From an optimization exercise on the open Yosys and OpenROAD flow, aimed at small area; shortcuts taken in it are not production practice.
The RTL was checked by simulation tests, not by an equivalence proof against the original design.
Not every run is shown, and edits may drop behaviour that the tests do not exercise.
Power is estimated from default activity; no workload was simulated.

File: design/flow/design.v
module baud_tick_gen(
	input clk, rst, enable,
	output tick);
parameter clk_freq = 12000000;
parameter baud = 115200;
parameter oversampling = 1;
function integer log2(input integer v); begin log2=0; while(v >> log2) log2 = log2 + 1; end endfunction
localparam acc_width = log2(clk_freq / baud) + 8;  
reg [acc_width:0] acc;
localparam shiftlimiter = log2((baud * oversampling) >> (31 - acc_width));  
localparam inc = ((baud * oversampling << (acc_width - shiftlimiter)) + (clk_freq >> (shiftlimiter + 1))) / (clk_freq >> shiftlimiter);  
always @(posedge clk) if (rst) acc <= 0; else if (enable) acc <= acc[acc_width-1:0] + inc[acc_width:0]; else acc <= inc[acc_width:0];
assign tick = acc[acc_width];
endmodule
module uart_rx(
	input clk,
	input rst,
	input rx,
	output reg rx_ready,
	output reg [7:0] rx_data,  
	output rx_idle,  
	output reg rx_eop  
);
parameter clk_freq = 12000000;
parameter baud = 115200;
parameter oversampling = 8;  
localparam
	IDLE      = 4'b0000,
	BIT_START = 4'b0001,
	BIT0      = 4'b1000,
	BIT1      = 4'b1001,
	BIT2      = 4'b1010,
	BIT3      = 4'b1011,
	BIT4      = 4'b1100,
	BIT5      = 4'b1101,
	BIT6      = 4'b1110,
	BIT7      = 4'b1111,
	BIT_STOP  = 4'b0010;
reg [3:0] rx_state;
wire os_tick;
baud_tick_gen #(clk_freq, baud, oversampling) tickgen(.clk(clk), .rst(rst), .enable(1'b1), .tick(os_tick));
reg [1:0] rx_sync;
always @(posedge clk) if(rst) rx_sync <= 2'b11; else if(os_tick) rx_sync <= {rx_sync[0], rx};
reg [1:0] filter_cnt;
reg rx_bit;
always @(posedge clk)
	if(rst) begin
		filter_cnt <= 2'b11;
		rx_bit <= 1'b1;
	end else if(os_tick) begin
		if((rx_sync[1] == 1'b1) && (filter_cnt != 2'b11)) filter_cnt <= filter_cnt + 1'd1;
		if((rx_sync[1] == 1'b0) && (filter_cnt != 2'b00)) filter_cnt <= filter_cnt - 1'd1;
		if(filter_cnt == 2'b11) rx_bit <= 1'b1;
		else 
		if(filter_cnt == 2'b00) rx_bit <= 1'b0;
	end
function integer log2(input integer v); begin log2 = 0; while(v >> log2) log2 = log2 + 1; end endfunction
localparam l2o = log2(oversampling);
reg [l2o-2:0] os_cnt;
always @(posedge clk) if(rst) os_cnt <= 0; else if(os_tick) os_cnt <= (rx_state == IDLE) ? 1'd0 : os_cnt + 1'd1;
wire sample_now = os_tick && (os_cnt == ((oversampling / 2) - 1));
always @(posedge clk)
	if(rst) rx_state <= IDLE; else
	case(rx_state)
		IDLE:      if(~rx_bit) rx_state <= BIT_START;
		BIT_START: if(sample_now) rx_state <= BIT0;
		BIT0:      if(sample_now) rx_state <= BIT1;
		BIT1:      if(sample_now) rx_state <= BIT2;
		BIT2:      if(sample_now) rx_state <= BIT3;
		BIT3:      if(sample_now) rx_state <= BIT4;
		BIT4:      if(sample_now) rx_state <= BIT5;
		BIT5:      if(sample_now) rx_state <= BIT6;
		BIT6:      if(sample_now) rx_state <= BIT7;
		BIT7:      if(sample_now) rx_state <= BIT_STOP;
		BIT_STOP:  if(sample_now) rx_state <= IDLE;
		default:   rx_state <= IDLE;
	endcase
always @(posedge clk) begin
	if(rst) rx_data <= 0; else
	if(sample_now && rx_state[3]) begin
		rx_data <= {rx_bit, rx_data[7:1]};
	end
end
always @(posedge clk)
if(rst) rx_ready <= 0; else
begin
	rx_ready <= (sample_now && (rx_state == BIT_STOP) && rx_bit);  
end
reg [l2o+1:0] gap_cnt;
always @(posedge clk)
	if (rst) gap_cnt <= 0; else
	if (rx_state != IDLE) 
		gap_cnt <= 0;
	else
		if(os_tick & ~gap_cnt[l2o+1]) gap_cnt <= gap_cnt + 1'd1;
assign rx_idle = gap_cnt[l2o+1];
always @(posedge clk) if (rst) rx_eop <= 0; else rx_eop <= os_tick & ~gap_cnt[l2o+1] & &gap_cnt[l2o:0];
endmodule
module uart_tx(
	input clk,
	input rst,
	input tx_start,
	input [7:0] tx_data,
	output tx,
	output tx_busy);
parameter clk_freq = 12000000;
parameter baud = 115200;
wire bit_tick;
baud_tick_gen #(clk_freq, baud) tickgen(.clk(clk), .rst(rst), .enable(tx_busy), .tick(bit_tick));
localparam
	IDLE      = 4'b0000,  
	BIT_START = 4'b0100,  
	BIT0      = 4'b1000,  
	BIT1      = 4'b1001,  
	BIT2      = 4'b1010,  
	BIT3      = 4'b1011,  
	BIT4      = 4'b1100,  
	BIT5      = 4'b1101,  
	BIT6      = 4'b1110,  
	BIT7      = 4'b1111,  
	BIT_STOP1 = 4'b0010,  
	BIT_STOP2 = 4'b0011;  
reg [3:0] tx_state;
wire tx_ready = (tx_state == 0);
assign tx_busy = ~tx_ready;
reg [7:0] tx_shift;
always @(posedge clk)
if (rst) begin
	tx_shift <= 0;
	tx_state <= IDLE;
end else begin
	if (tx_ready & tx_start)
		tx_shift <= tx_data;
	else
	if (tx_state[3] & bit_tick)
		tx_shift <= (tx_shift >> 1);
	case (tx_state)
		IDLE:      if(tx_start) tx_state <= BIT_START;
		BIT_START: if(bit_tick) tx_state <= BIT0;
		BIT0:      if(bit_tick) tx_state <= BIT1;
		BIT1:      if(bit_tick) tx_state <= BIT2;
		BIT2:      if(bit_tick) tx_state <= BIT3;
		BIT3:      if(bit_tick) tx_state <= BIT4;
		BIT4:      if(bit_tick) tx_state <= BIT5;
		BIT5:      if(bit_tick) tx_state <= BIT6;
		BIT6:      if(bit_tick) tx_state <= BIT7;
		BIT7:      if(bit_tick) tx_state <= BIT_STOP1;
		BIT_STOP1: if(bit_tick) tx_state <= BIT_STOP2;
		BIT_STOP2: if(bit_tick) tx_state <= IDLE;
		default:   if(bit_tick) tx_state <= IDLE;
	endcase
end
assign tx = (tx_state < 4) | (tx_state[3] & tx_shift[0]);
endmodule
module glitch_and_exi (
	input  CLK,
	input  rst,  
	output TX,
	input RX,
	output LED1,
	output LED2,
	output LED3,
	output LED4,
	output LED5,
	input BTN1,
	input BTN2,
	input BTN3,
	output LEDR_N,
	output LEDG_N,
	input P1A9_in,
	output P1A9_out, P1A9_oe,
	input P1A1, P1A3, P1A4, P1A7, P1A8, P1A2, P1A10,
	input P1B1_in,  
	output P1B1_out, P1B1_oe,  
	output P1B3_oe,  
	input P1B7  
);
	localparam clk_freq = 12_000_000;  
	localparam baud = 1000000;
	localparam RESET_DURATION = 16'h10;
	localparam GLITCH_LEN_ROLLOVER = 16'h101;
	localparam GLITCH_ROLLOVER = 16'h300;
	localparam GLITCH_DELAY = 16'h001;  
	localparam GLITCH_LEN = 16'h180;
	localparam DELAY_0 = 24'h100000;
	localparam DELAY_1 = 16'h1FFF;
	localparam DELAY_2 = 16'h635;
	localparam DELAY_1_MAX = 16'h2000;
	wire [7:0] WIIU_DEBUG_LIVE;
	assign P1A9_out = wiiu_tx;
	assign P1A9_oe = is_serial;
	assign WIIU_DEBUG_LIVE = {P1A10, P1A9_in, P1A8, P1A7, P1A4, P1A3, P1A2, P1A1};
	reg [7:0] WIIU_DEBUG;
	reg [7:0] LAST_WIIU_DEBUG;
	reg wiiu_tx;
	reg [7:0] wiiu_tx_byte;
	wire wiiu_nrst;
	assign wiiu_nrst = P1B1_in;
	reg wiiu_nrst_read;
	reg last_wiiu_nrst_read;
	reg [511:0] uart_rx_queue;
	reg [7:0] uart_rx_queue_len;
	reg [511:0] WIIU_DEBUG_HISTORY;
	reg [7:0] WIIU_DEBUG_HISTORY_LEN;
	reg perma_stop_reset;
	wire clk_12mhz;
	assign clk_12mhz = CLK;
	reg tx1_start;
	reg [7:0] tx1_data;
	wire tx1_busy;
	uart_tx #(clk_freq, baud) utx1 (
		.clk(clk_12mhz),
		.rst(rst),
		.tx_start(tx1_start),
		.tx_data(tx1_data),
		.tx(TX),
		.tx_busy(tx1_busy)
	);
	wire rx1_ready;
	wire [7:0] rx1_data;
	uart_rx #(clk_freq, baud) urx1 (
		.clk(clk_12mhz),
		.rst(rst),
		.rx(RX),
		.rx_ready(rx1_ready),
		.rx_data(rx1_data)
	);
	reg buffer_btn1;
	reg buffer_btn2;
	reg last_buffer_btn1;
	reg last_buffer_btn2;
	reg data_check_busy;
	reg data_flag;
	reg [7:0] data_tx;
	reg reset_trigger;
	reg [15:0] button_delay_1_inc;
	reg [23:0] button_delay_0;
	reg [15:0] button_delay_1;
	reg [15:0] button_delay_2;
	reg [15:0] last_button_bounce_3;
	reg [15:0] last_button_bounce_2;
	reg [15:0] last_button_bounce;
	reg [15:0] button_bounce;
	reg [15:0] glitch_len_iter;
	reg [15:0] reset_counter;
	reg [15:0] glitch_counter;
	reg [15:0] glitch_counter_iter;
	reg [15:0] last_glitch_counter_iter;  
	reg exi_clk;
	reg last_exi_clk;
	reg [15:0] exi_clk_cnt;
	reg glitch_trigger;
	reg is_serial;
	reg [3:0] serial_bits;
	reg [7:0] serial_byte;
	reg got_bit;
	reg last_bit7;
	always @(posedge CLK) begin
		if (rst) begin
			WIIU_DEBUG <= 8'hAA;
			LAST_WIIU_DEBUG <= 8'h55;
			wiiu_tx <= 1'b0;
			wiiu_tx_byte <= 8'b0;
			wiiu_nrst_read <= 1'b1;
			last_wiiu_nrst_read <= 1'b1;
			perma_stop_reset <= 0;
			data_check_busy <= 0;
			data_flag <= 0;
			data_tx <= 0;
			reset_trigger <= 0;
			button_delay_1_inc <= DELAY_1;
			button_delay_0 <= 0;
			button_delay_1 <= 0;
			button_delay_2 <= 0;
			last_button_bounce_3 <= 0;
			last_button_bounce_2 <= 0;
			last_button_bounce <= 0;
			button_bounce <= 0;
			glitch_len_iter <= GLITCH_LEN;
			reset_counter <= 0;
			glitch_counter <= 0;
			glitch_counter_iter <= GLITCH_DELAY + GLITCH_LEN;
			last_glitch_counter_iter <= GLITCH_DELAY + GLITCH_LEN;
			exi_clk <= 0;
			last_exi_clk <= 0;
			exi_clk_cnt <= 0;
			glitch_trigger <= 0;
			is_serial <= 0;
			got_bit <= 0;
			last_bit7 <= 0;
			uart_rx_queue <= 0;
			uart_rx_queue_len <= 0;
			WIIU_DEBUG_HISTORY <= 0;
			WIIU_DEBUG_HISTORY_LEN <= 0;
			tx1_start <= 0;
			tx1_data <= 0;
			buffer_btn1 <= 0;
			buffer_btn2 <= 0;
			last_buffer_btn1 <= 0;
			last_buffer_btn2 <= 0;
			serial_bits <= 0;
			serial_byte <= 0;
		end else begin
			buffer_btn1 <= BTN1;
			last_buffer_btn1 <= buffer_btn1;
			buffer_btn2 <= BTN2;
			last_buffer_btn2 <= buffer_btn2;
			wiiu_nrst_read <= perma_stop_reset ? wiiu_nrst : 1'b1;
			last_wiiu_nrst_read <= wiiu_nrst_read;
			WIIU_DEBUG <= WIIU_DEBUG_LIVE;
			button_bounce <= button_bounce + 1;
			exi_clk <= P1B7;
			last_exi_clk <= exi_clk;
			last_glitch_counter_iter <= glitch_counter_iter;
			if(data_flag) begin
				if(data_check_busy) begin
				  	if(~tx1_busy) begin
				    	data_check_busy <= 0;
				  	end  
				end else begin  
				  	if(~tx1_busy) begin
				    	tx1_data <= data_tx;
				    	tx1_start <= 1'b1;
				  	end else begin  
				    	tx1_start <= 1'b0;
				    	data_flag <= 0;
				  	end
				end
			end
			if (rx1_ready) begin
				uart_rx_queue <= uart_rx_queue | (rx1_data << (8*uart_rx_queue_len));
				uart_rx_queue_len <= uart_rx_queue_len + 1;
			end
			else if (last_glitch_counter_iter != glitch_counter_iter && !perma_stop_reset) begin
				WIIU_DEBUG_HISTORY <= (WIIU_DEBUG_HISTORY << 72) | (16'h55aa << 56) | (exi_clk_cnt[15:0] << 40) | (exi_clk_cnt[15:0] << 24) | (exi_clk_cnt[15:0] << 8) | 8'h55;
				WIIU_DEBUG_HISTORY_LEN <= WIIU_DEBUG_HISTORY_LEN + 9;
			end
			else if (is_serial && (WIIU_DEBUG != LAST_WIIU_DEBUG) && !(BTN3 || (!wiiu_nrst_read && last_wiiu_nrst_read))) begin
				if (WIIU_DEBUG[7] && !LAST_WIIU_DEBUG[7] && ((WIIU_DEBUG & 8'h3E) == 8'h00)) begin
					if (serial_bits <= 7)  begin
						serial_byte <= (serial_byte << 1) | WIIU_DEBUG[0];
						serial_bits <= serial_bits + 1;
						wiiu_tx <= wiiu_tx_byte[7];
						wiiu_tx_byte <= wiiu_tx_byte << 1;
						WIIU_DEBUG_HISTORY <= WIIU_DEBUG_HISTORY;
						WIIU_DEBUG_HISTORY_LEN <= WIIU_DEBUG_HISTORY_LEN;
						got_bit <= 1;
					end
				end
				else if ((WIIU_DEBUG & 8'hBF) == 8'h8F && serial_bits >= 8) begin
					WIIU_DEBUG_HISTORY <= WIIU_DEBUG_HISTORY | (serial_byte << (8*WIIU_DEBUG_HISTORY_LEN));
					WIIU_DEBUG_HISTORY_LEN <= WIIU_DEBUG_HISTORY_LEN + 1;
					wiiu_tx_byte <= uart_rx_queue[7:0];
					uart_rx_queue_len <= uart_rx_queue_len - 1;
					got_bit <= 0;
					serial_byte <= 0;
					serial_bits <= 0;
				end
				else if ((WIIU_DEBUG & 8'hBF) == 8'h8F && serial_bits < 8) begin
					wiiu_tx_byte <= uart_rx_queue[7:0];
					uart_rx_queue_len <= uart_rx_queue_len - 1;
					got_bit <= 0;
					serial_byte <= 0;
					serial_bits <= 0;
				end
				else begin
					WIIU_DEBUG_HISTORY <= WIIU_DEBUG_HISTORY;
					WIIU_DEBUG_HISTORY_LEN <= WIIU_DEBUG_HISTORY_LEN;
					got_bit <= 0;
				end
				LAST_WIIU_DEBUG <= WIIU_DEBUG;
				if (WIIU_DEBUG == 8'h25) begin
					is_serial <= 0;
				end
				else if (WIIU_DEBUG == 8'h8F && LAST_WIIU_DEBUG == 8'h0F) begin
				end
				else if (WIIU_DEBUG == 8'hc3
						 || WIIU_DEBUG == 8'hda 
						 || WIIU_DEBUG == 8'he1 
						 || WIIU_DEBUG == 8'h0d 
						 || WIIU_DEBUG == 8'h1d) begin
				end
				if (buffer_btn2 && !last_buffer_btn2) begin
					is_serial <= 0;
				end
			end 
			else if (!is_serial && (WIIU_DEBUG != LAST_WIIU_DEBUG || (buffer_btn2 && !last_buffer_btn2)) && !(BTN3 || (!wiiu_nrst_read && last_wiiu_nrst_read))) begin
				WIIU_DEBUG_HISTORY <= WIIU_DEBUG_HISTORY | (WIIU_DEBUG << (8*WIIU_DEBUG_HISTORY_LEN));
				WIIU_DEBUG_HISTORY_LEN <= WIIU_DEBUG_HISTORY_LEN + 1;
				LAST_WIIU_DEBUG <= WIIU_DEBUG;
				if (WIIU_DEBUG == 8'h88) begin  
					perma_stop_reset <= 1;
					is_serial <= 0;
				end
				else if (WIIU_DEBUG == 8'h8F && LAST_WIIU_DEBUG == 8'h0F) begin
					is_serial <= 1;  
				end
				else if (WIIU_DEBUG == 8'hc3
						 || WIIU_DEBUG == 8'hda 
						 || WIIU_DEBUG == 8'he1 
						 || WIIU_DEBUG == 8'h0d 
						 || WIIU_DEBUG == 8'h1d) begin
					perma_stop_reset <= 0;
					is_serial <= 0;
				end
			end else begin
				if (!data_flag && WIIU_DEBUG_HISTORY_LEN) begin
					data_tx <= WIIU_DEBUG_HISTORY[7:0];
					WIIU_DEBUG_HISTORY_LEN <= WIIU_DEBUG_HISTORY_LEN - 1;
				    WIIU_DEBUG_HISTORY <= WIIU_DEBUG_HISTORY >> 8;
					data_flag <= 1;
					data_check_busy <= 1;
				end
			end
			if (reset_trigger) begin
				exi_clk_cnt <= 0;
			end
			else if (exi_clk && !last_exi_clk && !reset_trigger && exi_clk_cnt < 16'h80) begin
				exi_clk_cnt <= exi_clk_cnt + 1;
			end
			else if (!exi_clk && last_exi_clk && !reset_trigger && exi_clk_cnt < 16'h80) begin
			end
			if (buffer_btn1 && !last_buffer_btn1) begin
				last_button_bounce_3 <= last_button_bounce_2;
				last_button_bounce_2 <= last_button_bounce;
				last_button_bounce <= button_bounce;
				button_bounce <= 0;
				reset_counter <= RESET_DURATION;
				glitch_counter <= glitch_counter_iter; 
				if (glitch_counter_iter < GLITCH_ROLLOVER + glitch_len_iter) begin
					glitch_counter_iter <= glitch_counter_iter + 1;
				end
				else begin
					glitch_counter_iter <= GLITCH_DELAY + glitch_len_iter;
					if (glitch_len_iter < GLITCH_LEN_ROLLOVER) begin
						glitch_len_iter <= glitch_len_iter + 1;
					end
					else begin
						glitch_len_iter <= GLITCH_LEN;
					end
				end
			end
			if ((BTN3 || (!wiiu_nrst_read && last_wiiu_nrst_read))) begin
				reset_trigger <= 1;
				is_serial <= 0;
				perma_stop_reset <= 0;
			end
			else if (reset_counter) begin
				reset_counter <= reset_counter - 1;
				reset_trigger <= 1;
			end 
			else begin
				reset_trigger <= 0;
			end
			if ((BTN3 || (!wiiu_nrst_read && last_wiiu_nrst_read))) begin
				button_delay_0 <= DELAY_0;
				button_delay_1 <= button_delay_1_inc;
				button_delay_2 <= DELAY_2;
			end
			else if (button_delay_1) begin
				if (button_delay_1 == 1) begin
					buffer_btn1 <= 1;
				end
				button_delay_1 <= button_delay_1 - 1;
			end
			else if (button_delay_2) begin
				if (button_delay_2 == 1) begin
					buffer_btn1 <= 1;
				end
				button_delay_2 <= button_delay_2 - 1;
			end
			else if (button_delay_0) begin
				if (button_delay_0 == 1) begin
					buffer_btn1 <= 1;
				end
				button_delay_0 <= button_delay_0 - 1;
			end
			else begin
				button_delay_0 <= DELAY_0;
				if (button_delay_1_inc > DELAY_1+1) begin
					button_delay_1_inc <= DELAY_1;
				end
				else begin
					button_delay_1_inc <= button_delay_1_inc + 1;
				end
				button_delay_2 <= DELAY_2;
				button_delay_1 <= button_delay_1_inc;	
			end
		end
	end
	assign LEDR_N = ~data_tx[0];
	assign LEDG_N = ~data_tx[1];
	assign {LED1, LED2, LED3, LED4} = WIIU_DEBUG[7:4];
	assign P1B1_out = !(reset_trigger && !perma_stop_reset);
	assign P1B1_oe = !perma_stop_reset;
	assign {LED5} = buffer_btn1;
	assign P1B3_oe = !(exi_clk_cnt > 16'h10 && exi_clk_cnt < 16'h80); 
endmodule
File: design/flow/run.sh
#!/bin/bash
# synth_recipe.tcl (not shown) runs the flow's synth.tcl, then flattens the netlist and writes it again
# the make line also repeats each setting of config.mk as NAME=value (left out here)
make -C /OpenROAD-flow-scripts/flow DESIGN_CONFIG=/design/flow/config.mk WORK_HOME=/design/flow/orfs CLKGATE_MAP_FILE= SYNTH_SCRIPT=/design/flow/synth_recipe.tcl finish
File: design/flow/config.mk
export PLATFORM = sky130hd
export DESIGN_NAME = glitch_and_exi
export DESIGN_NICKNAME = glitch_and_exi
export VERILOG_FILES = /design/flow/design.v
export SDC_FILE = /design/flow/constraint.sdc
export NUM_CORES = 4
export LEC_CHECK = 0
export CAP_MARGIN = 20
export CORE_MARGIN = 2
export CORE_UTILIZATION = 40
export SLEW_MARGIN = 20
File: design/flow/constraint.sdc
create_clock -name core_clock -period 10.0 [get_ports {CLK}]
set_input_delay 2.0000 -clock core_clock [delete_from_list [all_inputs] [get_ports {CLK}]]
set_output_delay 2.0000 -clock core_clock [all_outputs]
set_load 0.01 [all_outputs]
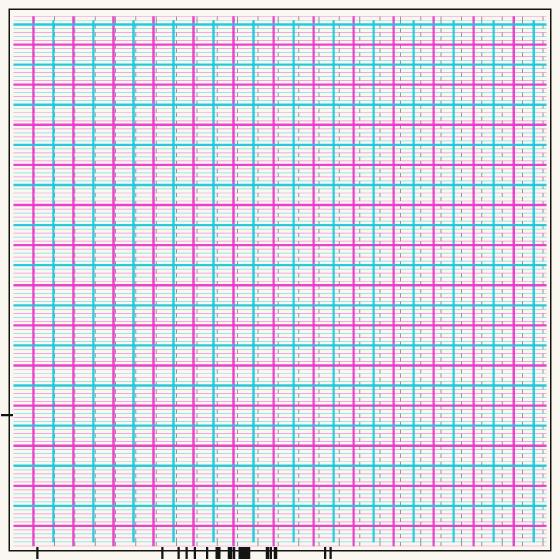
**Above:** run 1 (PDN straps and rails).
Pins as bars on the die edge. Tap cells in gray.
magenta -> VSS
cyan -> VDD
met5 straps = 26
rows = 132
Die Width: 366 um
die extent in y: 366 um

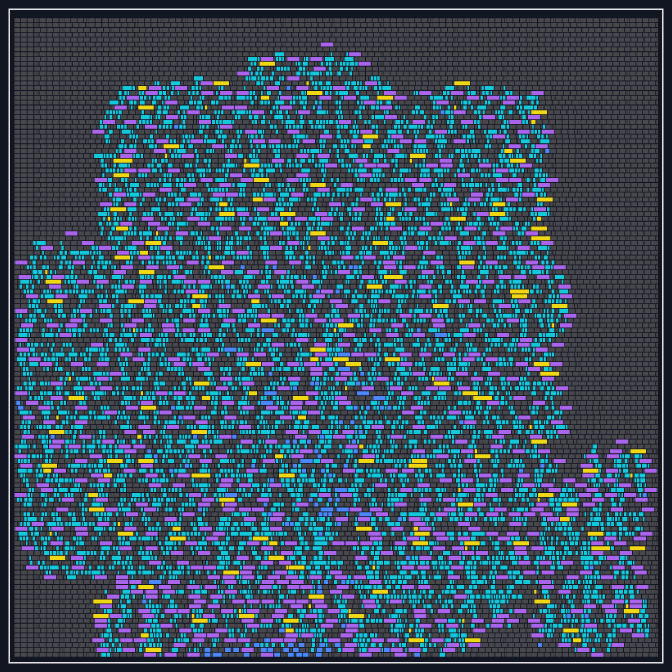
**Above:** run 1 (placed cells, one color a class).
Fill, decap, tap and diode cells in gray.
blue -> remaining buffers and delay cells  # cells 129, share of their area 2.3%
purple -> registers  # cells 814, share of their area 30%
cyan -> remaining logic cells  # cells 5,507, share of their area 61%
yellow -> clock drivers and dummy loads  # cells 178, share of their area 6.1%

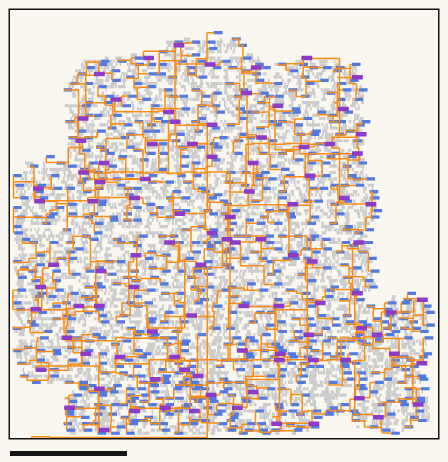
**Above:** run 1 (clock distribution).
Scale bar: 100 um.
purple -> clock-net drivers  # count 97
blue -> flip-flops  # count 814
orange -> clock wires  # length 12,900 um
flops lie = all over the die
routed clock nets = 98
Clock Skews: 0.0452 ns
Clk Latency, worst-skew pair: 0.75 ns
clock power share: 26.9%

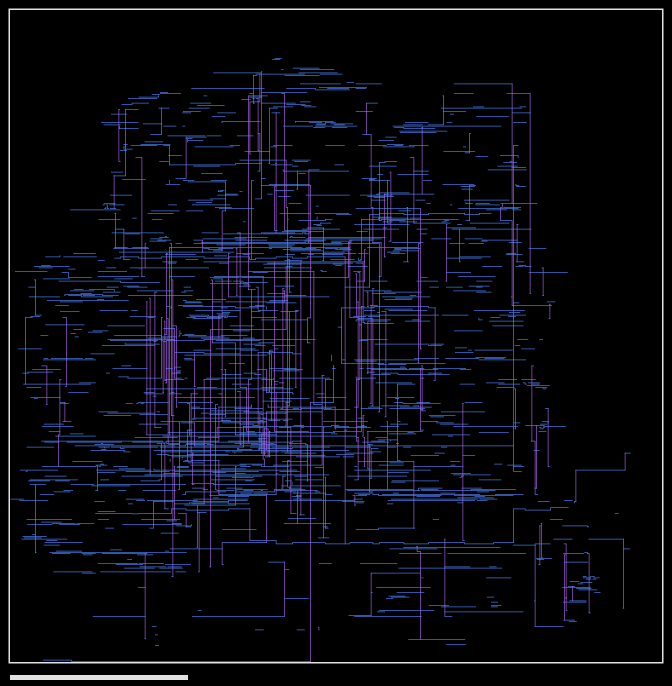
**Above:** run 1 (wiring by layer).
Scale bar: 100 um. Two of the layers only.
purple -> M4  # wire length 7,940 um
blue -> M3  # wire length 16,400 um

==> notes.md, run 1 <==
status=complete, no violations; final hold slack=0.438 ns; post-placement cell count=8,192; DP HPWL=104,000 um; worst hold path type=register to register; sequential portion of the cell area=a little under 30%; multi-input logic portion of the cell area=58.6%; overall power=roughly 0.014 W; number of routed nets with antenna violations=0; Reg with most FFs=WIIU_DEBUG_HISTORY; VDD IR-drop max=0.000212 V; GP Congestion=0.846; P_comb=0.00527 W; crit start category=input port; ANT cells=1; Simple-Gate Fraction of Synth Area=21.6%; nets@finish=between 6,000 and 7,000; grt met2 use=42.1%; post-synthesis cell area=0.0525 mm2; Sw Pwr=0.00612 W; slowest stage cell on the critical path=and2_4; Slew @ Worst Pin=1.26 ns; pre-CTS setup slack=3.87 ns; clk root buf=clkbuf_16; Top Usage Layer GRT=met2; # IOs=29; Critical Path RT=about 11 ns; Worst-path clk slew=around 0.060 ns; top flop regs=WIIU_DEBUG_HISTORY: 512 flops, button_delay_0: 24 flops; share of cells above drive strength 1=under 10%; CTS H-tree depth=3; largest net degree at the start of global routing=between 200 and 250; placed cell area=0.0528 mm2; P_seq=0.00496 W; top sig layer=met5; Synth Area in Compound Gates=35.9%; Final Cycle Share=between 50% and 60%; Worst Hold Path Cells=1; pwr/cell area=249 mW/mm2; TritonRoute pass-1 iters=8; Pleak=17.9 nW; TritonCTS clock tree=built; DRC Markers=0; Post-synth top cells=a21oi_1, nor2_1, nor3_1; clk cell area share=5.91%; cts repair resizes=0; sequential group share of total power=35.4%; crit path kind=input port to register; DIE AREA=~0.13 mm2; largest family of logic cells by synthesized area=compound AO/OA/AOI/OAI gates; critical path's largest stage delay=about 0.80 ns; Multi-input gate area=0.0329 mm2; clk_buf instances=147; Relative slew margins=15.6%; Setup violations, final=0; mux contribution to synthesized area=1.29%; reg2reg setup slack=4.85 ns; Critical Path Sink=WIIU_DEBUG_HISTORY[248]$_SDFFE_PP0P_; Net Sw Frac=~44%; routed len/inst=22.8 um; Final Cell Area=0.0562 mm2; hold buffers post-CTS=0; n_taps=approximately 1,700; max cap viols=0; Ys Warns=5; Biggest consumer=combinational cells; gr usage total=26.9%; RR Endpoint=WIIU_DEBUG_HISTORY[486]$_SDFFE_PP0P_; filler cell count=13,100; Async SR Flop Fraction=0%; Largest area class, layout=multi-input gates; Post-CTS Setup Bufs=0; CP max FO=approximately 180; CTS buffer count=97; post-synthesis cell type count=80; met2 WL=approximately 85,000 um; Pins Over Slew Limit=0; register area share after synthesis=31.1%; Yosys top cell by area=dfxtp_1; setup TNS=0 ns; number of sequential cells=814; met3 usage=4.84%; final setup margin=4.51 ns; Endpoint, Worst Hold=urx1.tickgen.acc[0]$_SDFF_PP0_
run 1: layout by cell type (no fill, tap or decap), drive strengths merged, types with 27 or more instances in the layout:
master | netlist | routed
a21oi | 1035 | 1035
nor2 | 987 | 987
nor3 | 887 | 887
dfxtp | 814 | 814
a31oi | 477 | 477
o21ai | 410 | 410
a311oi | 277 | 277
a211oi | 264 | 264
nand2 | 188 | 188
a2111oi | 160 | 160
clkbuf | 685 | 147
nand3 | 102 | 102
buf | 119 | 102
xor2 | 70 | 70
inv | 60 | 62
mux2i | 60 | 60
nor2b | 57 | 57
xnor2 | 56 | 56
ha | 53 | 53
nor4 | 44 | 44
nand4 | 31 | 31
clkdlybuf4s50 | 0 | 27
run 1: cells by family (layout without fill, tap and decap cells):
group | Yosys count | after routing
xor gates and xnor gates | 126 | 126
buffers and inverters | 865 | 368
AOI/OAI and AO/OA | 2750 | 2750
other | 0 | 1
DFF | 814 | 814
muxes | 67 | 67
adders and majority gates | 54 | 54
and+or+nand+nor | 2449 | 2449
**Run 1: top view of the die**

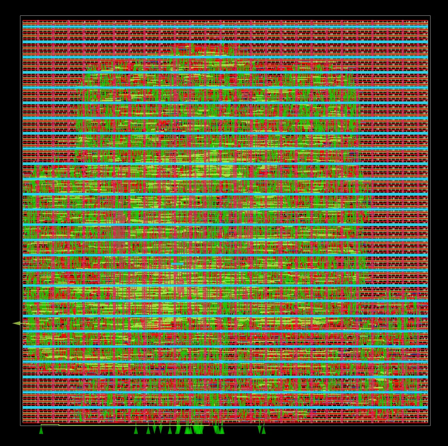

--- run 2 (changed files replaced; the others as in run 1) ---
==> design/flow/design.v <==
module baud_tick_gen(
	input clk, rst,
	output tick);
reg [12:0] acc;
always @(posedge clk) if (rst) acc <= 0; else acc <= acc[11:0] + 13'd2731;
assign tick = acc[12];
endmodule
module uart_rx(
	input clk,
	input rst,
	input rx,
	output reg rx_ready,
	output reg [7:0] rx_data
);
localparam
	IDLE      = 4'b0000,
	BIT_START = 4'b0001,
	BIT0      = 4'b1000,
	BIT7      = 4'b1111,
	BIT_STOP  = 4'b0010;
reg [3:0] rx_state;
wire os_tick;
baud_tick_gen tickgen(.clk(clk), .rst(rst), .tick(os_tick));
reg [1:0] rx_sync;
always @(posedge clk) if(rst) rx_sync <= 2'b11; else if(os_tick) rx_sync <= {rx_sync[0], rx};
reg [1:0] filter_cnt;
reg rx_bit;
always @(posedge clk)
	if(rst) begin
		filter_cnt <= 2'b11;
		rx_bit <= 1'b1;
	end else if(os_tick) begin
		if((rx_sync[1] == 1'b1) && (filter_cnt != 2'b11)) filter_cnt <= filter_cnt + 1'd1;
		if((rx_sync[1] == 1'b0) && (filter_cnt != 2'b00)) filter_cnt <= filter_cnt - 1'd1;
		if(filter_cnt == 2'b11) rx_bit <= 1'b1;
		else
		if(filter_cnt == 2'b00) rx_bit <= 1'b0;
	end
reg [2:0] os_cnt;
always @(posedge clk) if(rst) os_cnt <= 0; else if(os_tick) os_cnt <= (rx_state == IDLE) ? 3'd0 : os_cnt + 3'd1;
wire sample_now = os_tick && (os_cnt == 3'd3);
always @(posedge clk)
	if(rst) rx_state <= IDLE; else
	case(rx_state)
		IDLE:      if(~rx_bit) rx_state <= BIT_START;
		BIT_START: if(sample_now) rx_state <= BIT0;
		BIT7:      if(sample_now) rx_state <= BIT_STOP;
		BIT_STOP:  if(sample_now) rx_state <= IDLE;
		default:   if(sample_now) rx_state <= rx_state + 4'd1;  
	endcase
always @(posedge clk) begin
	if(rst) rx_data <= 0; else
	if(sample_now && rx_state[3]) begin
		rx_data <= {rx_bit, rx_data[7:1]};
	end
end
always @(posedge clk)
	if (rst) rx_ready <= 0;
	else rx_ready <= (sample_now && (rx_state == BIT_STOP) && rx_bit);
endmodule
module uart_tx(
	input clk,
	input rst,
	input tx_start,
	input [7:0] tx_data,
	output tx,
	output tx_busy);
localparam
	IDLE      = 4'b0000,
	BIT_START = 4'b0100,
	BIT0      = 4'b1000,
	BIT7      = 4'b1111,
	BIT_STOP1 = 4'b0010,
	BIT_STOP2 = 4'b0011;
reg [3:0] tx_state;
reg [3:0] bit_cnt;
wire tx_ready = (tx_state == IDLE);
assign tx_busy = ~tx_ready;
wire bit_tick = bit_cnt[3] & bit_cnt[2];  
always @(posedge clk)
	if (rst | tx_ready) bit_cnt <= 0;
	else bit_cnt <= bit_tick ? 4'd1 : bit_cnt + 4'd1;
reg [7:0] tx_shift;
always @(posedge clk)
if (rst) begin
	tx_shift <= 0;
	tx_state <= IDLE;
end else begin
	if (tx_ready & tx_start)
		tx_shift <= tx_data;
	else
	if (tx_state[3] & bit_tick)
		tx_shift <= (tx_shift >> 1);
	case (tx_state)
		IDLE:      if(tx_start) tx_state <= BIT_START;
		BIT_START: if(bit_tick) tx_state <= BIT0;
		BIT7:      if(bit_tick) tx_state <= BIT_STOP1;
		BIT_STOP1: if(bit_tick) tx_state <= BIT_STOP2;
		BIT_STOP2: if(bit_tick) tx_state <= IDLE;
		default:   if(bit_tick) tx_state <= tx_state + 4'd1;  
	endcase
end
assign tx = (tx_state < 4) | (tx_state[3] & tx_shift[0]);
endmodule
module glitch_and_exi (
	input  CLK,
	input  rst,  
	output TX,
	input RX,
	output LED1,
	output LED2,
	output LED3,
	output LED4,
	output LED5,
	input BTN1,
	input BTN2,
	input BTN3,
	output LEDR_N,
	output LEDG_N,
	input P1A9_in,
	output P1A9_out, P1A9_oe,
	input P1A1, P1A3, P1A4, P1A7, P1A8, P1A2, P1A10,
	input P1B1_in,  
	output P1B1_out, P1B1_oe,  
	output P1B3_oe,  
	input P1B7  
);
	localparam [4:0]  RESET_DURATION = 5'h10;
	localparam [20:0] DELAY_0 = 21'h100000;
	localparam [20:0] DELAY_2 = 21'h635;
	wire [7:0] WIIU_DEBUG_LIVE = {P1A10, P1A9_in, P1A8, P1A7, P1A4, P1A3, P1A2, P1A1};
	reg [7:0] WIIU_DEBUG;
	reg [7:0] LAST_WIIU_DEBUG;
	reg wiiu_tx;
	reg [7:0] wiiu_tx_byte;
	reg wiiu_nrst_read;
	reg last_wiiu_nrst_read;
	reg [7:0] uart_rx_queue;
	reg [7:0] uart_rx_queue_len;
	reg [511:0] hist;
	reg [7:0] hist_len;
	reg perma_stop_reset;
	reg buffer_btn1;
	reg buffer_btn2;
	reg last_buffer_btn1;
	reg last_buffer_btn2;
	reg data_check_busy;
	reg data_flag;
	reg [7:0] data_tx;
	reg tx1_start;
	wire tx1_busy;
	reg reset_trigger;
	reg [4:0] reset_counter;
	reg glitch_log;          
	reg [20:0] bdelay;
	reg [1:0] bphase;        
	reg [1:0] binc;          
	reg exi_clk;
	reg last_exi_clk;
	reg [7:0] exi_clk_cnt;   
	reg is_serial;
	reg [3:0] serial_bits;
	reg [7:0] serial_byte;
	uart_tx utx1 (
		.clk(CLK),
		.rst(rst),
		.tx_start(tx1_start),
		.tx_data(data_tx),
		.tx(TX),
		.tx_busy(tx1_busy)
	);
	wire rx1_ready;
	wire [7:0] rx1_data;
	uart_rx urx1 (
		.clk(CLK),
		.rst(rst),
		.rx(RX),
		.rx_ready(rx1_ready),
		.rx_data(rx1_data)
	);
	wire [20:0] delay_1 = (binc == 2'd0) ? 21'h1FFF : (binc == 2'd1) ? 21'h2000 : 21'h2001;
	wire ev = BTN3 || (!wiiu_nrst_read && last_wiiu_nrst_read);
	wire dbg_changed = WIIU_DEBUG != LAST_WIIU_DEBUG;
	wire btn2_rise = buffer_btn2 && !last_buffer_btn2;
	wire btn1_rise = buffer_btn1 && !last_buffer_btn1;
	wire is_8f = (WIIU_DEBUG & 8'hBF) == 8'h8F;
	wire ser_bit = WIIU_DEBUG[7] && !LAST_WIIU_DEBUG[7] && ((WIIU_DEBUG & 8'h3E) == 8'h00);
	wire do_rec  = !rx1_ready && glitch_log && !perma_stop_reset;
	wire br_ser  = !rx1_ready && !do_rec && is_serial && dbg_changed && !ev;
	wire br_nser = !rx1_ready && !do_rec && !is_serial && (dbg_changed || btn2_rise) && !ev;
	wire do_app_ser = br_ser && !ser_bit && is_8f && serial_bits[3];
	wire do_app  = do_app_ser || br_nser;
	wire do_pop  = !rx1_ready && !do_rec && !br_ser && !br_nser && !data_flag && (hist_len != 0);
	wire [7:0] app_byte = br_ser ? serial_byte : WIIU_DEBUG;
	wire h_rec  = do_rec & !rst;
	wire h_pop  = do_pop & !rst;
	wire h_keep = !do_rec & !do_pop & !rst;
	wire h_app  = do_app & !rst & (hist_len[7:6] == 2'b00);
	wire [71:0] rec_bytes = {8'h55, 8'haa, 8'h00, exi_clk_cnt, 8'h00, exi_clk_cnt, 8'h00, exi_clk_cnt, 8'h55};
	genvar j;
	generate
		for (j = 0; j < 64; j = j + 1) begin : hb
			wire [7:0] from_rec = (j >= 9) ? hist[8*j-72+7 -: 8] : rec_bytes[8*j+7 -: 8];
			wire [7:0] from_pop = (j < 63) ? hist[8*j+15 -: 8] : 8'h00;
			wire sel = h_app && (hist_len[5:0] == j);
			always @(posedge CLK)
				hist[8*j+7 -: 8] <= ({8{h_rec}} & from_rec) | ({8{h_pop}} & from_pop)
					| ({8{h_keep}} & hist[8*j+7 -: 8]) | ({8{sel}} & app_byte);
		end
	endgenerate
	always @(posedge CLK) begin
		if (rst) begin
			hist_len <= 0;
		end else if (do_rec) begin
			hist_len <= hist_len + 8'd9;
		end else if (do_app) begin
			hist_len <= hist_len + 8'd1;
		end else if (do_pop) begin
			hist_len <= hist_len - 8'd1;
		end
	end
	always @(posedge CLK) begin
		if (rst) begin
			WIIU_DEBUG <= 8'hAA;
			LAST_WIIU_DEBUG <= 8'h55;
			wiiu_tx <= 1'b0;
			wiiu_tx_byte <= 8'b0;
			wiiu_nrst_read <= 1'b1;
			last_wiiu_nrst_read <= 1'b1;
			perma_stop_reset <= 0;
			data_check_busy <= 0;
			data_flag <= 0;
			data_tx <= 0;
			tx1_start <= 0;
			reset_trigger <= 0;
			reset_counter <= 0;
			glitch_log <= 0;
			bdelay <= 0;
			bphase <= 0;
			binc <= 0;
			exi_clk <= 0;
			last_exi_clk <= 0;
			exi_clk_cnt <= 0;
			is_serial <= 0;
			uart_rx_queue <= 0;
			uart_rx_queue_len <= 0;
			buffer_btn1 <= 0;
			buffer_btn2 <= 0;
			last_buffer_btn1 <= 0;
			last_buffer_btn2 <= 0;
			serial_bits <= 0;
			serial_byte <= 0;
		end else begin
			buffer_btn1 <= BTN1;
			last_buffer_btn1 <= buffer_btn1;
			buffer_btn2 <= BTN2;
			last_buffer_btn2 <= buffer_btn2;
			wiiu_nrst_read <= perma_stop_reset ? P1B1_in : 1'b1;
			last_wiiu_nrst_read <= wiiu_nrst_read;
			WIIU_DEBUG <= WIIU_DEBUG_LIVE;
			exi_clk <= P1B7;
			last_exi_clk <= exi_clk;
			glitch_log <= btn1_rise;
			if (data_flag) begin
				if (data_check_busy) begin
					if (~tx1_busy) data_check_busy <= 0;
				end else begin
					if (~tx1_busy) begin
						tx1_start <= 1'b1;
					end else begin
						tx1_start <= 1'b0;
						data_flag <= 0;
					end
				end
			end
			if (rx1_ready) begin
				if (uart_rx_queue_len == 0)
					uart_rx_queue <= uart_rx_queue | rx1_data;
				uart_rx_queue_len <= uart_rx_queue_len + 1;
			end
			else if (do_rec) begin
			end
			else if (br_ser) begin
				if (ser_bit) begin
					if (!serial_bits[3]) begin
						serial_byte <= {serial_byte[6:0], WIIU_DEBUG[0]};
						serial_bits <= serial_bits + 1;
						wiiu_tx <= wiiu_tx_byte[7];
						wiiu_tx_byte <= {wiiu_tx_byte[6:0], 1'b0};
					end
				end
				else if (is_8f) begin
					wiiu_tx_byte <= uart_rx_queue;
					uart_rx_queue_len <= uart_rx_queue_len - 1;
					serial_byte <= 0;
					serial_bits <= 0;
				end
				LAST_WIIU_DEBUG <= WIIU_DEBUG;
				if (WIIU_DEBUG == 8'h25) is_serial <= 0;
				if (btn2_rise) is_serial <= 0;
			end
			else if (br_nser) begin
				LAST_WIIU_DEBUG <= WIIU_DEBUG;
				if (WIIU_DEBUG == 8'h88) begin
					perma_stop_reset <= 1;
					is_serial <= 0;
				end
				else if (WIIU_DEBUG == 8'h8F && LAST_WIIU_DEBUG == 8'h0F) begin
					is_serial <= 1;
				end
				else if (WIIU_DEBUG == 8'hc3
						 || WIIU_DEBUG == 8'hda
						 || WIIU_DEBUG == 8'he1
						 || WIIU_DEBUG == 8'h0d
						 || WIIU_DEBUG == 8'h1d) begin
					perma_stop_reset <= 0;
					is_serial <= 0;
				end
			end
			else if (do_pop) begin
				data_tx <= hist[7:0];
				data_flag <= 1;
				data_check_busy <= 1;
			end
			if (reset_trigger)
				exi_clk_cnt <= 0;
			else if (exi_clk && !last_exi_clk && !exi_clk_cnt[7])
				exi_clk_cnt <= exi_clk_cnt + 1;
			if (btn1_rise) reset_counter <= RESET_DURATION;
			if (ev) begin
				reset_trigger <= 1;
				is_serial <= 0;
				perma_stop_reset <= 0;
			end
			else if (reset_counter != 0) begin
				reset_counter <= reset_counter - 1;
				reset_trigger <= 1;
			end
			else begin
				reset_trigger <= 0;
			end
			if (ev) begin
				bphase <= 2'd1;
				bdelay <= delay_1;
			end
			else if (bdelay == 1) begin
				buffer_btn1 <= 1;
				if (bphase == 2'd1) begin
					bphase <= 2'd2;
					bdelay <= DELAY_2;
				end else if (bphase == 2'd2) begin
					bphase <= 2'd0;
					bdelay <= DELAY_0;
				end else begin
					bdelay <= 0;
				end
			end
			else if (bdelay != 0) begin
				bdelay <= bdelay - 1;
			end
			else begin
				bphase <= 2'd1;
				bdelay <= delay_1;
				binc <= (binc == 2'd2) ? 2'd0 : binc + 2'd1;
			end
		end
	end
	assign LEDR_N = ~data_tx[0];
	assign LEDG_N = ~data_tx[1];
	assign {LED1, LED2, LED3, LED4} = WIIU_DEBUG[7:4];
	assign P1B1_out = !(reset_trigger && !perma_stop_reset);
	assign P1B1_oe = !perma_stop_reset;
	assign LED5 = buffer_btn1;
	assign P1A9_out = wiiu_tx;
	assign P1A9_oe = is_serial;
	assign P1B3_oe = !(exi_clk_cnt > 8'h10 && exi_clk_cnt < 8'h80);
endmodule
==> design/flow/config.mk <==
export PLATFORM = sky130hd
export DESIGN_NAME = glitch_and_exi
export DESIGN_NICKNAME = glitch_and_exi
export VERILOG_FILES = /design/flow/design.v
export SDC_FILE = /design/flow/constraint.sdc
export NUM_CORES = 4
export LEC_CHECK = 0
export ABC_AREA = 1
export CAP_MARGIN = 20
export CORE_MARGIN = 2
export CORE_UTILIZATION = 55
export SLEW_MARGIN = 20
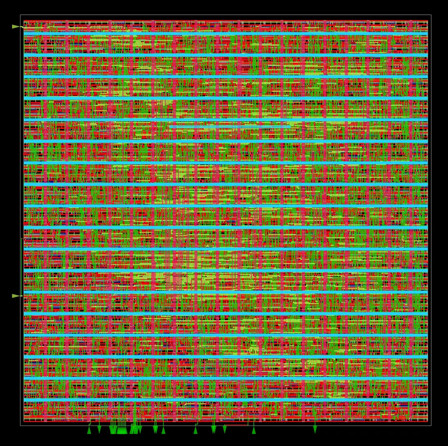
**Above:** run 2 (top view of the die).
Finished Layout Cells: 6,234
DIE AREA: 0.0673 mm2
row count: 93
Layout Utilization: 58.8%

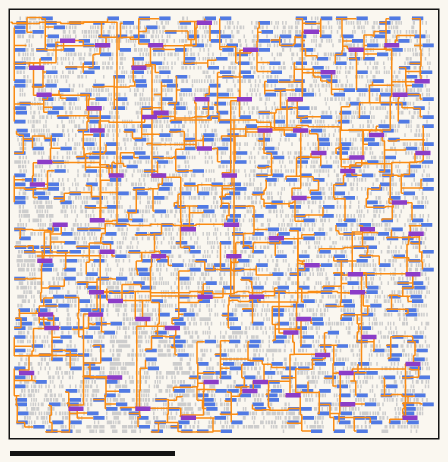
**Above:** run 2 (clock distribution).
Scale bar: 100 um.
blue -> flip-flops  # count 684
purple -> clock-net drivers  # count 77
orange -> clock wires  # length 9,170 um
flops lie = all over the die
Power Clock: 0.00274 W
clock power share: 38.8%
Clock Skews: 0.0198 ns
Clk Latency, worst-skew pair: 0.63 ns

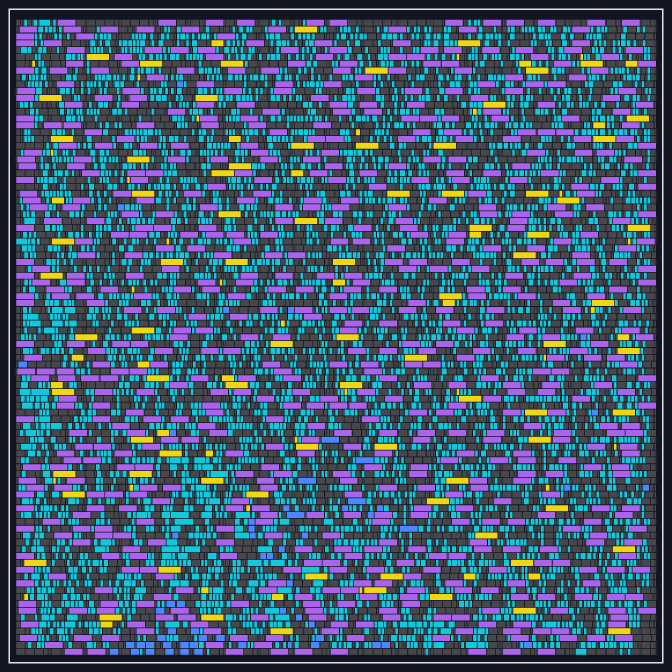
**Above:** run 2 (placed cells, one color a class).
Fill, decap, tap and diode cells in gray.
purple -> registers  # cells 684, share of their area 37%
cyan -> remaining logic cells  # cells 4,508, share of their area 55%
yellow -> clock drivers and dummy loads  # cells 128, share of their area 6.5%
blue -> remaining buffers and delay cells  # cells 59, share of their area 1.6%

==> notes.md, run 2 <==
CTS sink cnt=684; Sw Pwr=0.00238 W (-61%); Area Overhead vs Synth=5.67%; share of cells above drive strength 1=3.83% (-5.6 points); cts repair resizes=0 (unchanged); Final Cycle Share=50.9% (-4.0 points); vias in the first global route=32,400; worst hold path type=register to register; crit path kind=input port to register; CP max FO=73 (-59%); Comb pwr share=19.7%; Relative slew margins=21.3% (+5.7 points); overall power=0.00706 W (-50%); commonest non-fill, non-tap cell in the layout=nor2_1; P_comb=0.00139 W (-74%); TritonRoute pass-1 iters=8 (unchanged); Worst Hold Path Cells=1 (unchanged); Syn Nets=5,598; gr usage total=34.2% (+7.4 points); register area share after synthesis=38.2% (+7.1 points); CP Capture Type=register; pwr/cell area=186 mW/mm2 (-25%); routed len/inst=18.8 um (-18%); Biggest consumer=registers; top flop regs=hist: 512 flops, bdelay: 21 flops, urx1.tickgen.acc: 13 flops; Die Width=259 um (-29%); commonest cells after routing, fill and taps aside=nor2_1, nand2_1, dfxtp_1, inv_1, nand3_1; CP arrival=5.65 ns; Pleak=14.0 nW (-22%); post-synthesis cell area=0.0359 mm2 (-32%); adder-cell share of the synthesized area=1.30%; Net Sw Frac=33.7% (-10 points); Final Cell Area=0.0379 mm2 (-33%); GP Congestion=0.860 (+1.7%); placed cell area=0.0355 mm2 (-33%); P_seq=0.00293 W (-41%); core area=0.0645 mm2; status=complete, no violations; Ys Warns=4 (-1); nets@finish=5,382 (-19%); Post-CTS Setup Bufs=0 (unchanged); mux contribution to synthesized area=0% (-1.3 points); Simple-Gate Fraction of Synth Area=43.4% (+22 points); CTS H-tree depth=3 (unchanged); sequential group share of total power=41.4% (+6.0 points); Post-synth top cells=nor2_1, nand2_1, dfxtp_1; port buffer count=28; CTS buffer count=77 (-21%); critical path's largest stage delay=0.72 ns (-0.08 ns); slowest stage cell on the critical path=buf_4; largest net degree at the start of global routing=224 (-0.44%); VDD IR-drop max=0.000155 V (-27%); Worst-path clk slew=0.05 ns (about the same); drt via density=5.66; Yosys top cell by area=dfxtp_1; Initial Util=55.7%; final wirelength=117,000 um; DP HPWL=71,900 um (-31%); final setup margin=4.91 ns (+0.399 ns); total grt overflow=0; violation count after the first detailed-routing iteration=5,084; Area contributors post-synth=dfxtp_1, nor2_1, nand4_1, nand2_1, nand3_1; post-placement cell count=6,106 (-25%); Setup violations, final=0 (unchanged); Synth Area in Compound Gates=3.67% (-32 points); Pins Over Slew Limit=0 (unchanged); number of routed nets with antenna violations=0 (unchanged); Max Freq=0.196 GHz; TritonCTS clock tree=built; crit start category=input port; Synth Area in XOR/XNOR=0.757%; largest family of logic cells by synthesized area=simple AND/OR/NAND/NOR gates; min Tclk post-route=5.09 ns; die extent in y=259 um (-29%); initial antenna violation count=0; ANT cells=0 (-1); Async SR Flop Fraction=0% (unchanged); Slew @ Worst Pin=1.18 ns (-0.0821 ns); post-synth top area share=38.2%; Critical Path RT=10.56 ns (-0.09 ns); Avg Cell Area, Syn=6.47 um2; setup TNS=0 ns (unchanged); hold buffers post-CTS=0 (unchanged); clk root buf=clkbuf_16; post-synthesis cell type count=48 (-40%); clk buf depth=3; DR vias=35,300; FF-to-FF path depth=11; final hold slack=0.429 ns (-0.00862 ns); worst path cell trace=clkdlybuf4s50_1 > a21oi_4 > nand2_2 > nor2_1 > nand2_4 > nand3_4 > nand2_4 > nor2_8 > buf_4 > buf_4 > nand2_1 > nand3_1; max cap viols=0 (unchanged); Int Power=0.00468 W; DRC Markers=0 (unchanged); first-pass GRT wire length=184,000 um; # IOs=29 (unchanged); Reg with most FFs=hist; pre-CTS setup slack=4.31 ns (+0.446 ns)
==> run 2: cell type report <==
class	count	area [um2]
multi-input combinational	3838	17700
tap	855	1070
inverter	670	2530
timing repair buffer	59	583
sequential	684	13700
clock inverter	10	57.6
clock buffer	118	2320
fill	6550	26600
==> run 2: routing by layer <==
layer | up-vias | share of wire (%) | global-route usage [%]
li1 | 17300 | - | -
met1 | 16300 | 45 | 49.6
met2 | 1396 | 44 | 51.9
met3 | 239 | 8.2 | 5.60
met4 | 2 | 3.1 | 10.6
met5 | - | 0.063 | 0.783
==> run 2: critical path: cells and delay by family <==
kind                   cells  cell delay [ns]
AOI/OAI and AO/OA          1             0.27
and+or+nand+nor            8             1.58
buffers and inverters      3             1.70
==> run 2: final timing paths <==
check,startpoint,to,slack [ns]
setup / recovery,BTN3,hist[102]$_DFF_P_,4.91
hold / removal,urx1.tickgen.acc[0]$_SDFF_PP0_,urx1.tickgen.acc[0]$_SDFF_PP0_,0.43
setup reg to reg,hist_len[2]$_SDFFE_PP0P_,hist[102]$_DFF_P_,5.98
hold reg to reg,urx1.tickgen.acc[0]$_SDFF_PP0_,urx1.tickgen.acc[0]$_SDFF_PP0_,0.43
**Run 2: clock routing**

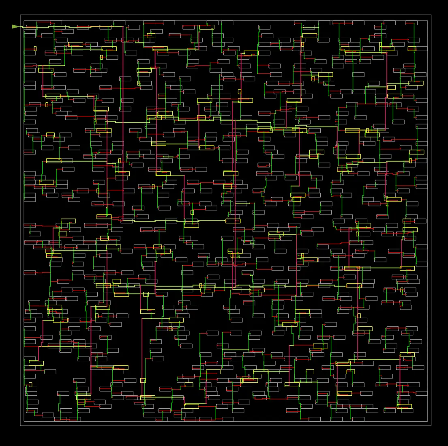

==> run 3, diff against run 2 <==
--- a/design/flow/design.v
+++ b/design/flow/design.v
@@ -65,42 +65,21 @@
 	input [7:0] tx_data,
 	output tx,
 	output tx_busy);
-localparam
-	IDLE      = 4'b0000,
-	BIT_START = 4'b0100,
-	BIT0      = 4'b1000,
-	BIT7      = 4'b1111,
-	BIT_STOP1 = 4'b0010,
-	BIT_STOP2 = 4'b0011;
-reg [3:0] tx_state;
+reg [11:0] frame;
 reg [3:0] bit_cnt;
-wire tx_ready = (tx_state == IDLE);
-assign tx_busy = ~tx_ready;
+assign tx_busy = |frame[11:1];
 wire bit_tick = bit_cnt[3] & bit_cnt[2];  
 always @(posedge clk)
-	if (rst | tx_ready) bit_cnt <= 0;
+	if (rst | ~tx_busy) bit_cnt <= 0;
 	else bit_cnt <= bit_tick ? 4'd1 : bit_cnt + 4'd1;
-reg [7:0] tx_shift;
 always @(posedge clk)
-if (rst) begin
-	tx_shift <= 0;
-	tx_state <= IDLE;
-end else begin
-	if (tx_ready & tx_start)
-		tx_shift <= tx_data;
-	else
-	if (tx_state[3] & bit_tick)
-		tx_shift <= (tx_shift >> 1);
-	case (tx_state)
-		IDLE:      if(tx_start) tx_state <= BIT_START;
-		BIT_START: if(bit_tick) tx_state <= BIT0;
-		BIT7:      if(bit_tick) tx_state <= BIT_STOP1;
-		BIT_STOP1: if(bit_tick) tx_state <= BIT_STOP2;
-		BIT_STOP2: if(bit_tick) tx_state <= IDLE;
-		default:   if(bit_tick) tx_state <= tx_state + 4'd1;  
-	endcase
-end
-assign tx = (tx_state < 4) | (tx_state[3] & tx_shift[0]);
+	if (rst)
+		frame <= 12'd1;
+	else if (~tx_busy) begin
+		if (tx_start) frame <= {3'b111, tx_data, 1'b0};
+	end else if (bit_tick)
+		frame <= {1'b0, frame[11:1]};
+assign tx = frame[0];
 endmodule
 module glitch_and_exi (
 	input  CLK,
@@ -159,8 +138,9 @@
 	reg last_exi_clk;
 	reg [7:0] exi_clk_cnt;   
 	reg is_serial;
-	reg [3:0] serial_bits;
-	reg [7:0] serial_byte;
+	reg [8:0] serial_sr;
+	wire serial_full = serial_sr[8];
+	wire [7:0] serial_byte = serial_sr[7:0];
 	uart_tx utx1 (
 		.clk(CLK),
 		.rst(rst),
@@ -188,7 +168,7 @@
 	wire do_rec  = !rx1_ready && glitch_log && !perma_stop_reset;
 	wire br_ser  = !rx1_ready && !do_rec && is_serial && dbg_changed && !ev;
 	wire br_nser = !rx1_ready && !do_rec && !is_serial && (dbg_changed || btn2_rise) && !ev;
-	wire do_app_ser = br_ser && !ser_bit && is_8f && serial_bits[3];
+	wire do_app_ser = br_ser && !ser_bit && is_8f && serial_full;
 	wire do_app  = do_app_ser || br_nser;
 	wire do_pop  = !rx1_ready && !do_rec && !br_ser && !br_nser && !data_flag && (hist_len != 0);
 	wire [7:0] app_byte = br_ser ? serial_byte : WIIU_DEBUG;
@@ -248,8 +228,7 @@
 			buffer_btn2 <= 0;
 			last_buffer_btn1 <= 0;
 			last_buffer_btn2 <= 0;
-			serial_bits <= 0;
-			serial_byte <= 0;
+			serial_sr <= 9'd1;
 		end else begin
 			buffer_btn1 <= BTN1;
 			last_buffer_btn1 <= buffer_btn1;
@@ -282,9 +261,8 @@
 			end
 			else if (br_ser) begin
 				if (ser_bit) begin
-					if (!serial_bits[3]) begin
-						serial_byte <= {serial_byte[6:0], WIIU_DEBUG[0]};
-						serial_bits <= serial_bits + 1;
+					if (!serial_full) begin
+						serial_sr <= {serial_sr[7:0], WIIU_DEBUG[0]};
 						wiiu_tx <= wiiu_tx_byte[7];
 						wiiu_tx_byte <= {wiiu_tx_byte[6:0], 1'b0};
 					end
@@ -292,8 +270,7 @@
 				else if (is_8f) begin
 					wiiu_tx_byte <= uart_rx_queue;
 					uart_rx_queue_len <= uart_rx_queue_len - 1;
-					serial_byte <= 0;
-					serial_bits <= 0;
+					serial_sr <= 9'd1;
 				end
 				LAST_WIIU_DEBUG <= WIIU_DEBUG;
 				if (WIIU_DEBUG == 8'h25) is_serial <= 0;
--- a/design/flow/config.mk
+++ b/design/flow/config.mk
@@ -5,8 +5,9 @@
 export SDC_FILE = /design/flow/constraint.sdc
 export NUM_CORES = 4
 export LEC_CHECK = 0
-export ABC_AREA = 1
 export CAP_MARGIN = 20
 export CORE_MARGIN = 2
 export CORE_UTILIZATION = 55
+export CTS_BUF_LIST = sky130_fd_sc_hd__clkbuf_4
+export CTS_CLUSTER_SIZE = 20
 export SLEW_MARGIN = 20
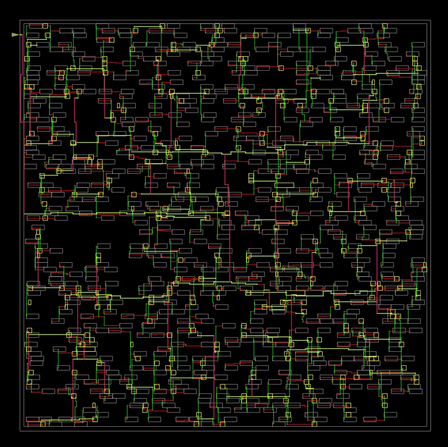
**Above:** run 3 (clock routing).
Power Clock: 0.00248 W
CTS sink cnt: 681
clk_buf instances: 276
number of sequential cells: 681
Clock Skews: 0.0628 ns

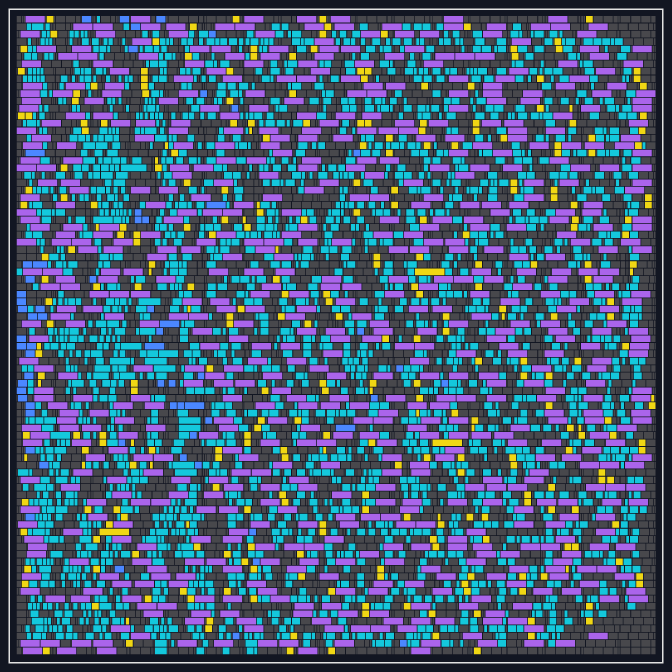
**Above:** run 3 (placed cells, one color a class).
Fill, decap, tap and diode cells in gray.
purple -> registers  # cells 681, share of their area 43%
cyan -> remaining logic cells  # cells 2,295, share of their area 48%
blue -> remaining buffers and delay cells  # cells 62, share of their area 1.9%
yellow -> clock drivers and dummy loads  # cells 308, share of their area 7.1%

==> notes.md, run 3 <==
multi-input logic portion of the cell area=46.5% (-0.071 points); TritonCTS clock tree=built; Max Freq=0.207 GHz (+5.3%); Net Sw Frac=35.2% (+1.4 points); Final Cell Area=0.0328 mm2 (-13%); Relative slew margins=21.7% (+0.41 points); Syn Nets=3,357 (-40%); Post-synth top cells=dfxtp_1, nor2_1, nand2_1; number of routed nets with antenna violations=0 (unchanged); post-synthesis cell type count=74 (+54%); setup TNS=0 ns (unchanged); filler cell count=4,869 (-26%); CTS buffer count=179 (+130%); initial antenna violation count=4 (+4); max cap viols=0 (unchanged); hold buffers post-CTS=0 (unchanged); core area=0.0548 mm2 (-15%); pwr/cell area=211 mW/mm2 (+13%); Endpoint, Worst Hold=glitch_log$_SDFF_PP0_; Pleak=11.3 nW (-20%); nets@finish=3,267 (-39%); top sig layer=met5; sequential portion of the cell area=41.5% (+5.4 points); Biggest consumer=registers; drt via density=7.15 (+26%); clk buf depth=3 (unchanged); met1 GRT Util=50.5% (+0.94 points); crit path kind=input port to register; CP max FO=215 (+190%); GP Congestion=0.873 (+1.5%); DP HPWL=67,300 um (-6.4%); Top Usage Layer GRT=met2; status=complete, no violations; die extent in y=239 um (-8.0%); final hold slack=0.407 ns (-0.0222 ns); reg-to-reg startpoint=WIIU_DEBUG[5]$_SDFF_PP1_; total grt overflow=0 (unchanged); Reg with most FFs=hist; Initial Util=55.3% (-0.35 points); Critical Path RT=10.94 ns (+0.38 ns); CTS H-tree depth=4 (+1); crit start category=input port; commonest non-fill, non-tap cell in the layout=dfxtp_1; register area share after synthesis=45.0% (+6.8 points); CP Depth=9 (-3); met2 WL=48,500 um (-5.5%); DRC Markers=0 (unchanged); Largest area class, layout=multi-input gates; Pins Over Slew Limit=0 (unchanged); NonClk Buf Share=1.88% (+0.34 points); vias in the first global route=27,400 (-15%); Slew @ Worst Pin=1.17 ns (-0.00610 ns); row count=86 (-7.5%); worst hold path type=register to register; FF-to-FF path depth=12 (+1); cts repair resizes=0 (unchanged); n_taps=704 (-18%); Int Power=0.00450 W (-3.9%); ANT cells=7 (+7); violation count after the first detailed-routing iteration=4,374 (-14%); Area Overhead vs Synth=8.36%; Final Cycle Share=48.4% (-2.6 points); Area contributors post-synth=dfxtp_1, a22oi_1, a221o_1, a32oi_1, o221ai_1; Setup violations, final=0 (unchanged); Multi-input gate area=0.0153 mm2 (-14%); Worst Hold Path Cells=1 (unchanged); top flop regs=hist: 512 flops, bdelay: 21 flops, urx1.tickgen.acc: 13 flops; routed len/inst=27.1 um (+44%); crit path from=BTN3; Sw Pwr=0.00244 W (+2.3%); sequential cell area=0.0136 mm2 (-0.44%); critical path's largest stage delay=0.73 ns (about the same); gr usage total=37.5% (+3.3 points); DIE AREA=0.0570 mm2 (-15%); P_comb=0.00142 W (about the same); CP Capture Type=register; Multi-input comb cells=2,258 (-41%); sequential group share of total power=43.8% (+2.4 points); VDD IR-drop max=0.000259 V (+68%)
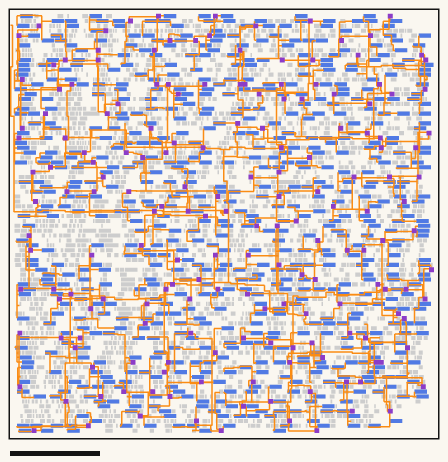
**Above:** run 3 (clock distribution).
Scale bar: 50 um.
blue -> flip-flops  # count 681
purple -> clock-net drivers  # count 179
orange -> clock wires  # length 9,380 um
flops lie = all over the die
routed clock nets = 180
clock power share: 35.7%
Clk Latency, worst-skew pair: 1.07 ns

## run 3: changes by cell type in the layout (fill, tap and decap cells not counted), sizes merged, moves of 45 or more
| cell | previous run | this run |
|---|---|---|
| a21oi | 110 | 65 |
| a221o | 0 | 208 |
| a22oi | 0 | 284 |
| a32oi | 0 | 209 |
| clkbuf | 118 | 276 |
| inv | 668 | 43 |
| nand2 | 813 | 316 |
| nand3 | 581 | 54 |
| nand4 | 530 | 11 |
| nor2 | 1579 | 367 |
| o221ai | 0 | 208 |
## run 3: logic make-up (layout without fill, tap and decap cells)
group / count (synthesis) / in the layout / synth area share [%]
DFF: 681 / 681 / 45.0
muxes: 41 / 41 / 1.40
adders and majority gates: 32 / 32 / 1.37
AOI/OAI and AO/OA: 1214 / 1214 / 32.4
xor gates and xnor gates: 41 / 41 / 1.26
buffers and inverters: 370 / 407 / 5.12
and+or+nand+nor: 930 / 930 / 13.4
other: 0 / 7 / 0
## run 3: stage by stage
step | cells | worst slack, ns
finish | 4057 | 5.16
global route | 4055 | 5.10
CTS | 4050 | 5.33
detailed placement | 3742 | 4.32
global placement | 3742 | 4.38
floorplan | 3309 | 5.18
**Run 3: PDN straps and rails**

Pins as bars on the die edge. Tap cells in gray.
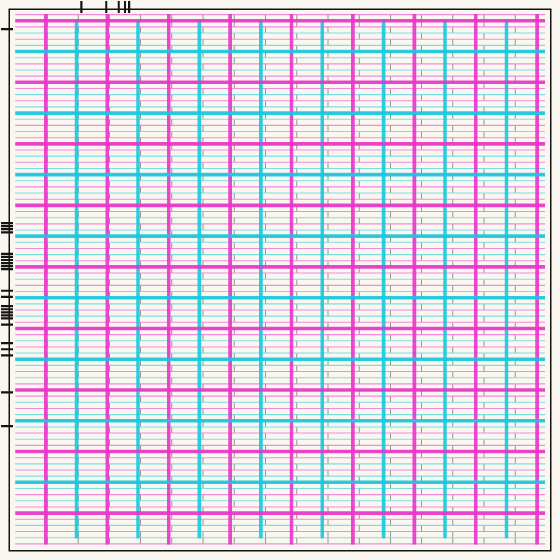

==> run 4, diff against run 3 <==
==> design/flow/flow/run.sh (new file) <==
#!/bin/bash
# Standard ORFS layout, but with an area-oriented ABC mapping script (&nf) in
# synthesis. Everything else (synthesis passes, flattening, renaming, and all
# layout steps) is the standard flow.
set -euo pipefail
HERE=$(pwd)
rm -rf "$HERE/myscripts"
cp -r "$FLOW_HOME/scripts" "$HERE/myscripts"
cp "$HERE/flow/abc_map.script" "$HERE/myscripts/abc_speed.script"
cp "$HERE/flow/abc_map.script" "$HERE/myscripts/abc_area.script"
bash standard.sh SCRIPTS_DIR="$HERE/myscripts" synth > "$HERE/synth.log" 2>&1
bash standard.sh finish > "$HERE/layout.log" 2>&1
==> design/flow/flow/abc_map.script (new file) <==
strash
&get -n
&st
&dch
&nf -R 1000
&put
topo
==> design/flow/standard.sh (new file) <==
#!/bin/bash
# synth_recipe.tcl (not shown) runs the flow's synth.tcl, then flattens the netlist and writes it again
# the make line also repeats each setting of config.mk as NAME=value (left out here)
make -C /OpenROAD-flow-scripts/flow DESIGN_CONFIG=/design/flow/config.mk WORK_HOME=/design/flow/orfs CLKGATE_MAP_FILE= SYNTH_SCRIPT=/design/flow/synth_recipe.tcl "${@:-finish}"
removed: design/flow/run.sh
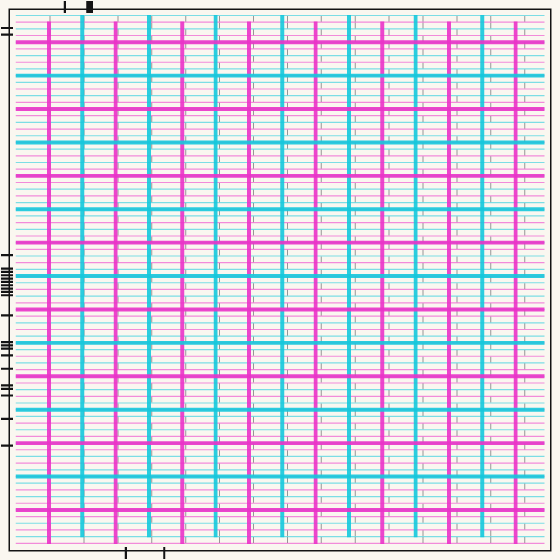
**Above:** run 4 (PDN straps and rails).
Pins as bars on the die edge. Tap cells in gray.
magenta -> VSS
cyan -> VDD
rows = 79
met4 straps = 15
signal pins = 29
met1 rails = 80
met5 straps = 15

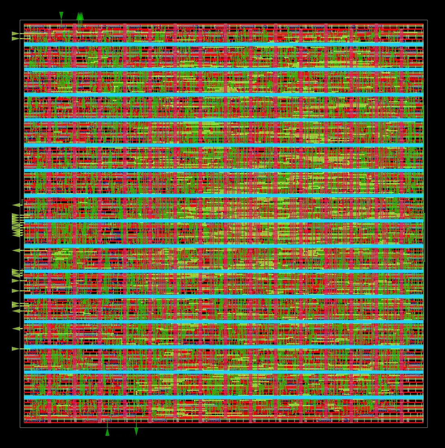
**Above:** run 4 (top view of the die).
Die Width: 220 um
DIE AREA: 0.0483 mm2
die extent in y: 220 um
Final Cell Area: 0.0292 mm2
final wirelength: 85,500 um

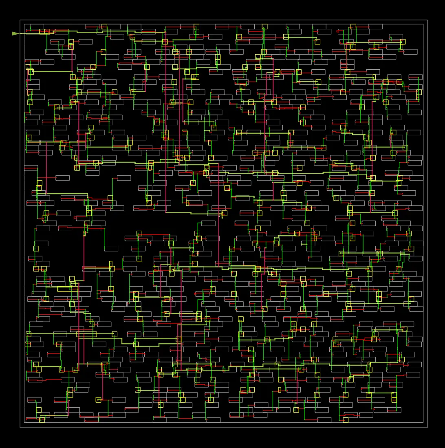
**Above:** run 4 (clock routing).
CTS buffer count: 172
Power Clock: 0.00228 W

==> notes.md, run 4 <==
Int Power=0.00434 W (-3.5%); Setup violations, final=0 (unchanged); overall power=0.00628 W; Comb pwr share=15.9%; synthesized instance count=2,481; commonest cells after routing, fill and taps aside=dfxtp_1, o21ai_0, a222oi_1, clkbuf_4, nor2_1; FF-to-FF path depth=13 (+1); crit path from=LAST_WIIU_DEBUG[7]$_SDFFE_PP0P_; Avg Cell Area, Syn=10.3 um2; Post-CTS Setup Bufs=0; Post-synth EDFFs=0; port buffer count=28; Endpoint, Worst Hold=urx1.tickgen.acc[0]$_SDFF_PP0_; commonest non-fill, non-tap cell in the layout=dfxtp_1; Final Hold Vio Count=0; Reg with most FFs=hist; setup TNS=0 ns (unchanged); total grt overflow=0 (unchanged); share of cells above drive strength 1=11.2%; Sw Pwr=0.00194 W (-20%); first-pass GRT wire length=130,000 um; largest family of logic cells by synthesized area=compound AO/OA/AOI/OAI gates; DRC Markers=0 (unchanged); Finished Layout Cells=3,426 (-16%); clk buf depth=3 (unchanged); P_comb=0.000997 W (-30%); CTS sink cnt=681 (unchanged); sequential group share of total power=47.8% (+4.0 points); pre-CTS setup slack=4.19 ns (-0.130 ns); # IOs=29; most frequent cell after synthesis=dfxtp_1; worst hold path type=register to register; top_reg_cell synth=dfxtp_1; pwr/cell area=215 mW/mm2 (+1.8%); Final Cycle Share=52.5% (+4.2 points); Layout Utilization=63.1%; gr usage total=34.7% (-2.8 points); number of routed nets with antenna violations=0 (unchanged); Slew @ Worst Pin=1.25 ns (+0.0773 ns); Syn Nets=2,529 (-25%); top flop regs=hist: 512 flops, bdelay: 21 flops, urx1.tickgen.acc: 13 flops; crit start category=register; initial antenna violation count=3 (-1); Relative slew margins=16.6% (-5.2 points); Critical Path Sink=hist[449]$_DFF_P_; Ys Warns=4; mux contribution to synthesized area=0.742% (-0.66 points); hold buffers post-CTS=0 (unchanged); Synth Area in Compound Gates=34.2% (+1.7 points); core area=0.0463 mm2 (-16%); crit path kind=register to register; Simple-Gate Fraction of Synth Area=7.97% (-5.4 points); Worst Hold Path Cells=1 (unchanged); status=complete, no violations; post-synthesis cell type count=46 (-38%); Clock Skews=0.0564 ns (-0.00634 ns); RSZ-0062 raised after global routing=no; Max Freq=0.190 GHz (-8.0%); register area share after synthesis=53.2% (+8.2 points); Async SR Flop Fraction=0%; Worst-path clk slew=around 0.070 ns; P_seq=0.00300 W; routed len/inst=25.0 um (-8.0%); Pins Over Slew Limit=0 (unchanged); reg-to-reg startpoint=LAST_WIIU_DEBUG[7]$_SDFFE_PP0P_; violation count after the first detailed-routing iteration=5,254 (+20%); placed cell area=0.0271 mm2; min Tclk post-route=5.25 ns; CP arrival=~6.2 ns; Area Overhead vs Synth=14.0%; VDD IR-drop max=0.000163 V (-37%); Biggest consumer=registers; DR vias=24,300; Net Sw Frac=30.9% (-4.3 points); DP HPWL=53,900 um (-20%); max cap viols=0 (unchanged); row count=79 (-8.1%); reg2reg setup slack=4.75 ns; post-placement cell count=3,145 (-16%); post-synthesis cell area=approximately 0.026 mm2; adder-cell share of the synthesized area=1.62% (+0.25 points); final setup margin=4.75 ns (-0.419 ns); nets@finish=2,760 (-16%); Area contributors post-synth=dfxtp_1, a222oi_1, o21ai_0, nor2_1, a22oi_1; clock power share=36.4% (+0.7 points); Yosys top cell by area=dfxtp_1; Initial Util=55.4% (+0.083 points); CP Capture Type=register; Post-synth top cells=dfxtp_1, o21ai_0, a222oi_1; CP max FO=94 (-56%); TritonCTS clock tree=built; flops & latches, synth=681; max reg flops=512; vias in the first global route=22,100 (-19%); final hold slack=0.440 ns (+0.0329 ns); GP Congestion=0.895 (+2.5%); Clk Latency, worst-skew pair=1.05 ns (-0.02 ns); TritonRoute pass-1 iters=22; Synth Area in XOR/XNOR=1.71% (+0.45 points); Critical Path RT=10.92 ns (-0.02 ns); largest net degree at the start of global routing=256; Hold Startpoint=urx1.tickgen.acc[0]$_SDFF_PP0_; CTS H-tree depth=4 (unchanged); Pleak=9.85 nW (-13%); cts repair resizes=0 (unchanged); clk root buf=clkbuf_4; drt via density=7.09 (-0.81%); RR Endpoint=hist[449]$_DFF_P_
run 4: area by class of cell:
| type | instances | area (um2) |
|---|---|---|
| Tap cell | 607 | 759 |
| Sequential cell | 681 | 13600 |
| Fill cell | 3960 | 17100 |
| Antenna cell | 6 | 15.0 |
| Inverter | 38 | 143 |
| Timing Repair Buffer | 57 | 571 |
| Clock buffer | 257 | 1930 |
| Multi-Input combinational cell | 1762 | 12000 |
| Clock inverter | 18 | 121 |
run 4: critical path: stages (launching register included):
cell	delay [ns]
dfxtp_1	0.34
clkinv_1	0.10
ha_1	0.27
a21boi_0	0.16
o221ai_1	0.14
nor4_1	0.93
nor2_4	0.34
nor2_4	0.30
nand2_1	0.11
nor3_2	0.39
nor2b_4	0.78
buf_4	0.88
a222oi_1	0.17
o21ai_0	0.17
run 4: layer usage:
| layer | wire length (um) | global-route usage [%] |
|---|---|---|
| met1 | 33700 | 44.3 |
| met2 | 38100 | 52.5 |
| met3 | 7880 | 8.24 |
| met4 | 5850 | 23.1 |
| met5 | 0 | 0 |
run 4: cell families after synthesis:
family,Yosys count
muxes,19
and+or+nand+nor,446
DFF,681
adders and majority gates,32
xor gates and xnor gates,50
AOI/OAI and AO/OA,1215
buffers and inverters,38
**Run 4: clock distribution**

Scale bar: 50 um.
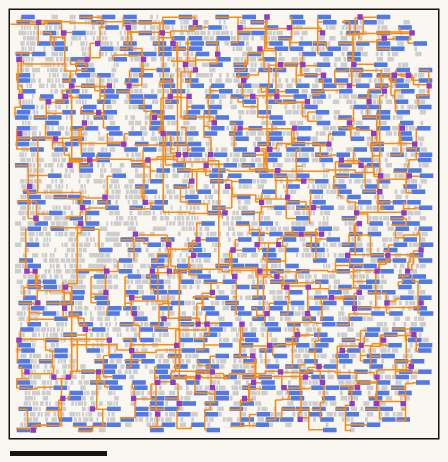

==> run 5, diff against run 4 <==
--- a/design/flow/design.v
+++ b/design/flow/design.v
@@ -37,7 +37,7 @@
 		if(filter_cnt == 2'b00) rx_bit <= 1'b0;
 	end
 reg [2:0] os_cnt;
-always @(posedge clk) if(rst) os_cnt <= 0; else if(os_tick) os_cnt <= (rx_state == IDLE) ? 3'd0 : os_cnt + 3'd1;
+always @(posedge clk) if(os_tick) os_cnt <= (rx_state == IDLE) ? 3'd0 : os_cnt + 3'd1;
 wire sample_now = os_tick && (os_cnt == 3'd3);
 always @(posedge clk)
 	if(rst) rx_state <= IDLE; else
@@ -49,7 +49,6 @@
 		default:   if(sample_now) rx_state <= rx_state + 4'd1;  
 	endcase
 always @(posedge clk) begin
-	if(rst) rx_data <= 0; else
 	if(sample_now && rx_state[3]) begin
 		rx_data <= {rx_bit, rx_data[7:1]};
 	end
@@ -70,7 +69,7 @@
 assign tx_busy = |frame[11:1];
 wire bit_tick = bit_cnt[3] & bit_cnt[2];  
 always @(posedge clk)
-	if (rst | ~tx_busy) bit_cnt <= 0;
+	if (~tx_busy) bit_cnt <= 0;  
 	else bit_cnt <= bit_tick ? 4'd1 : bit_cnt + 4'd1;
 always @(posedge clk)
 	if (rst)
@@ -105,8 +104,13 @@
 	input P1B7  
 );
 	localparam [4:0]  RESET_DURATION = 5'h10;
-	localparam [20:0] DELAY_0 = 21'h100000;
-	localparam [20:0] DELAY_2 = 21'h635;
+	localparam [20:0] L_ZERO = 21'h1FFFFF;
+	localparam [20:0] L_ONE  = 21'h0FFFFF;
+	localparam [20:0] L_D1_0 = 21'h07959C;  
+	localparam [20:0] L_D1_1 = 21'h03CACE;  
+	localparam [20:0] L_D1_2 = 21'h01E567;  
+	localparam [20:0] L_D2   = 21'h01649A;  
+	localparam [20:0] L_D0   = 21'h155400;  
 	wire [7:0] WIIU_DEBUG_LIVE = {P1A10, P1A9_in, P1A8, P1A7, P1A4, P1A3, P1A2, P1A1};
 	reg [7:0] WIIU_DEBUG;
 	reg [7:0] LAST_WIIU_DEBUG;
@@ -158,7 +162,7 @@
 		.rx_ready(rx1_ready),
 		.rx_data(rx1_data)
 	);
-	wire [20:0] delay_1 = (binc == 2'd0) ? 21'h1FFF : (binc == 2'd1) ? 21'h2000 : 21'h2001;
+	wire [20:0] delay_1 = (binc == 2'd0) ? L_D1_0 : (binc == 2'd1) ? L_D1_1 : L_D1_2;
 	wire ev = BTN3 || (!wiiu_nrst_read && last_wiiu_nrst_read);
 	wire dbg_changed = WIIU_DEBUG != LAST_WIIU_DEBUG;
 	wire btn2_rise = buffer_btn2 && !last_buffer_btn2;
@@ -215,7 +219,7 @@
 			reset_trigger <= 0;
 			reset_counter <= 0;
 			glitch_log <= 0;
-			bdelay <= 0;
+			bdelay <= L_ZERO;
 			bphase <= 0;
 			binc <= 0;
 			exi_clk <= 0;
@@ -320,26 +324,25 @@
 				bphase <= 2'd1;
 				bdelay <= delay_1;
 			end
-			else if (bdelay == 1) begin
-				buffer_btn1 <= 1;
-				if (bphase == 2'd1) begin
-					bphase <= 2'd2;
-					bdelay <= DELAY_2;
-				end else if (bphase == 2'd2) begin
-					bphase <= 2'd0;
-					bdelay <= DELAY_0;
-				end else begin
-					bdelay <= 0;
-				end
-			end
-			else if (bdelay != 0) begin
-				bdelay <= bdelay - 1;
-			end
-			else begin
+			else if (bdelay == L_ZERO) begin
 				bphase <= 2'd1;
 				bdelay <= delay_1;
 				binc <= (binc == 2'd2) ? 2'd0 : binc + 2'd1;
 			end
+			else begin
+				if (bdelay == L_ONE) begin
+					buffer_btn1 <= 1;
+					bphase <= 2'd0;
+				end
+				if (bdelay == L_ONE && bphase == 2'd1)
+					bdelay <= L_D2;
+				else if (bdelay == L_ONE && bphase == 2'd2)
+					bdelay <= L_D0;
+				else
+					bdelay <= {bdelay[19:0], bdelay[20] ^ bdelay[18]};
+				if (bdelay == L_ONE && bphase == 2'd1)
+					bphase <= 2'd2;
+			end
 		end
 	end
 	assign LEDR_N = ~data_tx[0];
==> design/flow/flow/run.sh (replaced) <==
#!/bin/bash
# Standard ORFS layout with three changes:
#  - synthesis maps with an area-oriented ABC script (&nf); all other
#    synthesis passes, flattening and renaming are the standard ones;
#  - CTS uses clkbuf_8 leaf clusters of up to 15 sinks and no dummy loads;
#  - port buffers are buf_1 cells.
set -euo pipefail
HERE=$(pwd)
rm -rf "$HERE/myscripts"
cp -r "$FLOW_HOME/scripts" "$HERE/myscripts"
cp "$HERE/flow/abc_map.script" "$HERE/myscripts/abc_speed.script"
cp "$HERE/flow/abc_map.script" "$HERE/myscripts/abc_area.script"
bash standard.sh SCRIPTS_DIR="$HERE/myscripts" synth > "$HERE/synth.log" 2>&1
export CTS_ARGS="-sink_clustering_enable -repair_clock_nets -dont_use_dummy_load -buf_list sky130_fd_sc_hd__clkbuf_8 -sink_clustering_size 15 -sink_clustering_max_diameter 50"
export BUFFER_PORTS_ARGS="-buffer_cell sky130_fd_sc_hd__buf_1"
bash standard.sh finish > "$HERE/layout.log" 2>&1
==> design/flow/config.mk (replaced) <==
export PLATFORM = sky130hd
export DESIGN_NAME = glitch_and_exi
export DESIGN_NICKNAME = glitch_and_exi
export VERILOG_FILES = /design/flow/design.v
export SDC_FILE = /design/flow/constraint.sdc
export NUM_CORES = 4
export LEC_CHECK = 0
export CAP_MARGIN = 0
export CELL_PAD_IN_SITES_DETAIL_PLACEMENT = 1
export CELL_PAD_IN_SITES_GLOBAL_PLACEMENT = 2
export CORE_MARGIN = 2
export CORE_UTILIZATION = 30
export PLACE_DENSITY = 0.4
export SLEW_MARGIN = 0
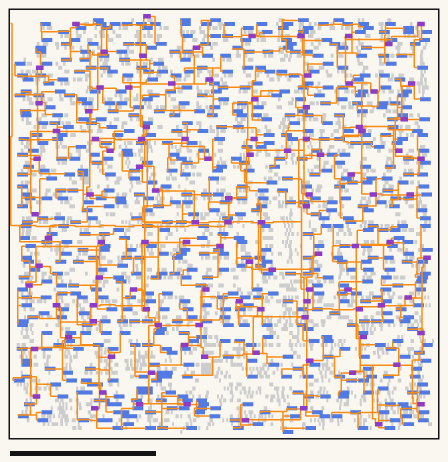
**Above:** run 5 (clock distribution).
Scale bar: 100 um.
blue -> flip-flops  # count 681
orange -> clock wires  # length 10,400 um
purple -> clock-net drivers  # count 106
routed clock nets = 107

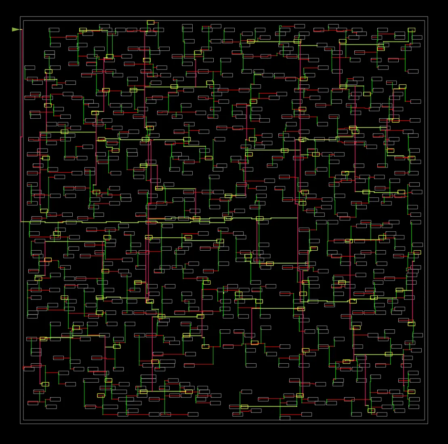
**Above:** run 5 (clock routing).
clk_buf instances: 106
Clk Latency, worst-skew pair: 0.73 ns
Clock Skews: 0.0559 ns
Power Clock: 0.00198 W
CTS buffer count: 106

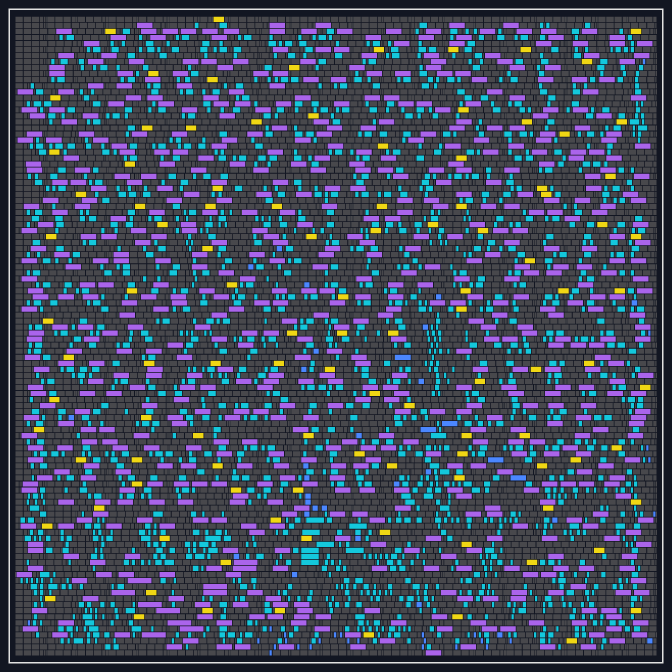
**Above:** run 5 (placed cells, one color a class).
Fill, decap, tap and diode cells in gray.
cyan -> remaining logic cells  # cells 1,711, share of their area 43%
yellow -> clock-net drivers  # cells 106, share of their area 5.4%
blue -> remaining buffers and delay cells  # cells 59, share of their area 1.5%
purple -> registers  # cells 681, share of their area 51%

==> notes.md, run 5 <==
status=complete, no violations; routed len/inst=29.5 um (+18%); violation count after the first detailed-routing iteration=3,974 (-24%); P_comb=0.000993 W (-0.4%); Max Freq=0.167 GHz (-12%); CP max FO=108 (+15%); Reg with most FFs=hist; multi-input logic portion of the cell area=40.2% (-0.99 points); Area Overhead vs Synth=13.3%; vias in the first global route=22,700 (+3.1%); first-pass GRT wire length=158,000 um (+22%); total grt overflow=0 (unchanged); Finished Layout Cells=3,639 (+6.2%); CTS H-tree depth=3 (-1); Setup violations, final=0 (unchanged); Die Width=294 um (+34%); CP arrival=6.60 ns (+0.43 ns); setup TNS=0 ns (unchanged); DIE AREA=0.0864 mm2 (+79%); Relative slew margins=16.4% (-0.21 points); DP HPWL=69,000 um (+28%); row count=106 (+34%); RR Endpoint=hist[229]$_DFF_P_; filler cell count=9,291 (+130%); Final Cycle Share=59.8% (+7.3 points); share of cells above drive strength 1=5.91% (-5.3 points); Pins Over Slew Limit=0 (unchanged); max reg flops=512 (unchanged); Pleak=9.18 nW (-6.8%); Critical Path RT=10.61 ns (-0.31 ns); Worst-path clk slew=0.07 ns (about the same); post-synthesis cell area=0.0252 mm2 (-1.6%); met3 usage=2.68% (-5.6 points); critical path's largest stage delay=0.96 ns (+0.03 ns); Biggest consumer=registers; grt met2 use=38.8% (-14 points); DRC Markers=0 (unchanged); number of sequential cells=681 (unchanged); commonest non-fill, non-tap cell in the layout=dfxtp_1; GP Congestion=0.782 (-13%); Non-clock inverters=31 (-18%); buffer and inverter count on the worst path=2 (unchanged); Multi-input gate area=0.0115 mm2 (-4.5%); min Tclk post-route=5.98 ns (+0.727 ns); cts repair resizes=0 (unchanged); initial antenna violation count=2 (-1); sequential group share of total power=50.3% (+2.5 points); clock power share=33.1% (-3.3 points); met1 GRT Util=34.4% (-9.9 points); Net Sw Frac=32.5% (+1.6 points); sequential portion of the cell area=48.1% (+1.4 points); Initial Util=30.2% (-25 points); Worst Hold Path Cells=2 (+1); met2 WL=49,600 um (+30%); clk root buf=clkbuf_8; final wirelength=107,000 um (+26%); gr usage total=24.2% (-10 points); Sw Pwr=0.00194 W (+0.15%); RSZ-0062 raised after global routing=no; TritonCTS clock tree=built; Int Power=0.00404 W (-6.8%); VDD IR-drop max=0.0000985 V (-39%); commonest cells after routing, fill and taps aside=dfxtp_1, o21ai_0, a222oi_1, nor2_1, nand2_1; top flop regs=hist: 512 flops, bdelay: 21 flops, urx1.tickgen.acc: 13 flops; P_seq=0.00301 W (about the same); Post-synth top cells=dfxtp_1, o21ai_0, a222oi_1; NonClk Buf Share=1.41% (-0.54 points); n_taps=1,080 (+78%); Slew @ Worst Pin=1.24 ns (-0.00998 ns); CTS sink cnt=681 (unchanged); met3 WL post-DR=5750 um (-27%); reg-to-reg startpoint=urx1.rx_ready$_SDFF_PP0_; wl on met1=49,500 um (+47%); register area share after synthesis=54.5% (+1.3 points); Largest area class, layout=flip-flops and latches; drt via density=6.40 (-9.7%); post-synthesis cell type count=49 (+6.5%); DR vias=23,300 (-4.1%); hold buffers post-CTS=0 (unchanged); nets@finish=2,603 (-5.7%); max cap viols=0 (unchanged); Yosys top cell by area=dfxtp_1; Post-synth EDFFs=11 (+11); most frequent cell after synthesis=dfxtp_1; FF-to-FF path depth=11 (-2); number of routed nets with antenna violations=0 (unchanged); crit path kind=input port to register
-- run 5: stage by stage --
step	cell area, um2	hold WS, ns	setup slack [ns]	utilization [%]	power (W)
after floorplan	25200	0.402	0.0632	-	0.00364
after global placement	27100	0.420	3.47	32.5	0.00403
after detailed placement	27100	0.434	3.38	32.5	0.00406
after CTS	28600	0.430	4.18	34.2	0.00607
after global routing	28600	0.452	3.66	34.2	0.00630
final	28600	0.428	4.02	34.2	0.00599
-- run 5: cells by family after synthesis --
group	share of synthesized area (%)
adder cells (fa/ha/maj)	1.45
flip-flops	54.5
buffers and inverters	0.461
multiplexers	0.675
AND/OR/NAND/NOR	7.10
AO/OA/AOI/OAI	34.6
XOR/XNOR	1.25
-- run 5: how the worst max path moves through the flow --
stage          from                 to  slack [ns]  cells after the start
5_1_grt        BTN3  hist[468]$_DFF_P_        3.66                     10
4_1_cts        BTN3  hist[454]$_DFF_P_        4.18                     10
2_1_floorplan  BTN3  hist[430]$_DFF_P_        0.06                      9
3_3_place_gp   BTN3  hist[313]$_DFF_P_        3.47                     13
3_5_place_dp   BTN3  hist[387]$_DFF_P_        3.38                     10
6_report       BTN3  hist[229]$_DFF_P_        4.02                     10
**Run 5: top view of the die**

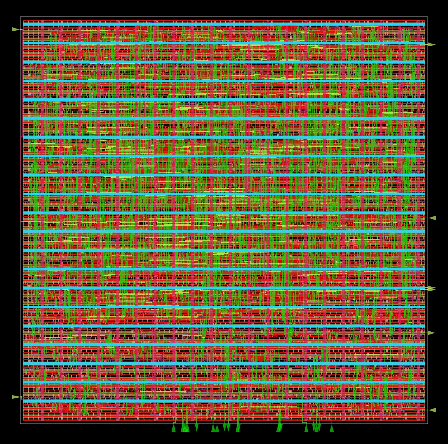

==> run 6, diff against run 5 <==
--- a/design/flow/design.v
+++ b/design/flow/design.v
@@ -127,10 +127,10 @@
 	reg buffer_btn2;
 	reg last_buffer_btn1;
 	reg last_buffer_btn2;
-	reg data_check_busy;
-	reg data_flag;
+	reg [1:0] flush;
+	wire data_flag = |flush;
 	reg [7:0] data_tx;
-	reg tx1_start;
+	wire tx1_start = flush[1] & ~flush[0];
 	wire tx1_busy;
 	reg reset_trigger;
 	reg [4:0] reset_counter;
@@ -175,6 +175,7 @@
 	wire do_app_ser = br_ser && !ser_bit && is_8f && serial_full;
 	wire do_app  = do_app_ser || br_nser;
 	wire do_pop  = !rx1_ready && !do_rec && !br_ser && !br_nser && !data_flag && (hist_len != 0);
+	wire q_dec = br_ser && !ser_bit && is_8f;
 	wire [7:0] app_byte = br_ser ? serial_byte : WIIU_DEBUG;
 	wire h_rec  = do_rec & !rst;
 	wire h_pop  = do_pop & !rst;
@@ -195,12 +196,8 @@
 	always @(posedge CLK) begin
 		if (rst) begin
 			hist_len <= 0;
-		end else if (do_rec) begin
-			hist_len <= hist_len + 8'd9;
-		end else if (do_app) begin
-			hist_len <= hist_len + 8'd1;
-		end else if (do_pop) begin
-			hist_len <= hist_len - 8'd1;
+		end else begin
+			hist_len <= hist_len + {{4{do_pop}}, do_rec | do_pop, {2{do_pop}}, do_rec | do_app | do_pop};
 		end
 	end
 	always @(posedge CLK) begin
@@ -212,10 +209,8 @@
 			wiiu_nrst_read <= 1'b1;
 			last_wiiu_nrst_read <= 1'b1;
 			perma_stop_reset <= 0;
-			data_check_busy <= 0;
-			data_flag <= 0;
+			flush <= 2'b00;
 			data_tx <= 0;
-			tx1_start <= 0;
 			reset_trigger <= 0;
 			reset_counter <= 0;
 			glitch_log <= 0;
@@ -244,22 +239,12 @@
 			exi_clk <= P1B7;
 			last_exi_clk <= exi_clk;
 			glitch_log <= btn1_rise;
-			if (data_flag) begin
-				if (data_check_busy) begin
-					if (~tx1_busy) data_check_busy <= 0;
-				end else begin
-					if (~tx1_busy) begin
-						tx1_start <= 1'b1;
-					end else begin
-						tx1_start <= 1'b0;
-						data_flag <= 0;
-					end
-				end
-			end
+			uart_rx_queue_len <= uart_rx_queue_len + {{7{q_dec}}, rx1_ready | q_dec};
+			flush[1] <= ~tx1_busy & (flush[1] | flush[0]);
+			flush[0] <= ~flush[1] & (flush[0] | do_pop);
 			if (rx1_ready) begin
 				if (uart_rx_queue_len == 0)
 					uart_rx_queue <= uart_rx_queue | rx1_data;
-				uart_rx_queue_len <= uart_rx_queue_len + 1;
 			end
 			else if (do_rec) begin
 			end
@@ -273,7 +258,6 @@
 				end
 				else if (is_8f) begin
 					wiiu_tx_byte <= uart_rx_queue;
-					uart_rx_queue_len <= uart_rx_queue_len - 1;
 					serial_sr <= 9'd1;
 				end
 				LAST_WIIU_DEBUG <= WIIU_DEBUG;
@@ -300,8 +284,6 @@
 			end
 			else if (do_pop) begin
 				data_tx <= hist[7:0];
-				data_flag <= 1;
-				data_check_busy <= 1;
 			end
 			if (reset_trigger)
 				exi_clk_cnt <= 0;
==> design/flow/flow/run.sh (replaced) <==
#!/bin/bash
# Standard ORFS layout with three changes:
#  - synthesis maps with an area-oriented ABC script (&nf); all other
#    synthesis passes, flattening and renaming are the standard ones;
#  - CTS uses clkbuf_8 leaf clusters of up to 12 sinks (80 um) and no dummy loads;
#  - port buffers are buf_1 cells.
set -euo pipefail
HERE=$(pwd)
rm -rf "$HERE/myscripts"
cp -r "$FLOW_HOME/scripts" "$HERE/myscripts"
cp "$HERE/flow/abc_map.script" "$HERE/myscripts/abc_speed.script"
cp "$HERE/flow/abc_map.script" "$HERE/myscripts/abc_area.script"
bash standard.sh SCRIPTS_DIR="$HERE/myscripts" synth > "$HERE/synth.log" 2>&1
export CTS_ARGS="-sink_clustering_enable -repair_clock_nets -dont_use_dummy_load -buf_list sky130_fd_sc_hd__clkbuf_8 -sink_clustering_size 12 -sink_clustering_max_diameter 80"
export BUFFER_PORTS_ARGS="-buffer_cell sky130_fd_sc_hd__buf_1"
bash standard.sh finish > "$HERE/layout.log" 2>&1
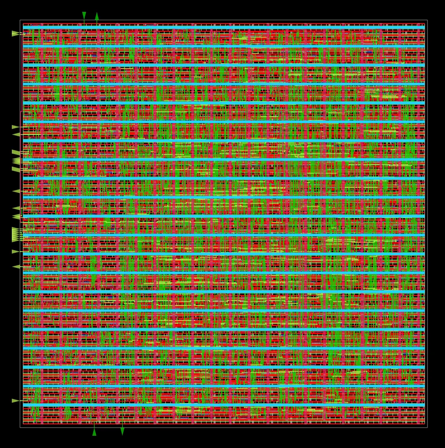
**Above:** run 6 (top view of the die).
final wirelength: 108,000 um
Layout Utilization: 33.7%
Die Width: 294 um
row count: 106

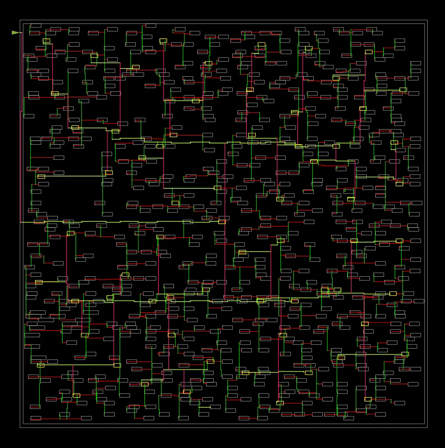
**Above:** run 6 (clock routing).
clk_buf instances: 67
CTS buffer count: 67

==> notes.md, run 6 <==
register area share after synthesis=54.5% (about the same); Max Freq=0.160 GHz (-4.2%); ANT cells=1; vias in the first global route=22,700 (-0.19%); DR vias=23,100 (-0.74%); clk root buf=clkbuf_8; RR Endpoint=hist_len[7]$_SDFF_PP0_; post-synthesis cell area=0.0252 mm2 (-0.16%); n_taps=1,080 (unchanged); drt via density=6.43 (+0.39%); met2 WL=52,200 um (+5.1%); Critical Path Sink=hist_len[7]$_SDFF_PP0_; Net Sw Frac=33.9% (+1.4 points); crit path from=BTN3; Critical Path RT=10.54 ns (-0.07 ns); Finished Layout Cells=3,598 (-1.1%); crit start category=input port; min Tclk post-route=6.24 ns (+0.262 ns); initial antenna violation count=2 (unchanged); Area Overhead vs Synth=11.6%; worst hold path type=register to register; placed cell area=0.0272 mm2 (+0.25%); CP Depth=16 (+6); filler cell count=9,201 (-0.97%); Biggest consumer=registers; FF-to-FF path depth=16 (+5); commonest non-fill, non-tap cell in the layout=dfxtp_1; number of routed nets with antenna violations=0 (unchanged); total grt overflow=0 (unchanged); sequential portion of the cell area=48.9% (+0.74 points); DRC Markers=0 (unchanged); Pins Over Slew Limit=0 (unchanged); Final Cycle Share=62.4% (+2.6 points); violation count after the first detailed-routing iteration=3,722 (-6.3%); worst path cell trace=buf_1 > a21oi_1 > nand3_1 > nor2_4 > nor2_1 > nand3_1 > clkinv_1 > ha_1 > a21oi_1 > nand2_1 > a21o_1 > a21o_1 > a21o_1 > a21oi_1 > xor2_1 > nor2_1; most frequent cell after synthesis=dfxtp_1; Multi-input gate area=0.0115 mm2 (about the same); Sw Pwr=0.00191 W (-1.6%); met3 WL post-DR=5160 um (-10%); cts repair resizes=0 (unchanged); Largest area class, layout=flip-flops and latches; top sig layer=met4; gr usage total=24.5% (+0.24 points); met3 usage=2.97% (+0.29 points); Non-clock inverters=33 (+6.5%); Int Power=0.00373 W (-7.8%); grt met2 use=41.4% (+2.6 points); Slew @ Worst Pin=1.14 ns (-0.104 ns); RSZ-0062 raised after global routing=no; buffer and inverter count on the worst path=2 (unchanged); hold buffers post-CTS=0 (unchanged); nets@finish=2,566 (-1.4%); top flop regs=hist: 512 flops, bdelay: 21 flops, urx1.tickgen.acc: 13 flops; core area=0.0834 mm2; Final Cell Area=0.0281 mm2 (-1.7%); critical path's largest stage delay=0.67 ns (-0.29 ns); VDD IR-drop max=0.000140 V (+42%); critical path's top delay family=simple AND/OR/NAND/NOR gates; Post-CTS Setup Bufs=0; CTS sink cnt=680 (-0.15%); DP HPWL=70,700 um (+2.5%); Reg with most FFs=hist; DIE AREA=0.0862 mm2 (-0.16%); Post-synth top cells=dfxtp_1, o21ai_0, a222oi_1; Relative slew margins=24.2% (+7.8 points); multi-input logic portion of the cell area=40.9% (+0.69 points); met1 GRT Util=32.1% (-2.3 points); NonClk Buf Share=1.71% (+0.29 points); CP max FO=16 (-85%); share of cells above drive strength 1=5.01% (-0.90 points); P_comb=0.00107 W (+8%); Clk Latency, worst-skew pair=0.69 ns (-0.04 ns); Clock Skews=0.0487 ns (-0.00713 ns); commonest cells after routing, fill and taps aside=dfxtp_1, o21ai_0, a222oi_1, nor2_1, nand3_1; max cap viols=0 (unchanged); wl on met1=47,000 um (-4.9%); pre-CTS setup slack=2.98 ns (-0.399 ns); sequential group share of total power=53.1% (+2.8 points); number of sequential cells=680 (-0.15%); Setup violations, final=0 (unchanged); CP arrival=6.79 ns (+0.19 ns); Pleak=9.06 nW (-1.3%); final hold slack=0.451 ns (+0.0223 ns); Power Clock=0.00157 W (-21%); crit path kind=input port to register; Initial Util=30.2% (-0.049 points); post-synth top area share=53.2%; P_seq=0.00300 W (about the same); TritonCTS clock tree=built; overall power=0.00564 W (-5.8%); post-placement cell count=3,530; status=complete, no violations; first-pass GRT wire length=160,000 um (+0.79%); Multi-input comb cells=between 1,500 and 2,000; reg-to-reg startpoint=wiiu_nrst_read$_SDFF_PP1_; max reg flops=512 (unchanged); GP Congestion=0.791 (+1.1%); routed len/inst=30.1 um (+2.0%); setup TNS=0 ns (unchanged); final setup margin=3.76 ns (-0.262 ns); pwr/cell area=201 mW/mm2; CTS H-tree depth=3 (unchanged); Yosys top cell by area=dfxtp_1; Worst-path clk slew=0.08 ns (about the same); post-synthesis cell type count=45 (-8.2%); largest net degree at the start of global routing=189; Post-synth EDFFs=11 (unchanged); clock power share=27.9% (-5.2 points)
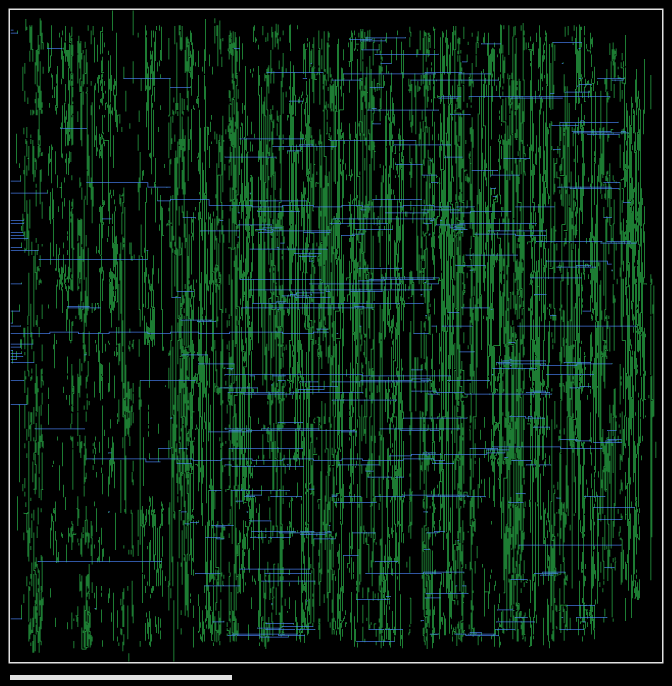
**Above:** run 6 (wiring by layer).
Scale bar: 100 um. Two of the layers only.
blue -> M3  # wire length 5,160 um
green -> M2  # wire length 52.2 mm

==> run 6: cell types whose count changed after synthesis, sizes merged, moves of 3 or more <==
cell    change
a211oi      -9
a22o        -8
and3        +4
ha          +3
nand2      -71
nand3      +55
nor2       +15
nor3        +3
nor4b       +4
o21a        -3
xor2        -5
==> run 6: worst min path at each step <==
stage	slack (ns)	depth (start not counted)	end
6_report	0.45	2	bdelay[2]$_SDFF_PP1_
5_1_grt	0.47	0	urx1.rx_data[2]$_DFFE_PP_
4_1_cts	0.45	0	urx1.rx_data[2]$_DFFE_PP_
3_5_place_dp	0.44	0	urx1.rx_data[2]$_DFFE_PP_
3_3_place_gp	0.43	1	urx1.tickgen.acc[0]$_SDFF_PP0_
2_1_floorplan	0.41	2	bdelay[17]$_SDFF_PP1_
==> run 6: cells by family (layout without fill, tap and decap cells) <==
group / Yosys count / count (layout) / share of synthesized area, %
compound gates: 1178 / 1178 / 33.9
flops: 680 / 680 / 54.5
simple gates: 410 / 410 / 7.75
buf+inv: 33 / 169 / 0.492
xor+xnor: 32 / 32 / 1.11
fa+ha+maj: 31 / 31 / 1.60
mux: 17 / 17 / 0.676
other cells: 0 / 1 / 0
**Run 6: clock distribution**

Scale bar: 100 um.
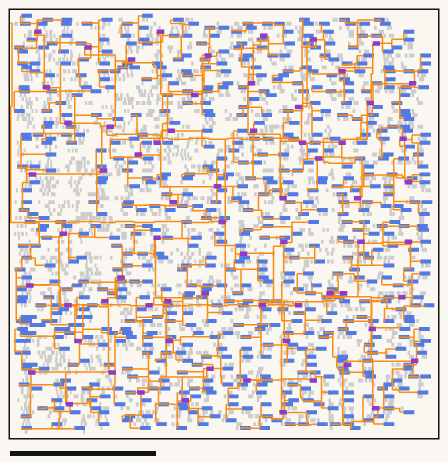

==> run 7, diff against run 6 <==
==> design/flow/flow/abc_map.script (replaced) <==
strash
&get -n
&st
&dc2
&dch
&nf -p -R 2000
&put
topo
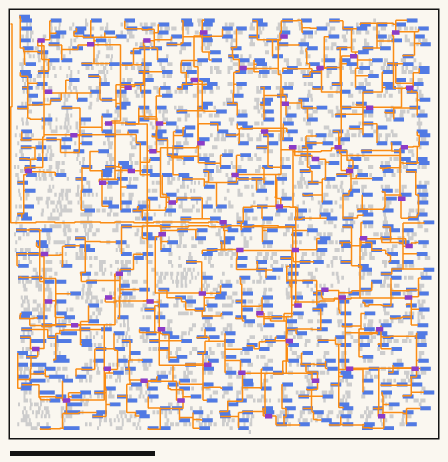
**Above:** run 7 (clock distribution).
Scale bar: 100 um.
orange -> clock wires  # length 9,880 um
purple -> clock-net drivers  # count 66
blue -> flip-flops  # count 680
routed clock nets = 67
flops lie = all over the die

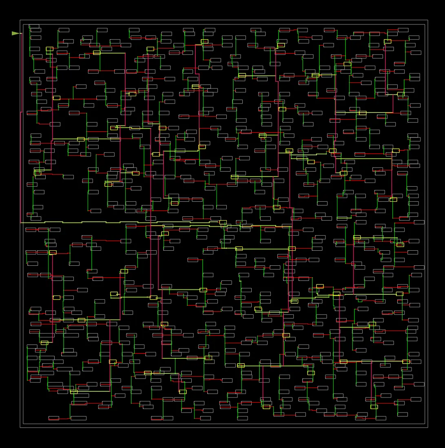
**Above:** run 7 (clock routing).
number of sequential cells: 680
CTS sink cnt: 680
Clk Latency, worst-skew pair: 0.68 ns
CTS buffer count: 66

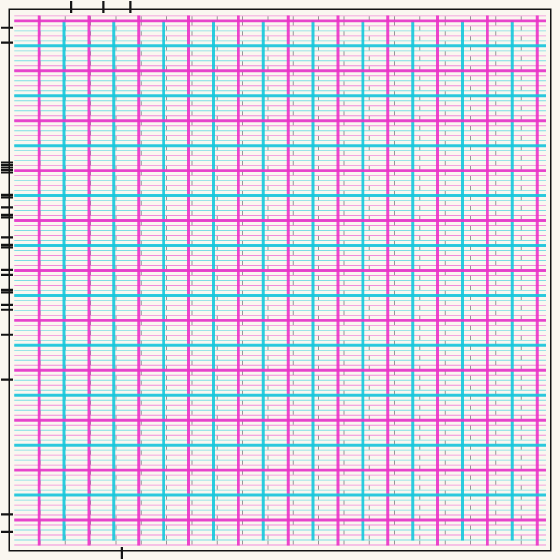
**Above:** run 7 (PDN straps and rails).
Pins as bars on the die edge. Tap cells in gray.
cyan -> VDD
magenta -> VSS
rows = 106
tap cells = 1,080
met1 rails = 107
core area: 0.0836 mm2
Die Width: 294 um
VDD IR-drop max: 0.000128 V
die extent in y: 294 um

==> notes.md, run 7 <==
status=complete, no violations; crit path kind=input port to register; crit path from=BTN3; vias in the first global route=22,500 (-0.99%); post-synth top area share=53.0% (-0.21 points); FF-to-FF path depth=11 (-5); DRC Markers=0 (unchanged); DR vias=23,300 (+0.78%); largest net degree at the start of global routing=215 (+14%); reg-to-reg startpoint=WIIU_DEBUG[0]$_SDFF_PP0_; Critical Path RT=10.58 ns (+0.04 ns); TritonCTS clock tree=built; most frequent cell after synthesis=dfxtp_1; DIE AREA=0.0866 mm2 (+0.39%); Area Overhead vs Synth=11.3%; initial antenna violation count=1 (-1); commonest non-fill, non-tap cell in the layout=dfxtp_1; Relative slew margins=20.8% (-3.4 points); nets@finish=2,593 (+1.1%); clk root buf=clkbuf_8; overall power=0.00562 W (-0.33%); grt met2 use=40.9% (-0.57 points); Reg with most FFs=hist; DP HPWL=71,600 um (+1.3%); Slew @ Worst Pin=1.18 ns (+0.0406 ns); row count=106 (unchanged); Clock Skews=0.0467 ns (-0.00201 ns); top sig layer=met4; crit start category=input port; total grt overflow=0 (unchanged); drt via density=6.43 (about the same); post-placement cell count=3,558 (+0.79%); Final Cell Area=0.0281 mm2 (+0.18%); commonest cells after routing, fill and taps aside=dfxtp_1, o21ai_0, a222oi_1, nor2_1, nand2_1; register area share after synthesis=54.3% (-0.21 points); largest family of logic cells by synthesized area=compound AO/OA/AOI/OAI gates; min Tclk post-route=5.44 ns (-0.805 ns); pwr/cell area=200 mW/mm2 (-0.51%); adder-cell share of the synthesized area=1.59% (-0.0063 points); Finished Layout Cells=3,626 (+0.78%); Setup violations, final=0 (unchanged); gr usage total=24.6% (+0.13 points); Simple-Gate Fraction of Synth Area=8.51% (+0.76 points); Critical Path Sink=hist[412]$_DFF_P_; met2 WL=51,800 um (-0.64%); CTS H-tree depth=3 (unchanged); top flop regs=hist: 512 flops, bdelay: 21 flops, urx1.tickgen.acc: 13 flops; RR Endpoint=hist[412]$_DFF_P_; max reg flops=512 (unchanged); Final Cycle Share=54.4% (-8.1 points); Post-CTS Setup Bufs=0 (unchanged); Worst-path clk slew=0.08 ns (about the same); setup TNS=0 ns (unchanged); post-synthesis cell area=0.0253 mm2 (+0.39%); hold buffers post-CTS=0 (unchanged); Worst Hold Path Cells=1 (-1); final wirelength=109,000 um (+0.39%); mux contribution to synthesized area=0.634% (-0.042 points); post-synthesis cell type count=46 (+2.2%); violation count after the first detailed-routing iteration=3,396 (-8.8%); number of routed nets with antenna violations=0 (unchanged); wl on met1=48,100 um (+2.2%); Max Freq=0.184 GHz (+15%); share of cells above drive strength 1=4.80% (-0.21 points); Pleak=9.02 nW (-0.45%); Post-synth EDFFs=11 (unchanged); met3 WL post-DR=4930 um (-4.6%); Layout Utilization=33.7% (about the same); routed len/inst=30.0 um (-0.39%); Synth Area in Compound Gates=34.1% (+0.28 points); first-pass GRT wire length=160,000 um (+0.21%); worst hold path type=register to register; Initial Util=30.2% (+0.070 points); Post-synth top cells=dfxtp_1, o21ai_0, a222oi_1; GP Congestion=0.777 (-1.7%); Synth Area in XOR/XNOR=0.416% (-0.70 points); met1 GRT Util=32.8% (+0.75 points)
-- run 7: logic make-up (layout without fill, tap and decap cells) --
group / count (synthesis) / in the layout
AOI/OAI and AO/OA: 1190 / 1190
xor gates and xnor gates: 12 / 12
adders and majority gates: 31 / 31
buffers and inverters: 28 / 161
DFF: 680 / 680
muxes: 16 / 16
other: 0 / 2
and+or+nand+nor: 454 / 454
-- run 7: layout make-up --
class	instances	area, um2
repair buffers	67	452
inverters	28	105
diodes	2	5.00
multi-input cells	1703	11600
fillers	9305	55400
flip-flops and latches	680	13700
well taps	1080	1350
clock buffers	66	908
-- run 7: critical path, stage by stage --
cell and delay, ns:
buf_1 0.11, a21oi_1 0.12, buf_4 0.16, nand2_1 0.05, a211oi_1 0.57, or3_1 0.58, nand2_1 0.26, nor2_4 0.77
buf_12 0.63, a222oi_1 0.28, o21ai_0 0.15
-- run 7: power by group --
part,internal [W],switching [W],total [W]
Sequential,0.00284,0.000148,0.00298
Clock,0.000592,0.000975,0.00157
Combinational,0.000258,0.000813,0.00107
-- run 7: through the flow --
stage	setup WS [ns]	hold WS, ns
floorplan	0.0245	0.408
CTS	4.58	0.450
detailed placement	3.85	0.436
global placement	3.87	0.419
global route	4.18	0.482
finish	4.56	0.451
**Run 7: top view of the die**

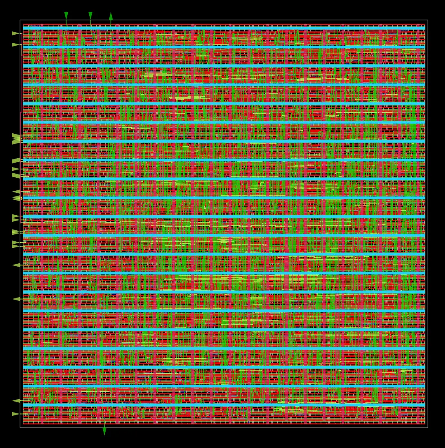

==> run 8, diff against run 7 <==
==> design/flow/flow/run.sh (replaced) <==
#!/bin/bash
# Standard ORFS layout with three changes:
#  - synthesis maps with an area-oriented ABC script (&nf); all other
#    synthesis passes, flattening and renaming are the standard ones;
#  - CTS uses clkbuf_8 leaf clusters of up to 15 sinks (70 um) and no dummy loads;
#  - port buffers are buf_1 cells.
set -euo pipefail
HERE=$(pwd)
rm -rf "$HERE/myscripts"
cp -r "$FLOW_HOME/scripts" "$HERE/myscripts"
cp "$HERE/flow/abc_map.script" "$HERE/myscripts/abc_speed.script"
cp "$HERE/flow/abc_map.script" "$HERE/myscripts/abc_area.script"
bash standard.sh SCRIPTS_DIR="$HERE/myscripts" synth > "$HERE/synth.log" 2>&1
export CTS_ARGS="-sink_clustering_enable -repair_clock_nets -dont_use_dummy_load -buf_list sky130_fd_sc_hd__clkbuf_8 -sink_clustering_size 15 -sink_clustering_max_diameter 70"
export BUFFER_PORTS_ARGS="-buffer_cell sky130_fd_sc_hd__buf_1"
bash standard.sh finish > "$HERE/layout.log" 2>&1
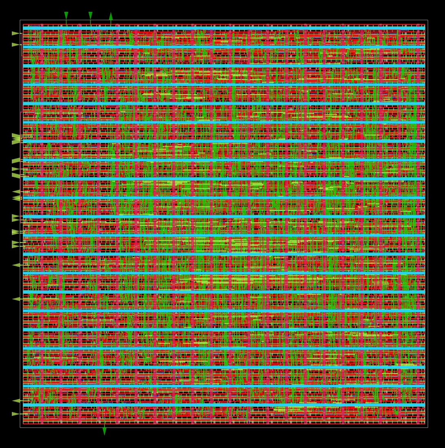
**Above:** run 8 (top view of the die).
# IOs: 29
DIE AREA: 0.0866 mm2

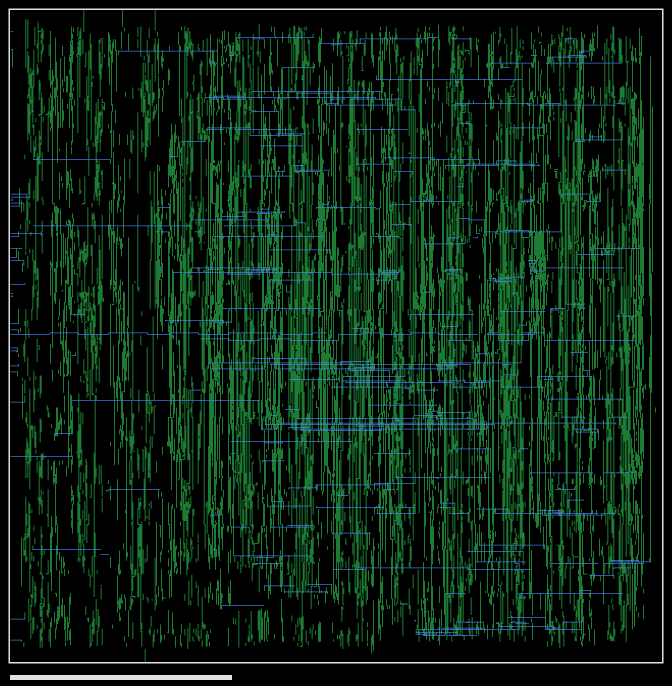
**Above:** run 8 (wiring by layer).
Scale bar: 100 um. Two of the layers only.
green -> M2  # wire length 52.0 mm
blue -> M3  # wire length 5,290 um
routed len/inst: 30.0 um
final wirelength: 108,000 um
gr usage total: 24.4%

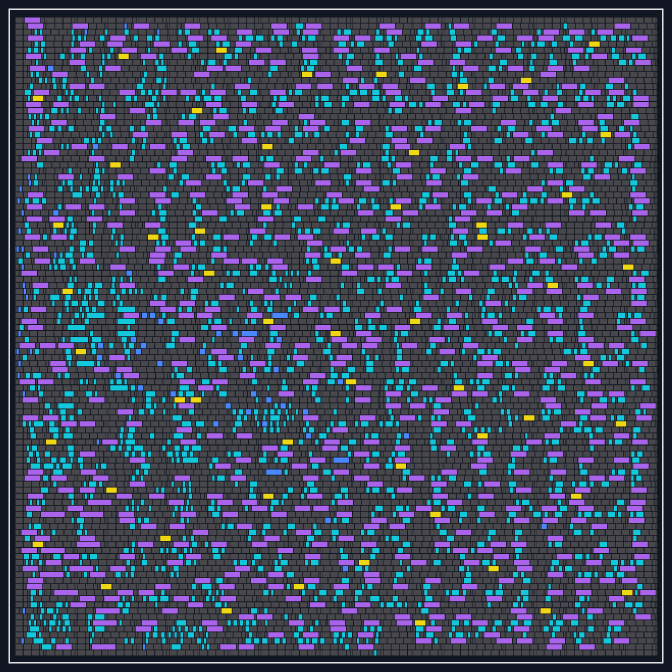
**Above:** run 8 (placed cells, one color a class).
Fill, decap, tap and diode cells in gray.
blue -> remaining buffers and delay cells  # cells 67, share of their area 1.7%
cyan -> remaining logic cells  # cells 1,731, share of their area 44%
yellow -> clock-net drivers  # cells 55, share of their area 2.8%
purple -> registers  # cells 680, share of their area 52%

==> notes.md, run 8 <==
Power Clock=0.00143 W (-9%); clock power share=26.0% (-1.9 points); DP HPWL=71,600 um (unchanged); TritonCTS clock tree=built; Non-clock inverters=28 (unchanged); slowest stage cell on the critical path=nor2_4; share of cells above drive strength 1=4.38% (-0.41 points); n_taps=1,080 (unchanged); drt via density=6.42 (about the same); top sig layer=met4; die extent in y=294 um (unchanged); nets@finish=2,582 (-0.42%); Multi-input comb cells=1,703 (unchanged); commonest non-fill, non-tap cell in the layout=dfxtp_1; buffer and inverter count on the worst path=3 (unchanged); Layout Utilization=33.5% (-0.18 points); multi-input logic portion of the cell area=41.4% (+0.22 points); P_comb=0.00107 W (about the same); DR vias=23,200 (-0.38%); violation count after the first detailed-routing iteration=3,576 (+5.3%); Post-synth top cells=dfxtp_1, o21ai_0, a222oi_1; post-synthesis cell area=0.0253 mm2 (unchanged); sequential group share of total power=54.4% (+1.3 points); Slew @ Worst Pin=1.25 ns (+0.0698 ns); Clk Latency, worst-skew pair=0.72 ns (+0.04 ns); initial antenna violation count=1 (unchanged); setup TNS=0 ns (unchanged); total grt overflow=0 (unchanged); number of sequential cells=680 (unchanged); clk cell area share=2.70% (-0.52 points); core area=0.0836 mm2 (unchanged); Net Sw Frac=34.6% (+0.18 points); Initial Util=30.2% (unchanged); post-placement cell count=3,558 (unchanged); sequential portion of the cell area=49.0% (+0.26 points); Max Freq=0.182 GHz (-1.1%); ANT cells=2 (unchanged); min Tclk post-route=5.50 ns (+0.0620 ns); crit path kind=input port to register; pre-CTS setup slack=3.85 ns (unchanged); crit start category=input port; Int Power=0.00358 W (-2.8%); CP most frequent cell=nand2_1; Critical Path RT=10.61 ns (+0.03 ns); Sw Pwr=0.00190 W (-2.0%); Post-CTS Setup Bufs=0 (unchanged); Post-synth EDFFs=11 (unchanged); largest net degree at the start of global routing=215 (unchanged); vias in the first global route=22,400 (-0.21%); critical path's top delay family=simple AND/OR/NAND/NOR gates; status=complete, no violations; Area Overhead vs Synth=10.7%; Setup violations, final=0 (unchanged); most frequent cell after synthesis=dfxtp_1; CTS sink cnt=680 (unchanged); Multi-input gate area=0.0116 mm2 (unchanged); Pleak=8.94 nW (-0.88%); Signal buffers=67 (unchanged); met3 WL post-DR=5290 um (+7.5%); overall power=0.00548 W (-2.5%)
[run 8: worst paths after layout]
path / cells past startpoint / from / end / slack (ns)
worst max-delay path: 11 / BTN3 / hist[502]$_DFF_P_ / 4.50
worst min-delay path: 2 / bdelay[16]$_SDFF_PP1_ / bdelay[17]$_SDFF_PP1_ / 0.45
worst max register to register: 11 / WIIU_DEBUG[0]$_SDFF_PP0_ / hist[502]$_DFF_P_ / 4.90
worst min register to register: 2 / bdelay[16]$_SDFF_PP1_ / bdelay[17]$_SDFF_PP1_ / 0.45
[run 8: metal layers]
layer,track usage [%],vias to the layer above
met5,0,-
met4,7.52,0
met3,2.73,131
met2,41.1,684
met1,32.7,11900
li1,-,10500
[run 8: kinds of logic after synthesis]
family                     count (synthesis)  share of synthesized area (%)
adders and majority gates                 31                           1.59
buffers and inverters                     28                          0.416
xor gates and xnor gates                  12                          0.416
DFF                                      680                           54.3
AOI/OAI and AO/OA                       1190                           34.1
muxes                                     16                          0.634
and+or+nand+nor                          454                           8.51
[run 8: tightest hold or removal path, delay by kind of cell (launching register included)]
kind,cells,cell delay [ns]
AND/OR/NAND/NOR,2,0.09
flip-flops,1,0.32
**Run 8: clock routing**

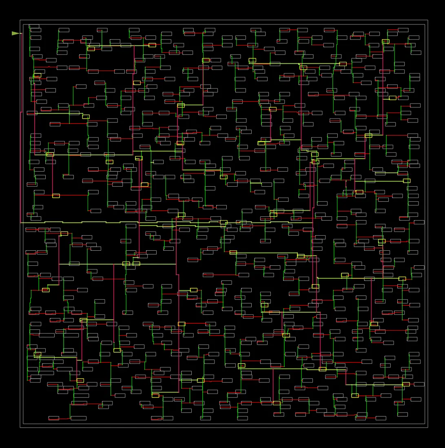

==> run 9, diff against run 8 <==
==> design/flow/flow/abc_map.script (replaced) <==
strash
&get -n
&st
&dch
&nf -R 1000
&put
topo
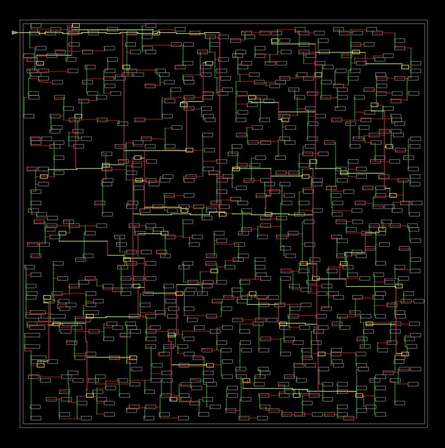
**Above:** run 9 (clock routing).
Clk Latency, worst-skew pair: 0.73 ns
CTS buffer count: 56
clk_buf instances: 56

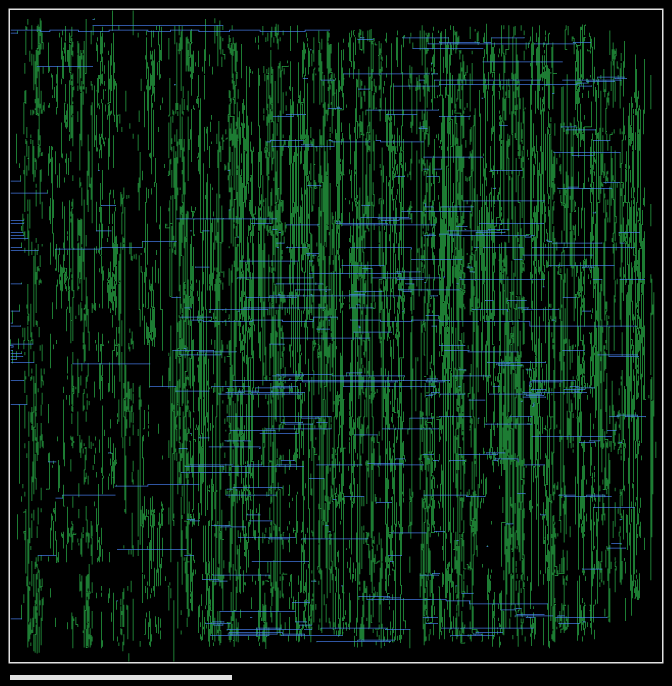
**Above:** run 9 (wiring by layer).
Scale bar: 100 um. Two of the layers only.
green -> M2  # wire length 51.8 mm
blue -> M3  # wire length 5,310 um

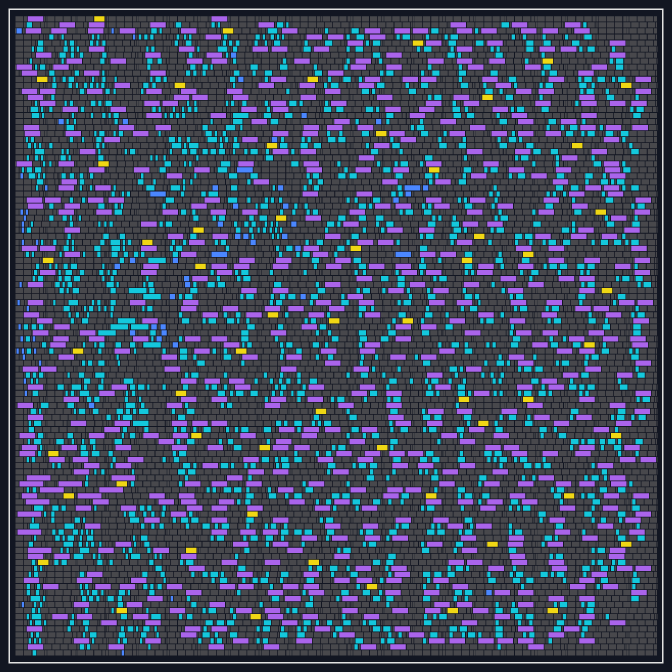
**Above:** run 9 (placed cells, one color a class).
Fill, decap, tap and diode cells in gray.
purple -> registers  # cells 680, share of their area 52%
blue -> remaining buffers and delay cells  # cells 69, share of their area 1.8%
cyan -> remaining logic cells  # cells 1,701, share of their area 44%
yellow -> clock-net drivers  # cells 56, share of their area 2.9%
core area: 0.0834 mm2
Layout Utilization: 33.5%
Final Cell Area: 0.0279 mm2

==> notes.md, run 9 <==
status=complete, no violations; largest family of logic cells by synthesized area=compound AO/OA/AOI/OAI gates; number of sequential cells=680 (unchanged); Power Clock=0.00144 W (about the same); Post-CTS Setup Bufs=0 (unchanged); DP HPWL=70,700 um (-1.2%); pre-CTS setup slack=2.98 ns (-0.871 ns); Int Power=0.00363 W (+1.2%); Setup violations, final=0 (unchanged); min Tclk post-route=6.20 ns (+0.694 ns); mux contribution to synthesized area=0.676% (+0.042 points); adder-cell share of the synthesized area=1.60% (+0.0063 points); post-placement cell count=3,530 (-0.79%); Multi-input gate area=0.0115 mm2 (-0.93%); overall power=0.00551 W (+0.49%); gr usage total=24.4% (about the same); vias in the first global route=22,700 (+1.2%); share of cells above drive strength 1=4.59% (+0.21 points); RR Endpoint=hist_len[7]$_SDFF_PP0_; Initial Util=30.2% (-0.070 points); violation count after the first detailed-routing iteration=3,689 (+3.2%); die extent in y=294 um (-0.19%); TritonCTS clock tree=built; crit start category=input port; P_comb=0.00107 W (about the same); setup TNS=0 ns (unchanged); met3 usage=2.49% (-0.24 points); slowest stage cell on the critical path=nor2_4; reg2reg setup slack=4.74 ns (-0.16 ns); CP Depth=16 (+5); Post-synth EDFFs=11 (unchanged); multi-input logic portion of the cell area=41.1% (-0.31 points); sequential portion of the cell area=49.1% (+0.088 points); FF-to-FF path depth=16 (+5); Simple-Gate Fraction of Synth Area=7.75% (-0.76 points); sequential group share of total power=54.4% (about the same); largest net degree at the start of global routing=189 (-12%); grt met2 use=41.0% (-0.10 points); Post-synth top cells=dfxtp_1, o21ai_0, a222oi_1; # IOs=29 (unchanged); top sig layer=met4; initial antenna violation count=1 (unchanged); DIE AREA=0.0862 mm2 (-0.38%); Hold Startpoint=urx1.rx_data[2]$_DFFE_PP_; Max Freq=0.161 GHz (-11%); Non-clock inverters=33 (+18%); ANT cells=1 (-1); Net Sw Frac=34.2% (-0.43 points); Pleak=8.98 nW (+0.46%); commonest non-fill, non-tap cell in the layout=dfxtp_1; Signal buffers=69 (+3.0%); Slew @ Worst Pin=1.10 ns (-0.145 ns); Area Overhead vs Synth=11.0%; Synth Area in XOR/XNOR=1.11% (+0.70 points); Top Usage Layer GRT=met2; met1 GRT Util=32.1% (-0.53 points); Sw Pwr=0.00188 W (-0.77%); crit path from=BTN3; met3 WL post-DR=5310 um (+0.25%); clock power share=26.2% (+0.2 points)
[run 9: changes by cell type after synthesis, moves of 6 or more]
cell and change:
nor2_1 +24, xor2_1 +6, o21ai_0 +37, xnor2_1 +14
a222oi_1 +35, o211ai_1 -35, nand2_1 -57, a22oi_1 -32
o21a_1 -13
[run 9: cell families (layout without fill, tap and decap cells)]
| group | after synthesis | after routing |
|---|---|---|
| AOI/OAI and AO/OA | 1178 | 1178 |
| xor gates and xnor gates | 32 | 32 |
| adders and majority gates | 31 | 31 |
| buffers and inverters | 33 | 158 |
| DFF | 680 | 680 |
| muxes | 17 | 17 |
| other | 0 | 1 |
| and+or+nand+nor | 410 | 410 |
[run 9: how the worst max path moves through the flow]
| stage | slack, ns | to |
|---|---|---|
| after floorplan | 0.0004 | hist[278]$_DFF_P_ |
| after CTS | 3.77 | hist_len[7]$_SDFF_PP0_ |
| after detailed placement | 2.98 | hist_len[7]$_SDFF_PP0_ |
| after global placement | 3.15 | hist_len[7]$_SDFF_PP0_ |
| final | 3.80 | hist_len[7]$_SDFF_PP0_ |
| after global routing | 3.33 | hist_len[7]$_SDFF_PP0_ |

==> gallery <==
Placed cells, one color a class.
Fill, decap, tap and diode cells in gray.
panel A
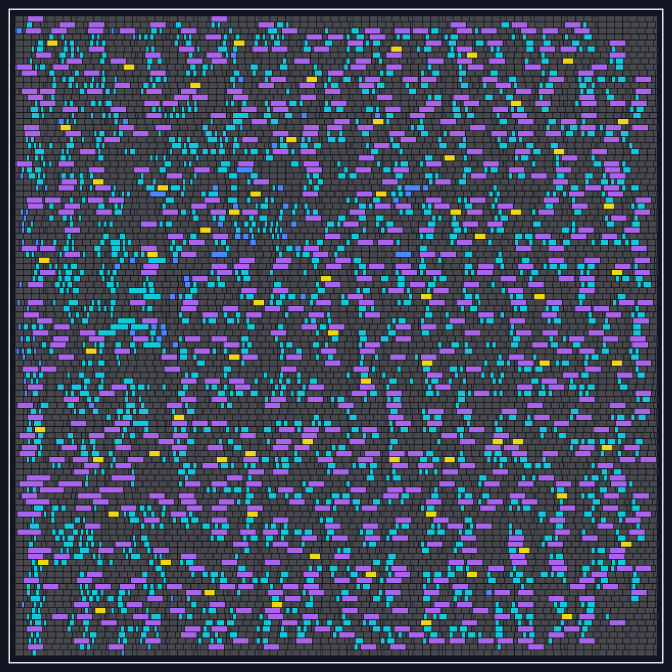
panel B
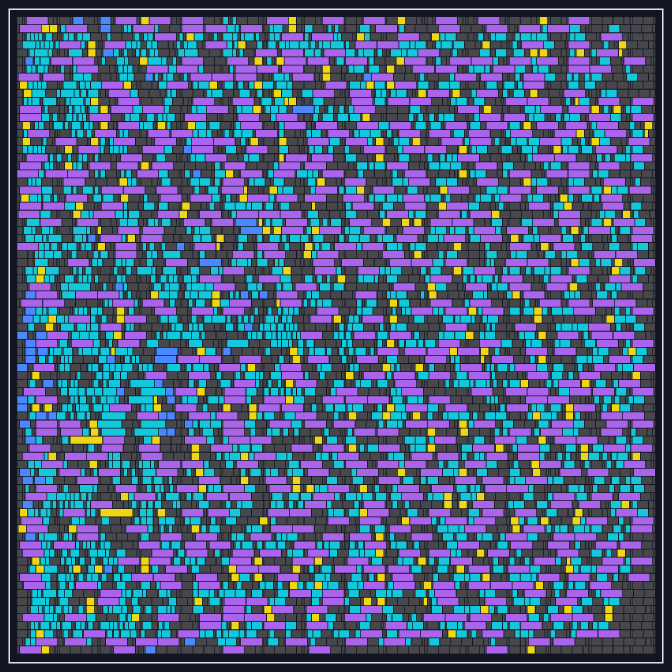
panel C
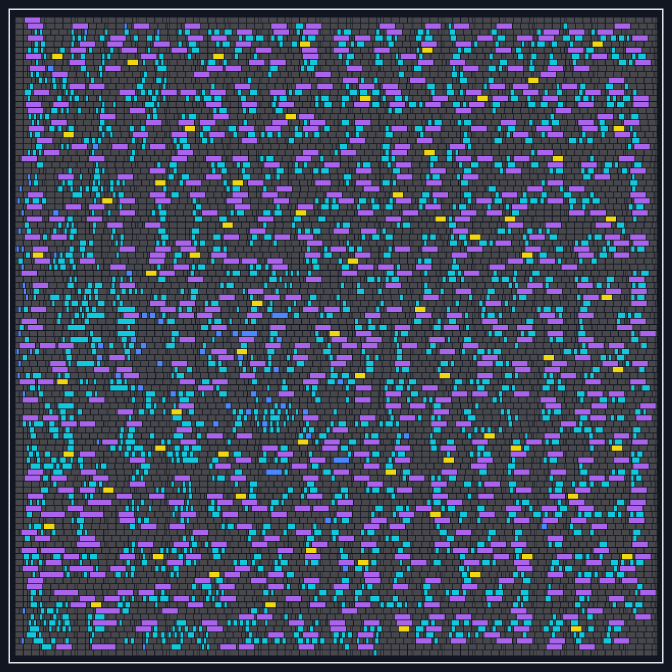
- run 4 = panel B
- run 7 = panel C
- run 6 = panel A
- highest utilization: panel B

Key to panel A:
blue -> remaining buffers and delay cells  # cells 69, share of their area 1.8%
purple -> registers  # cells 680, share of their area 51%
yellow -> clock-net drivers  # cells 67, share of their area 3.4%
cyan -> remaining logic cells  # cells 1,701, share of their area 43%

port drivers added, routing unchanged:
Ports are ideal in the flow. The routed layouts listed here were re-timed in OpenROAD.
Step 1, drivers: a clkbuf_16 drives CLK and a buf_2 each remaining input, both assumed.
Step 2 times the ports against the registers' clock, not the clock port: input delays grow and output delays shrink by t, the midpoint of the rising clock arrivals with the driver on.
Three values: ideal ports, drivers, drivers and shift; two values: the first two.
run	t (ns)	setup slack, ns	worst hold slack (ns)
run 1	0.805	4.507 / 4.556 / 3.750	0.438 / 0.438 / 0.438
run 2	0.695	4.906 / 4.952 / 4.258	0.429 / 0.429 / 0.429
run 3	1.093	5.164 / 5.197 / 4.104	0.407 / 0.407 / 0.407
run 4	1.082	4.745 / 4.745 / 3.974	0.440 / 0.440 / 0.440
run 5	0.768	4.018 / 4.058 / 3.290	0.428 / 0.428 / 0.428
run 6	0.722	3.755 / 3.792 / 3.071	0.451 / 0.451 / 0.451
run 7	0.716	4.560 / 4.596 / 3.880	0.451 / 0.451 / 0.451
run 8	0.748	4.498 / 4.533 / 3.785	0.451 / 0.451 / 0.451
run 9	0.770	3.805 / 3.851 / 3.081	0.411 / 0.411 / 0.411
After both steps setup and hold are still met in every run listed. For run 3, which loses most, drivers alone change the setup slack by +0.033 ns; drivers and shift together by -1.060 ns.
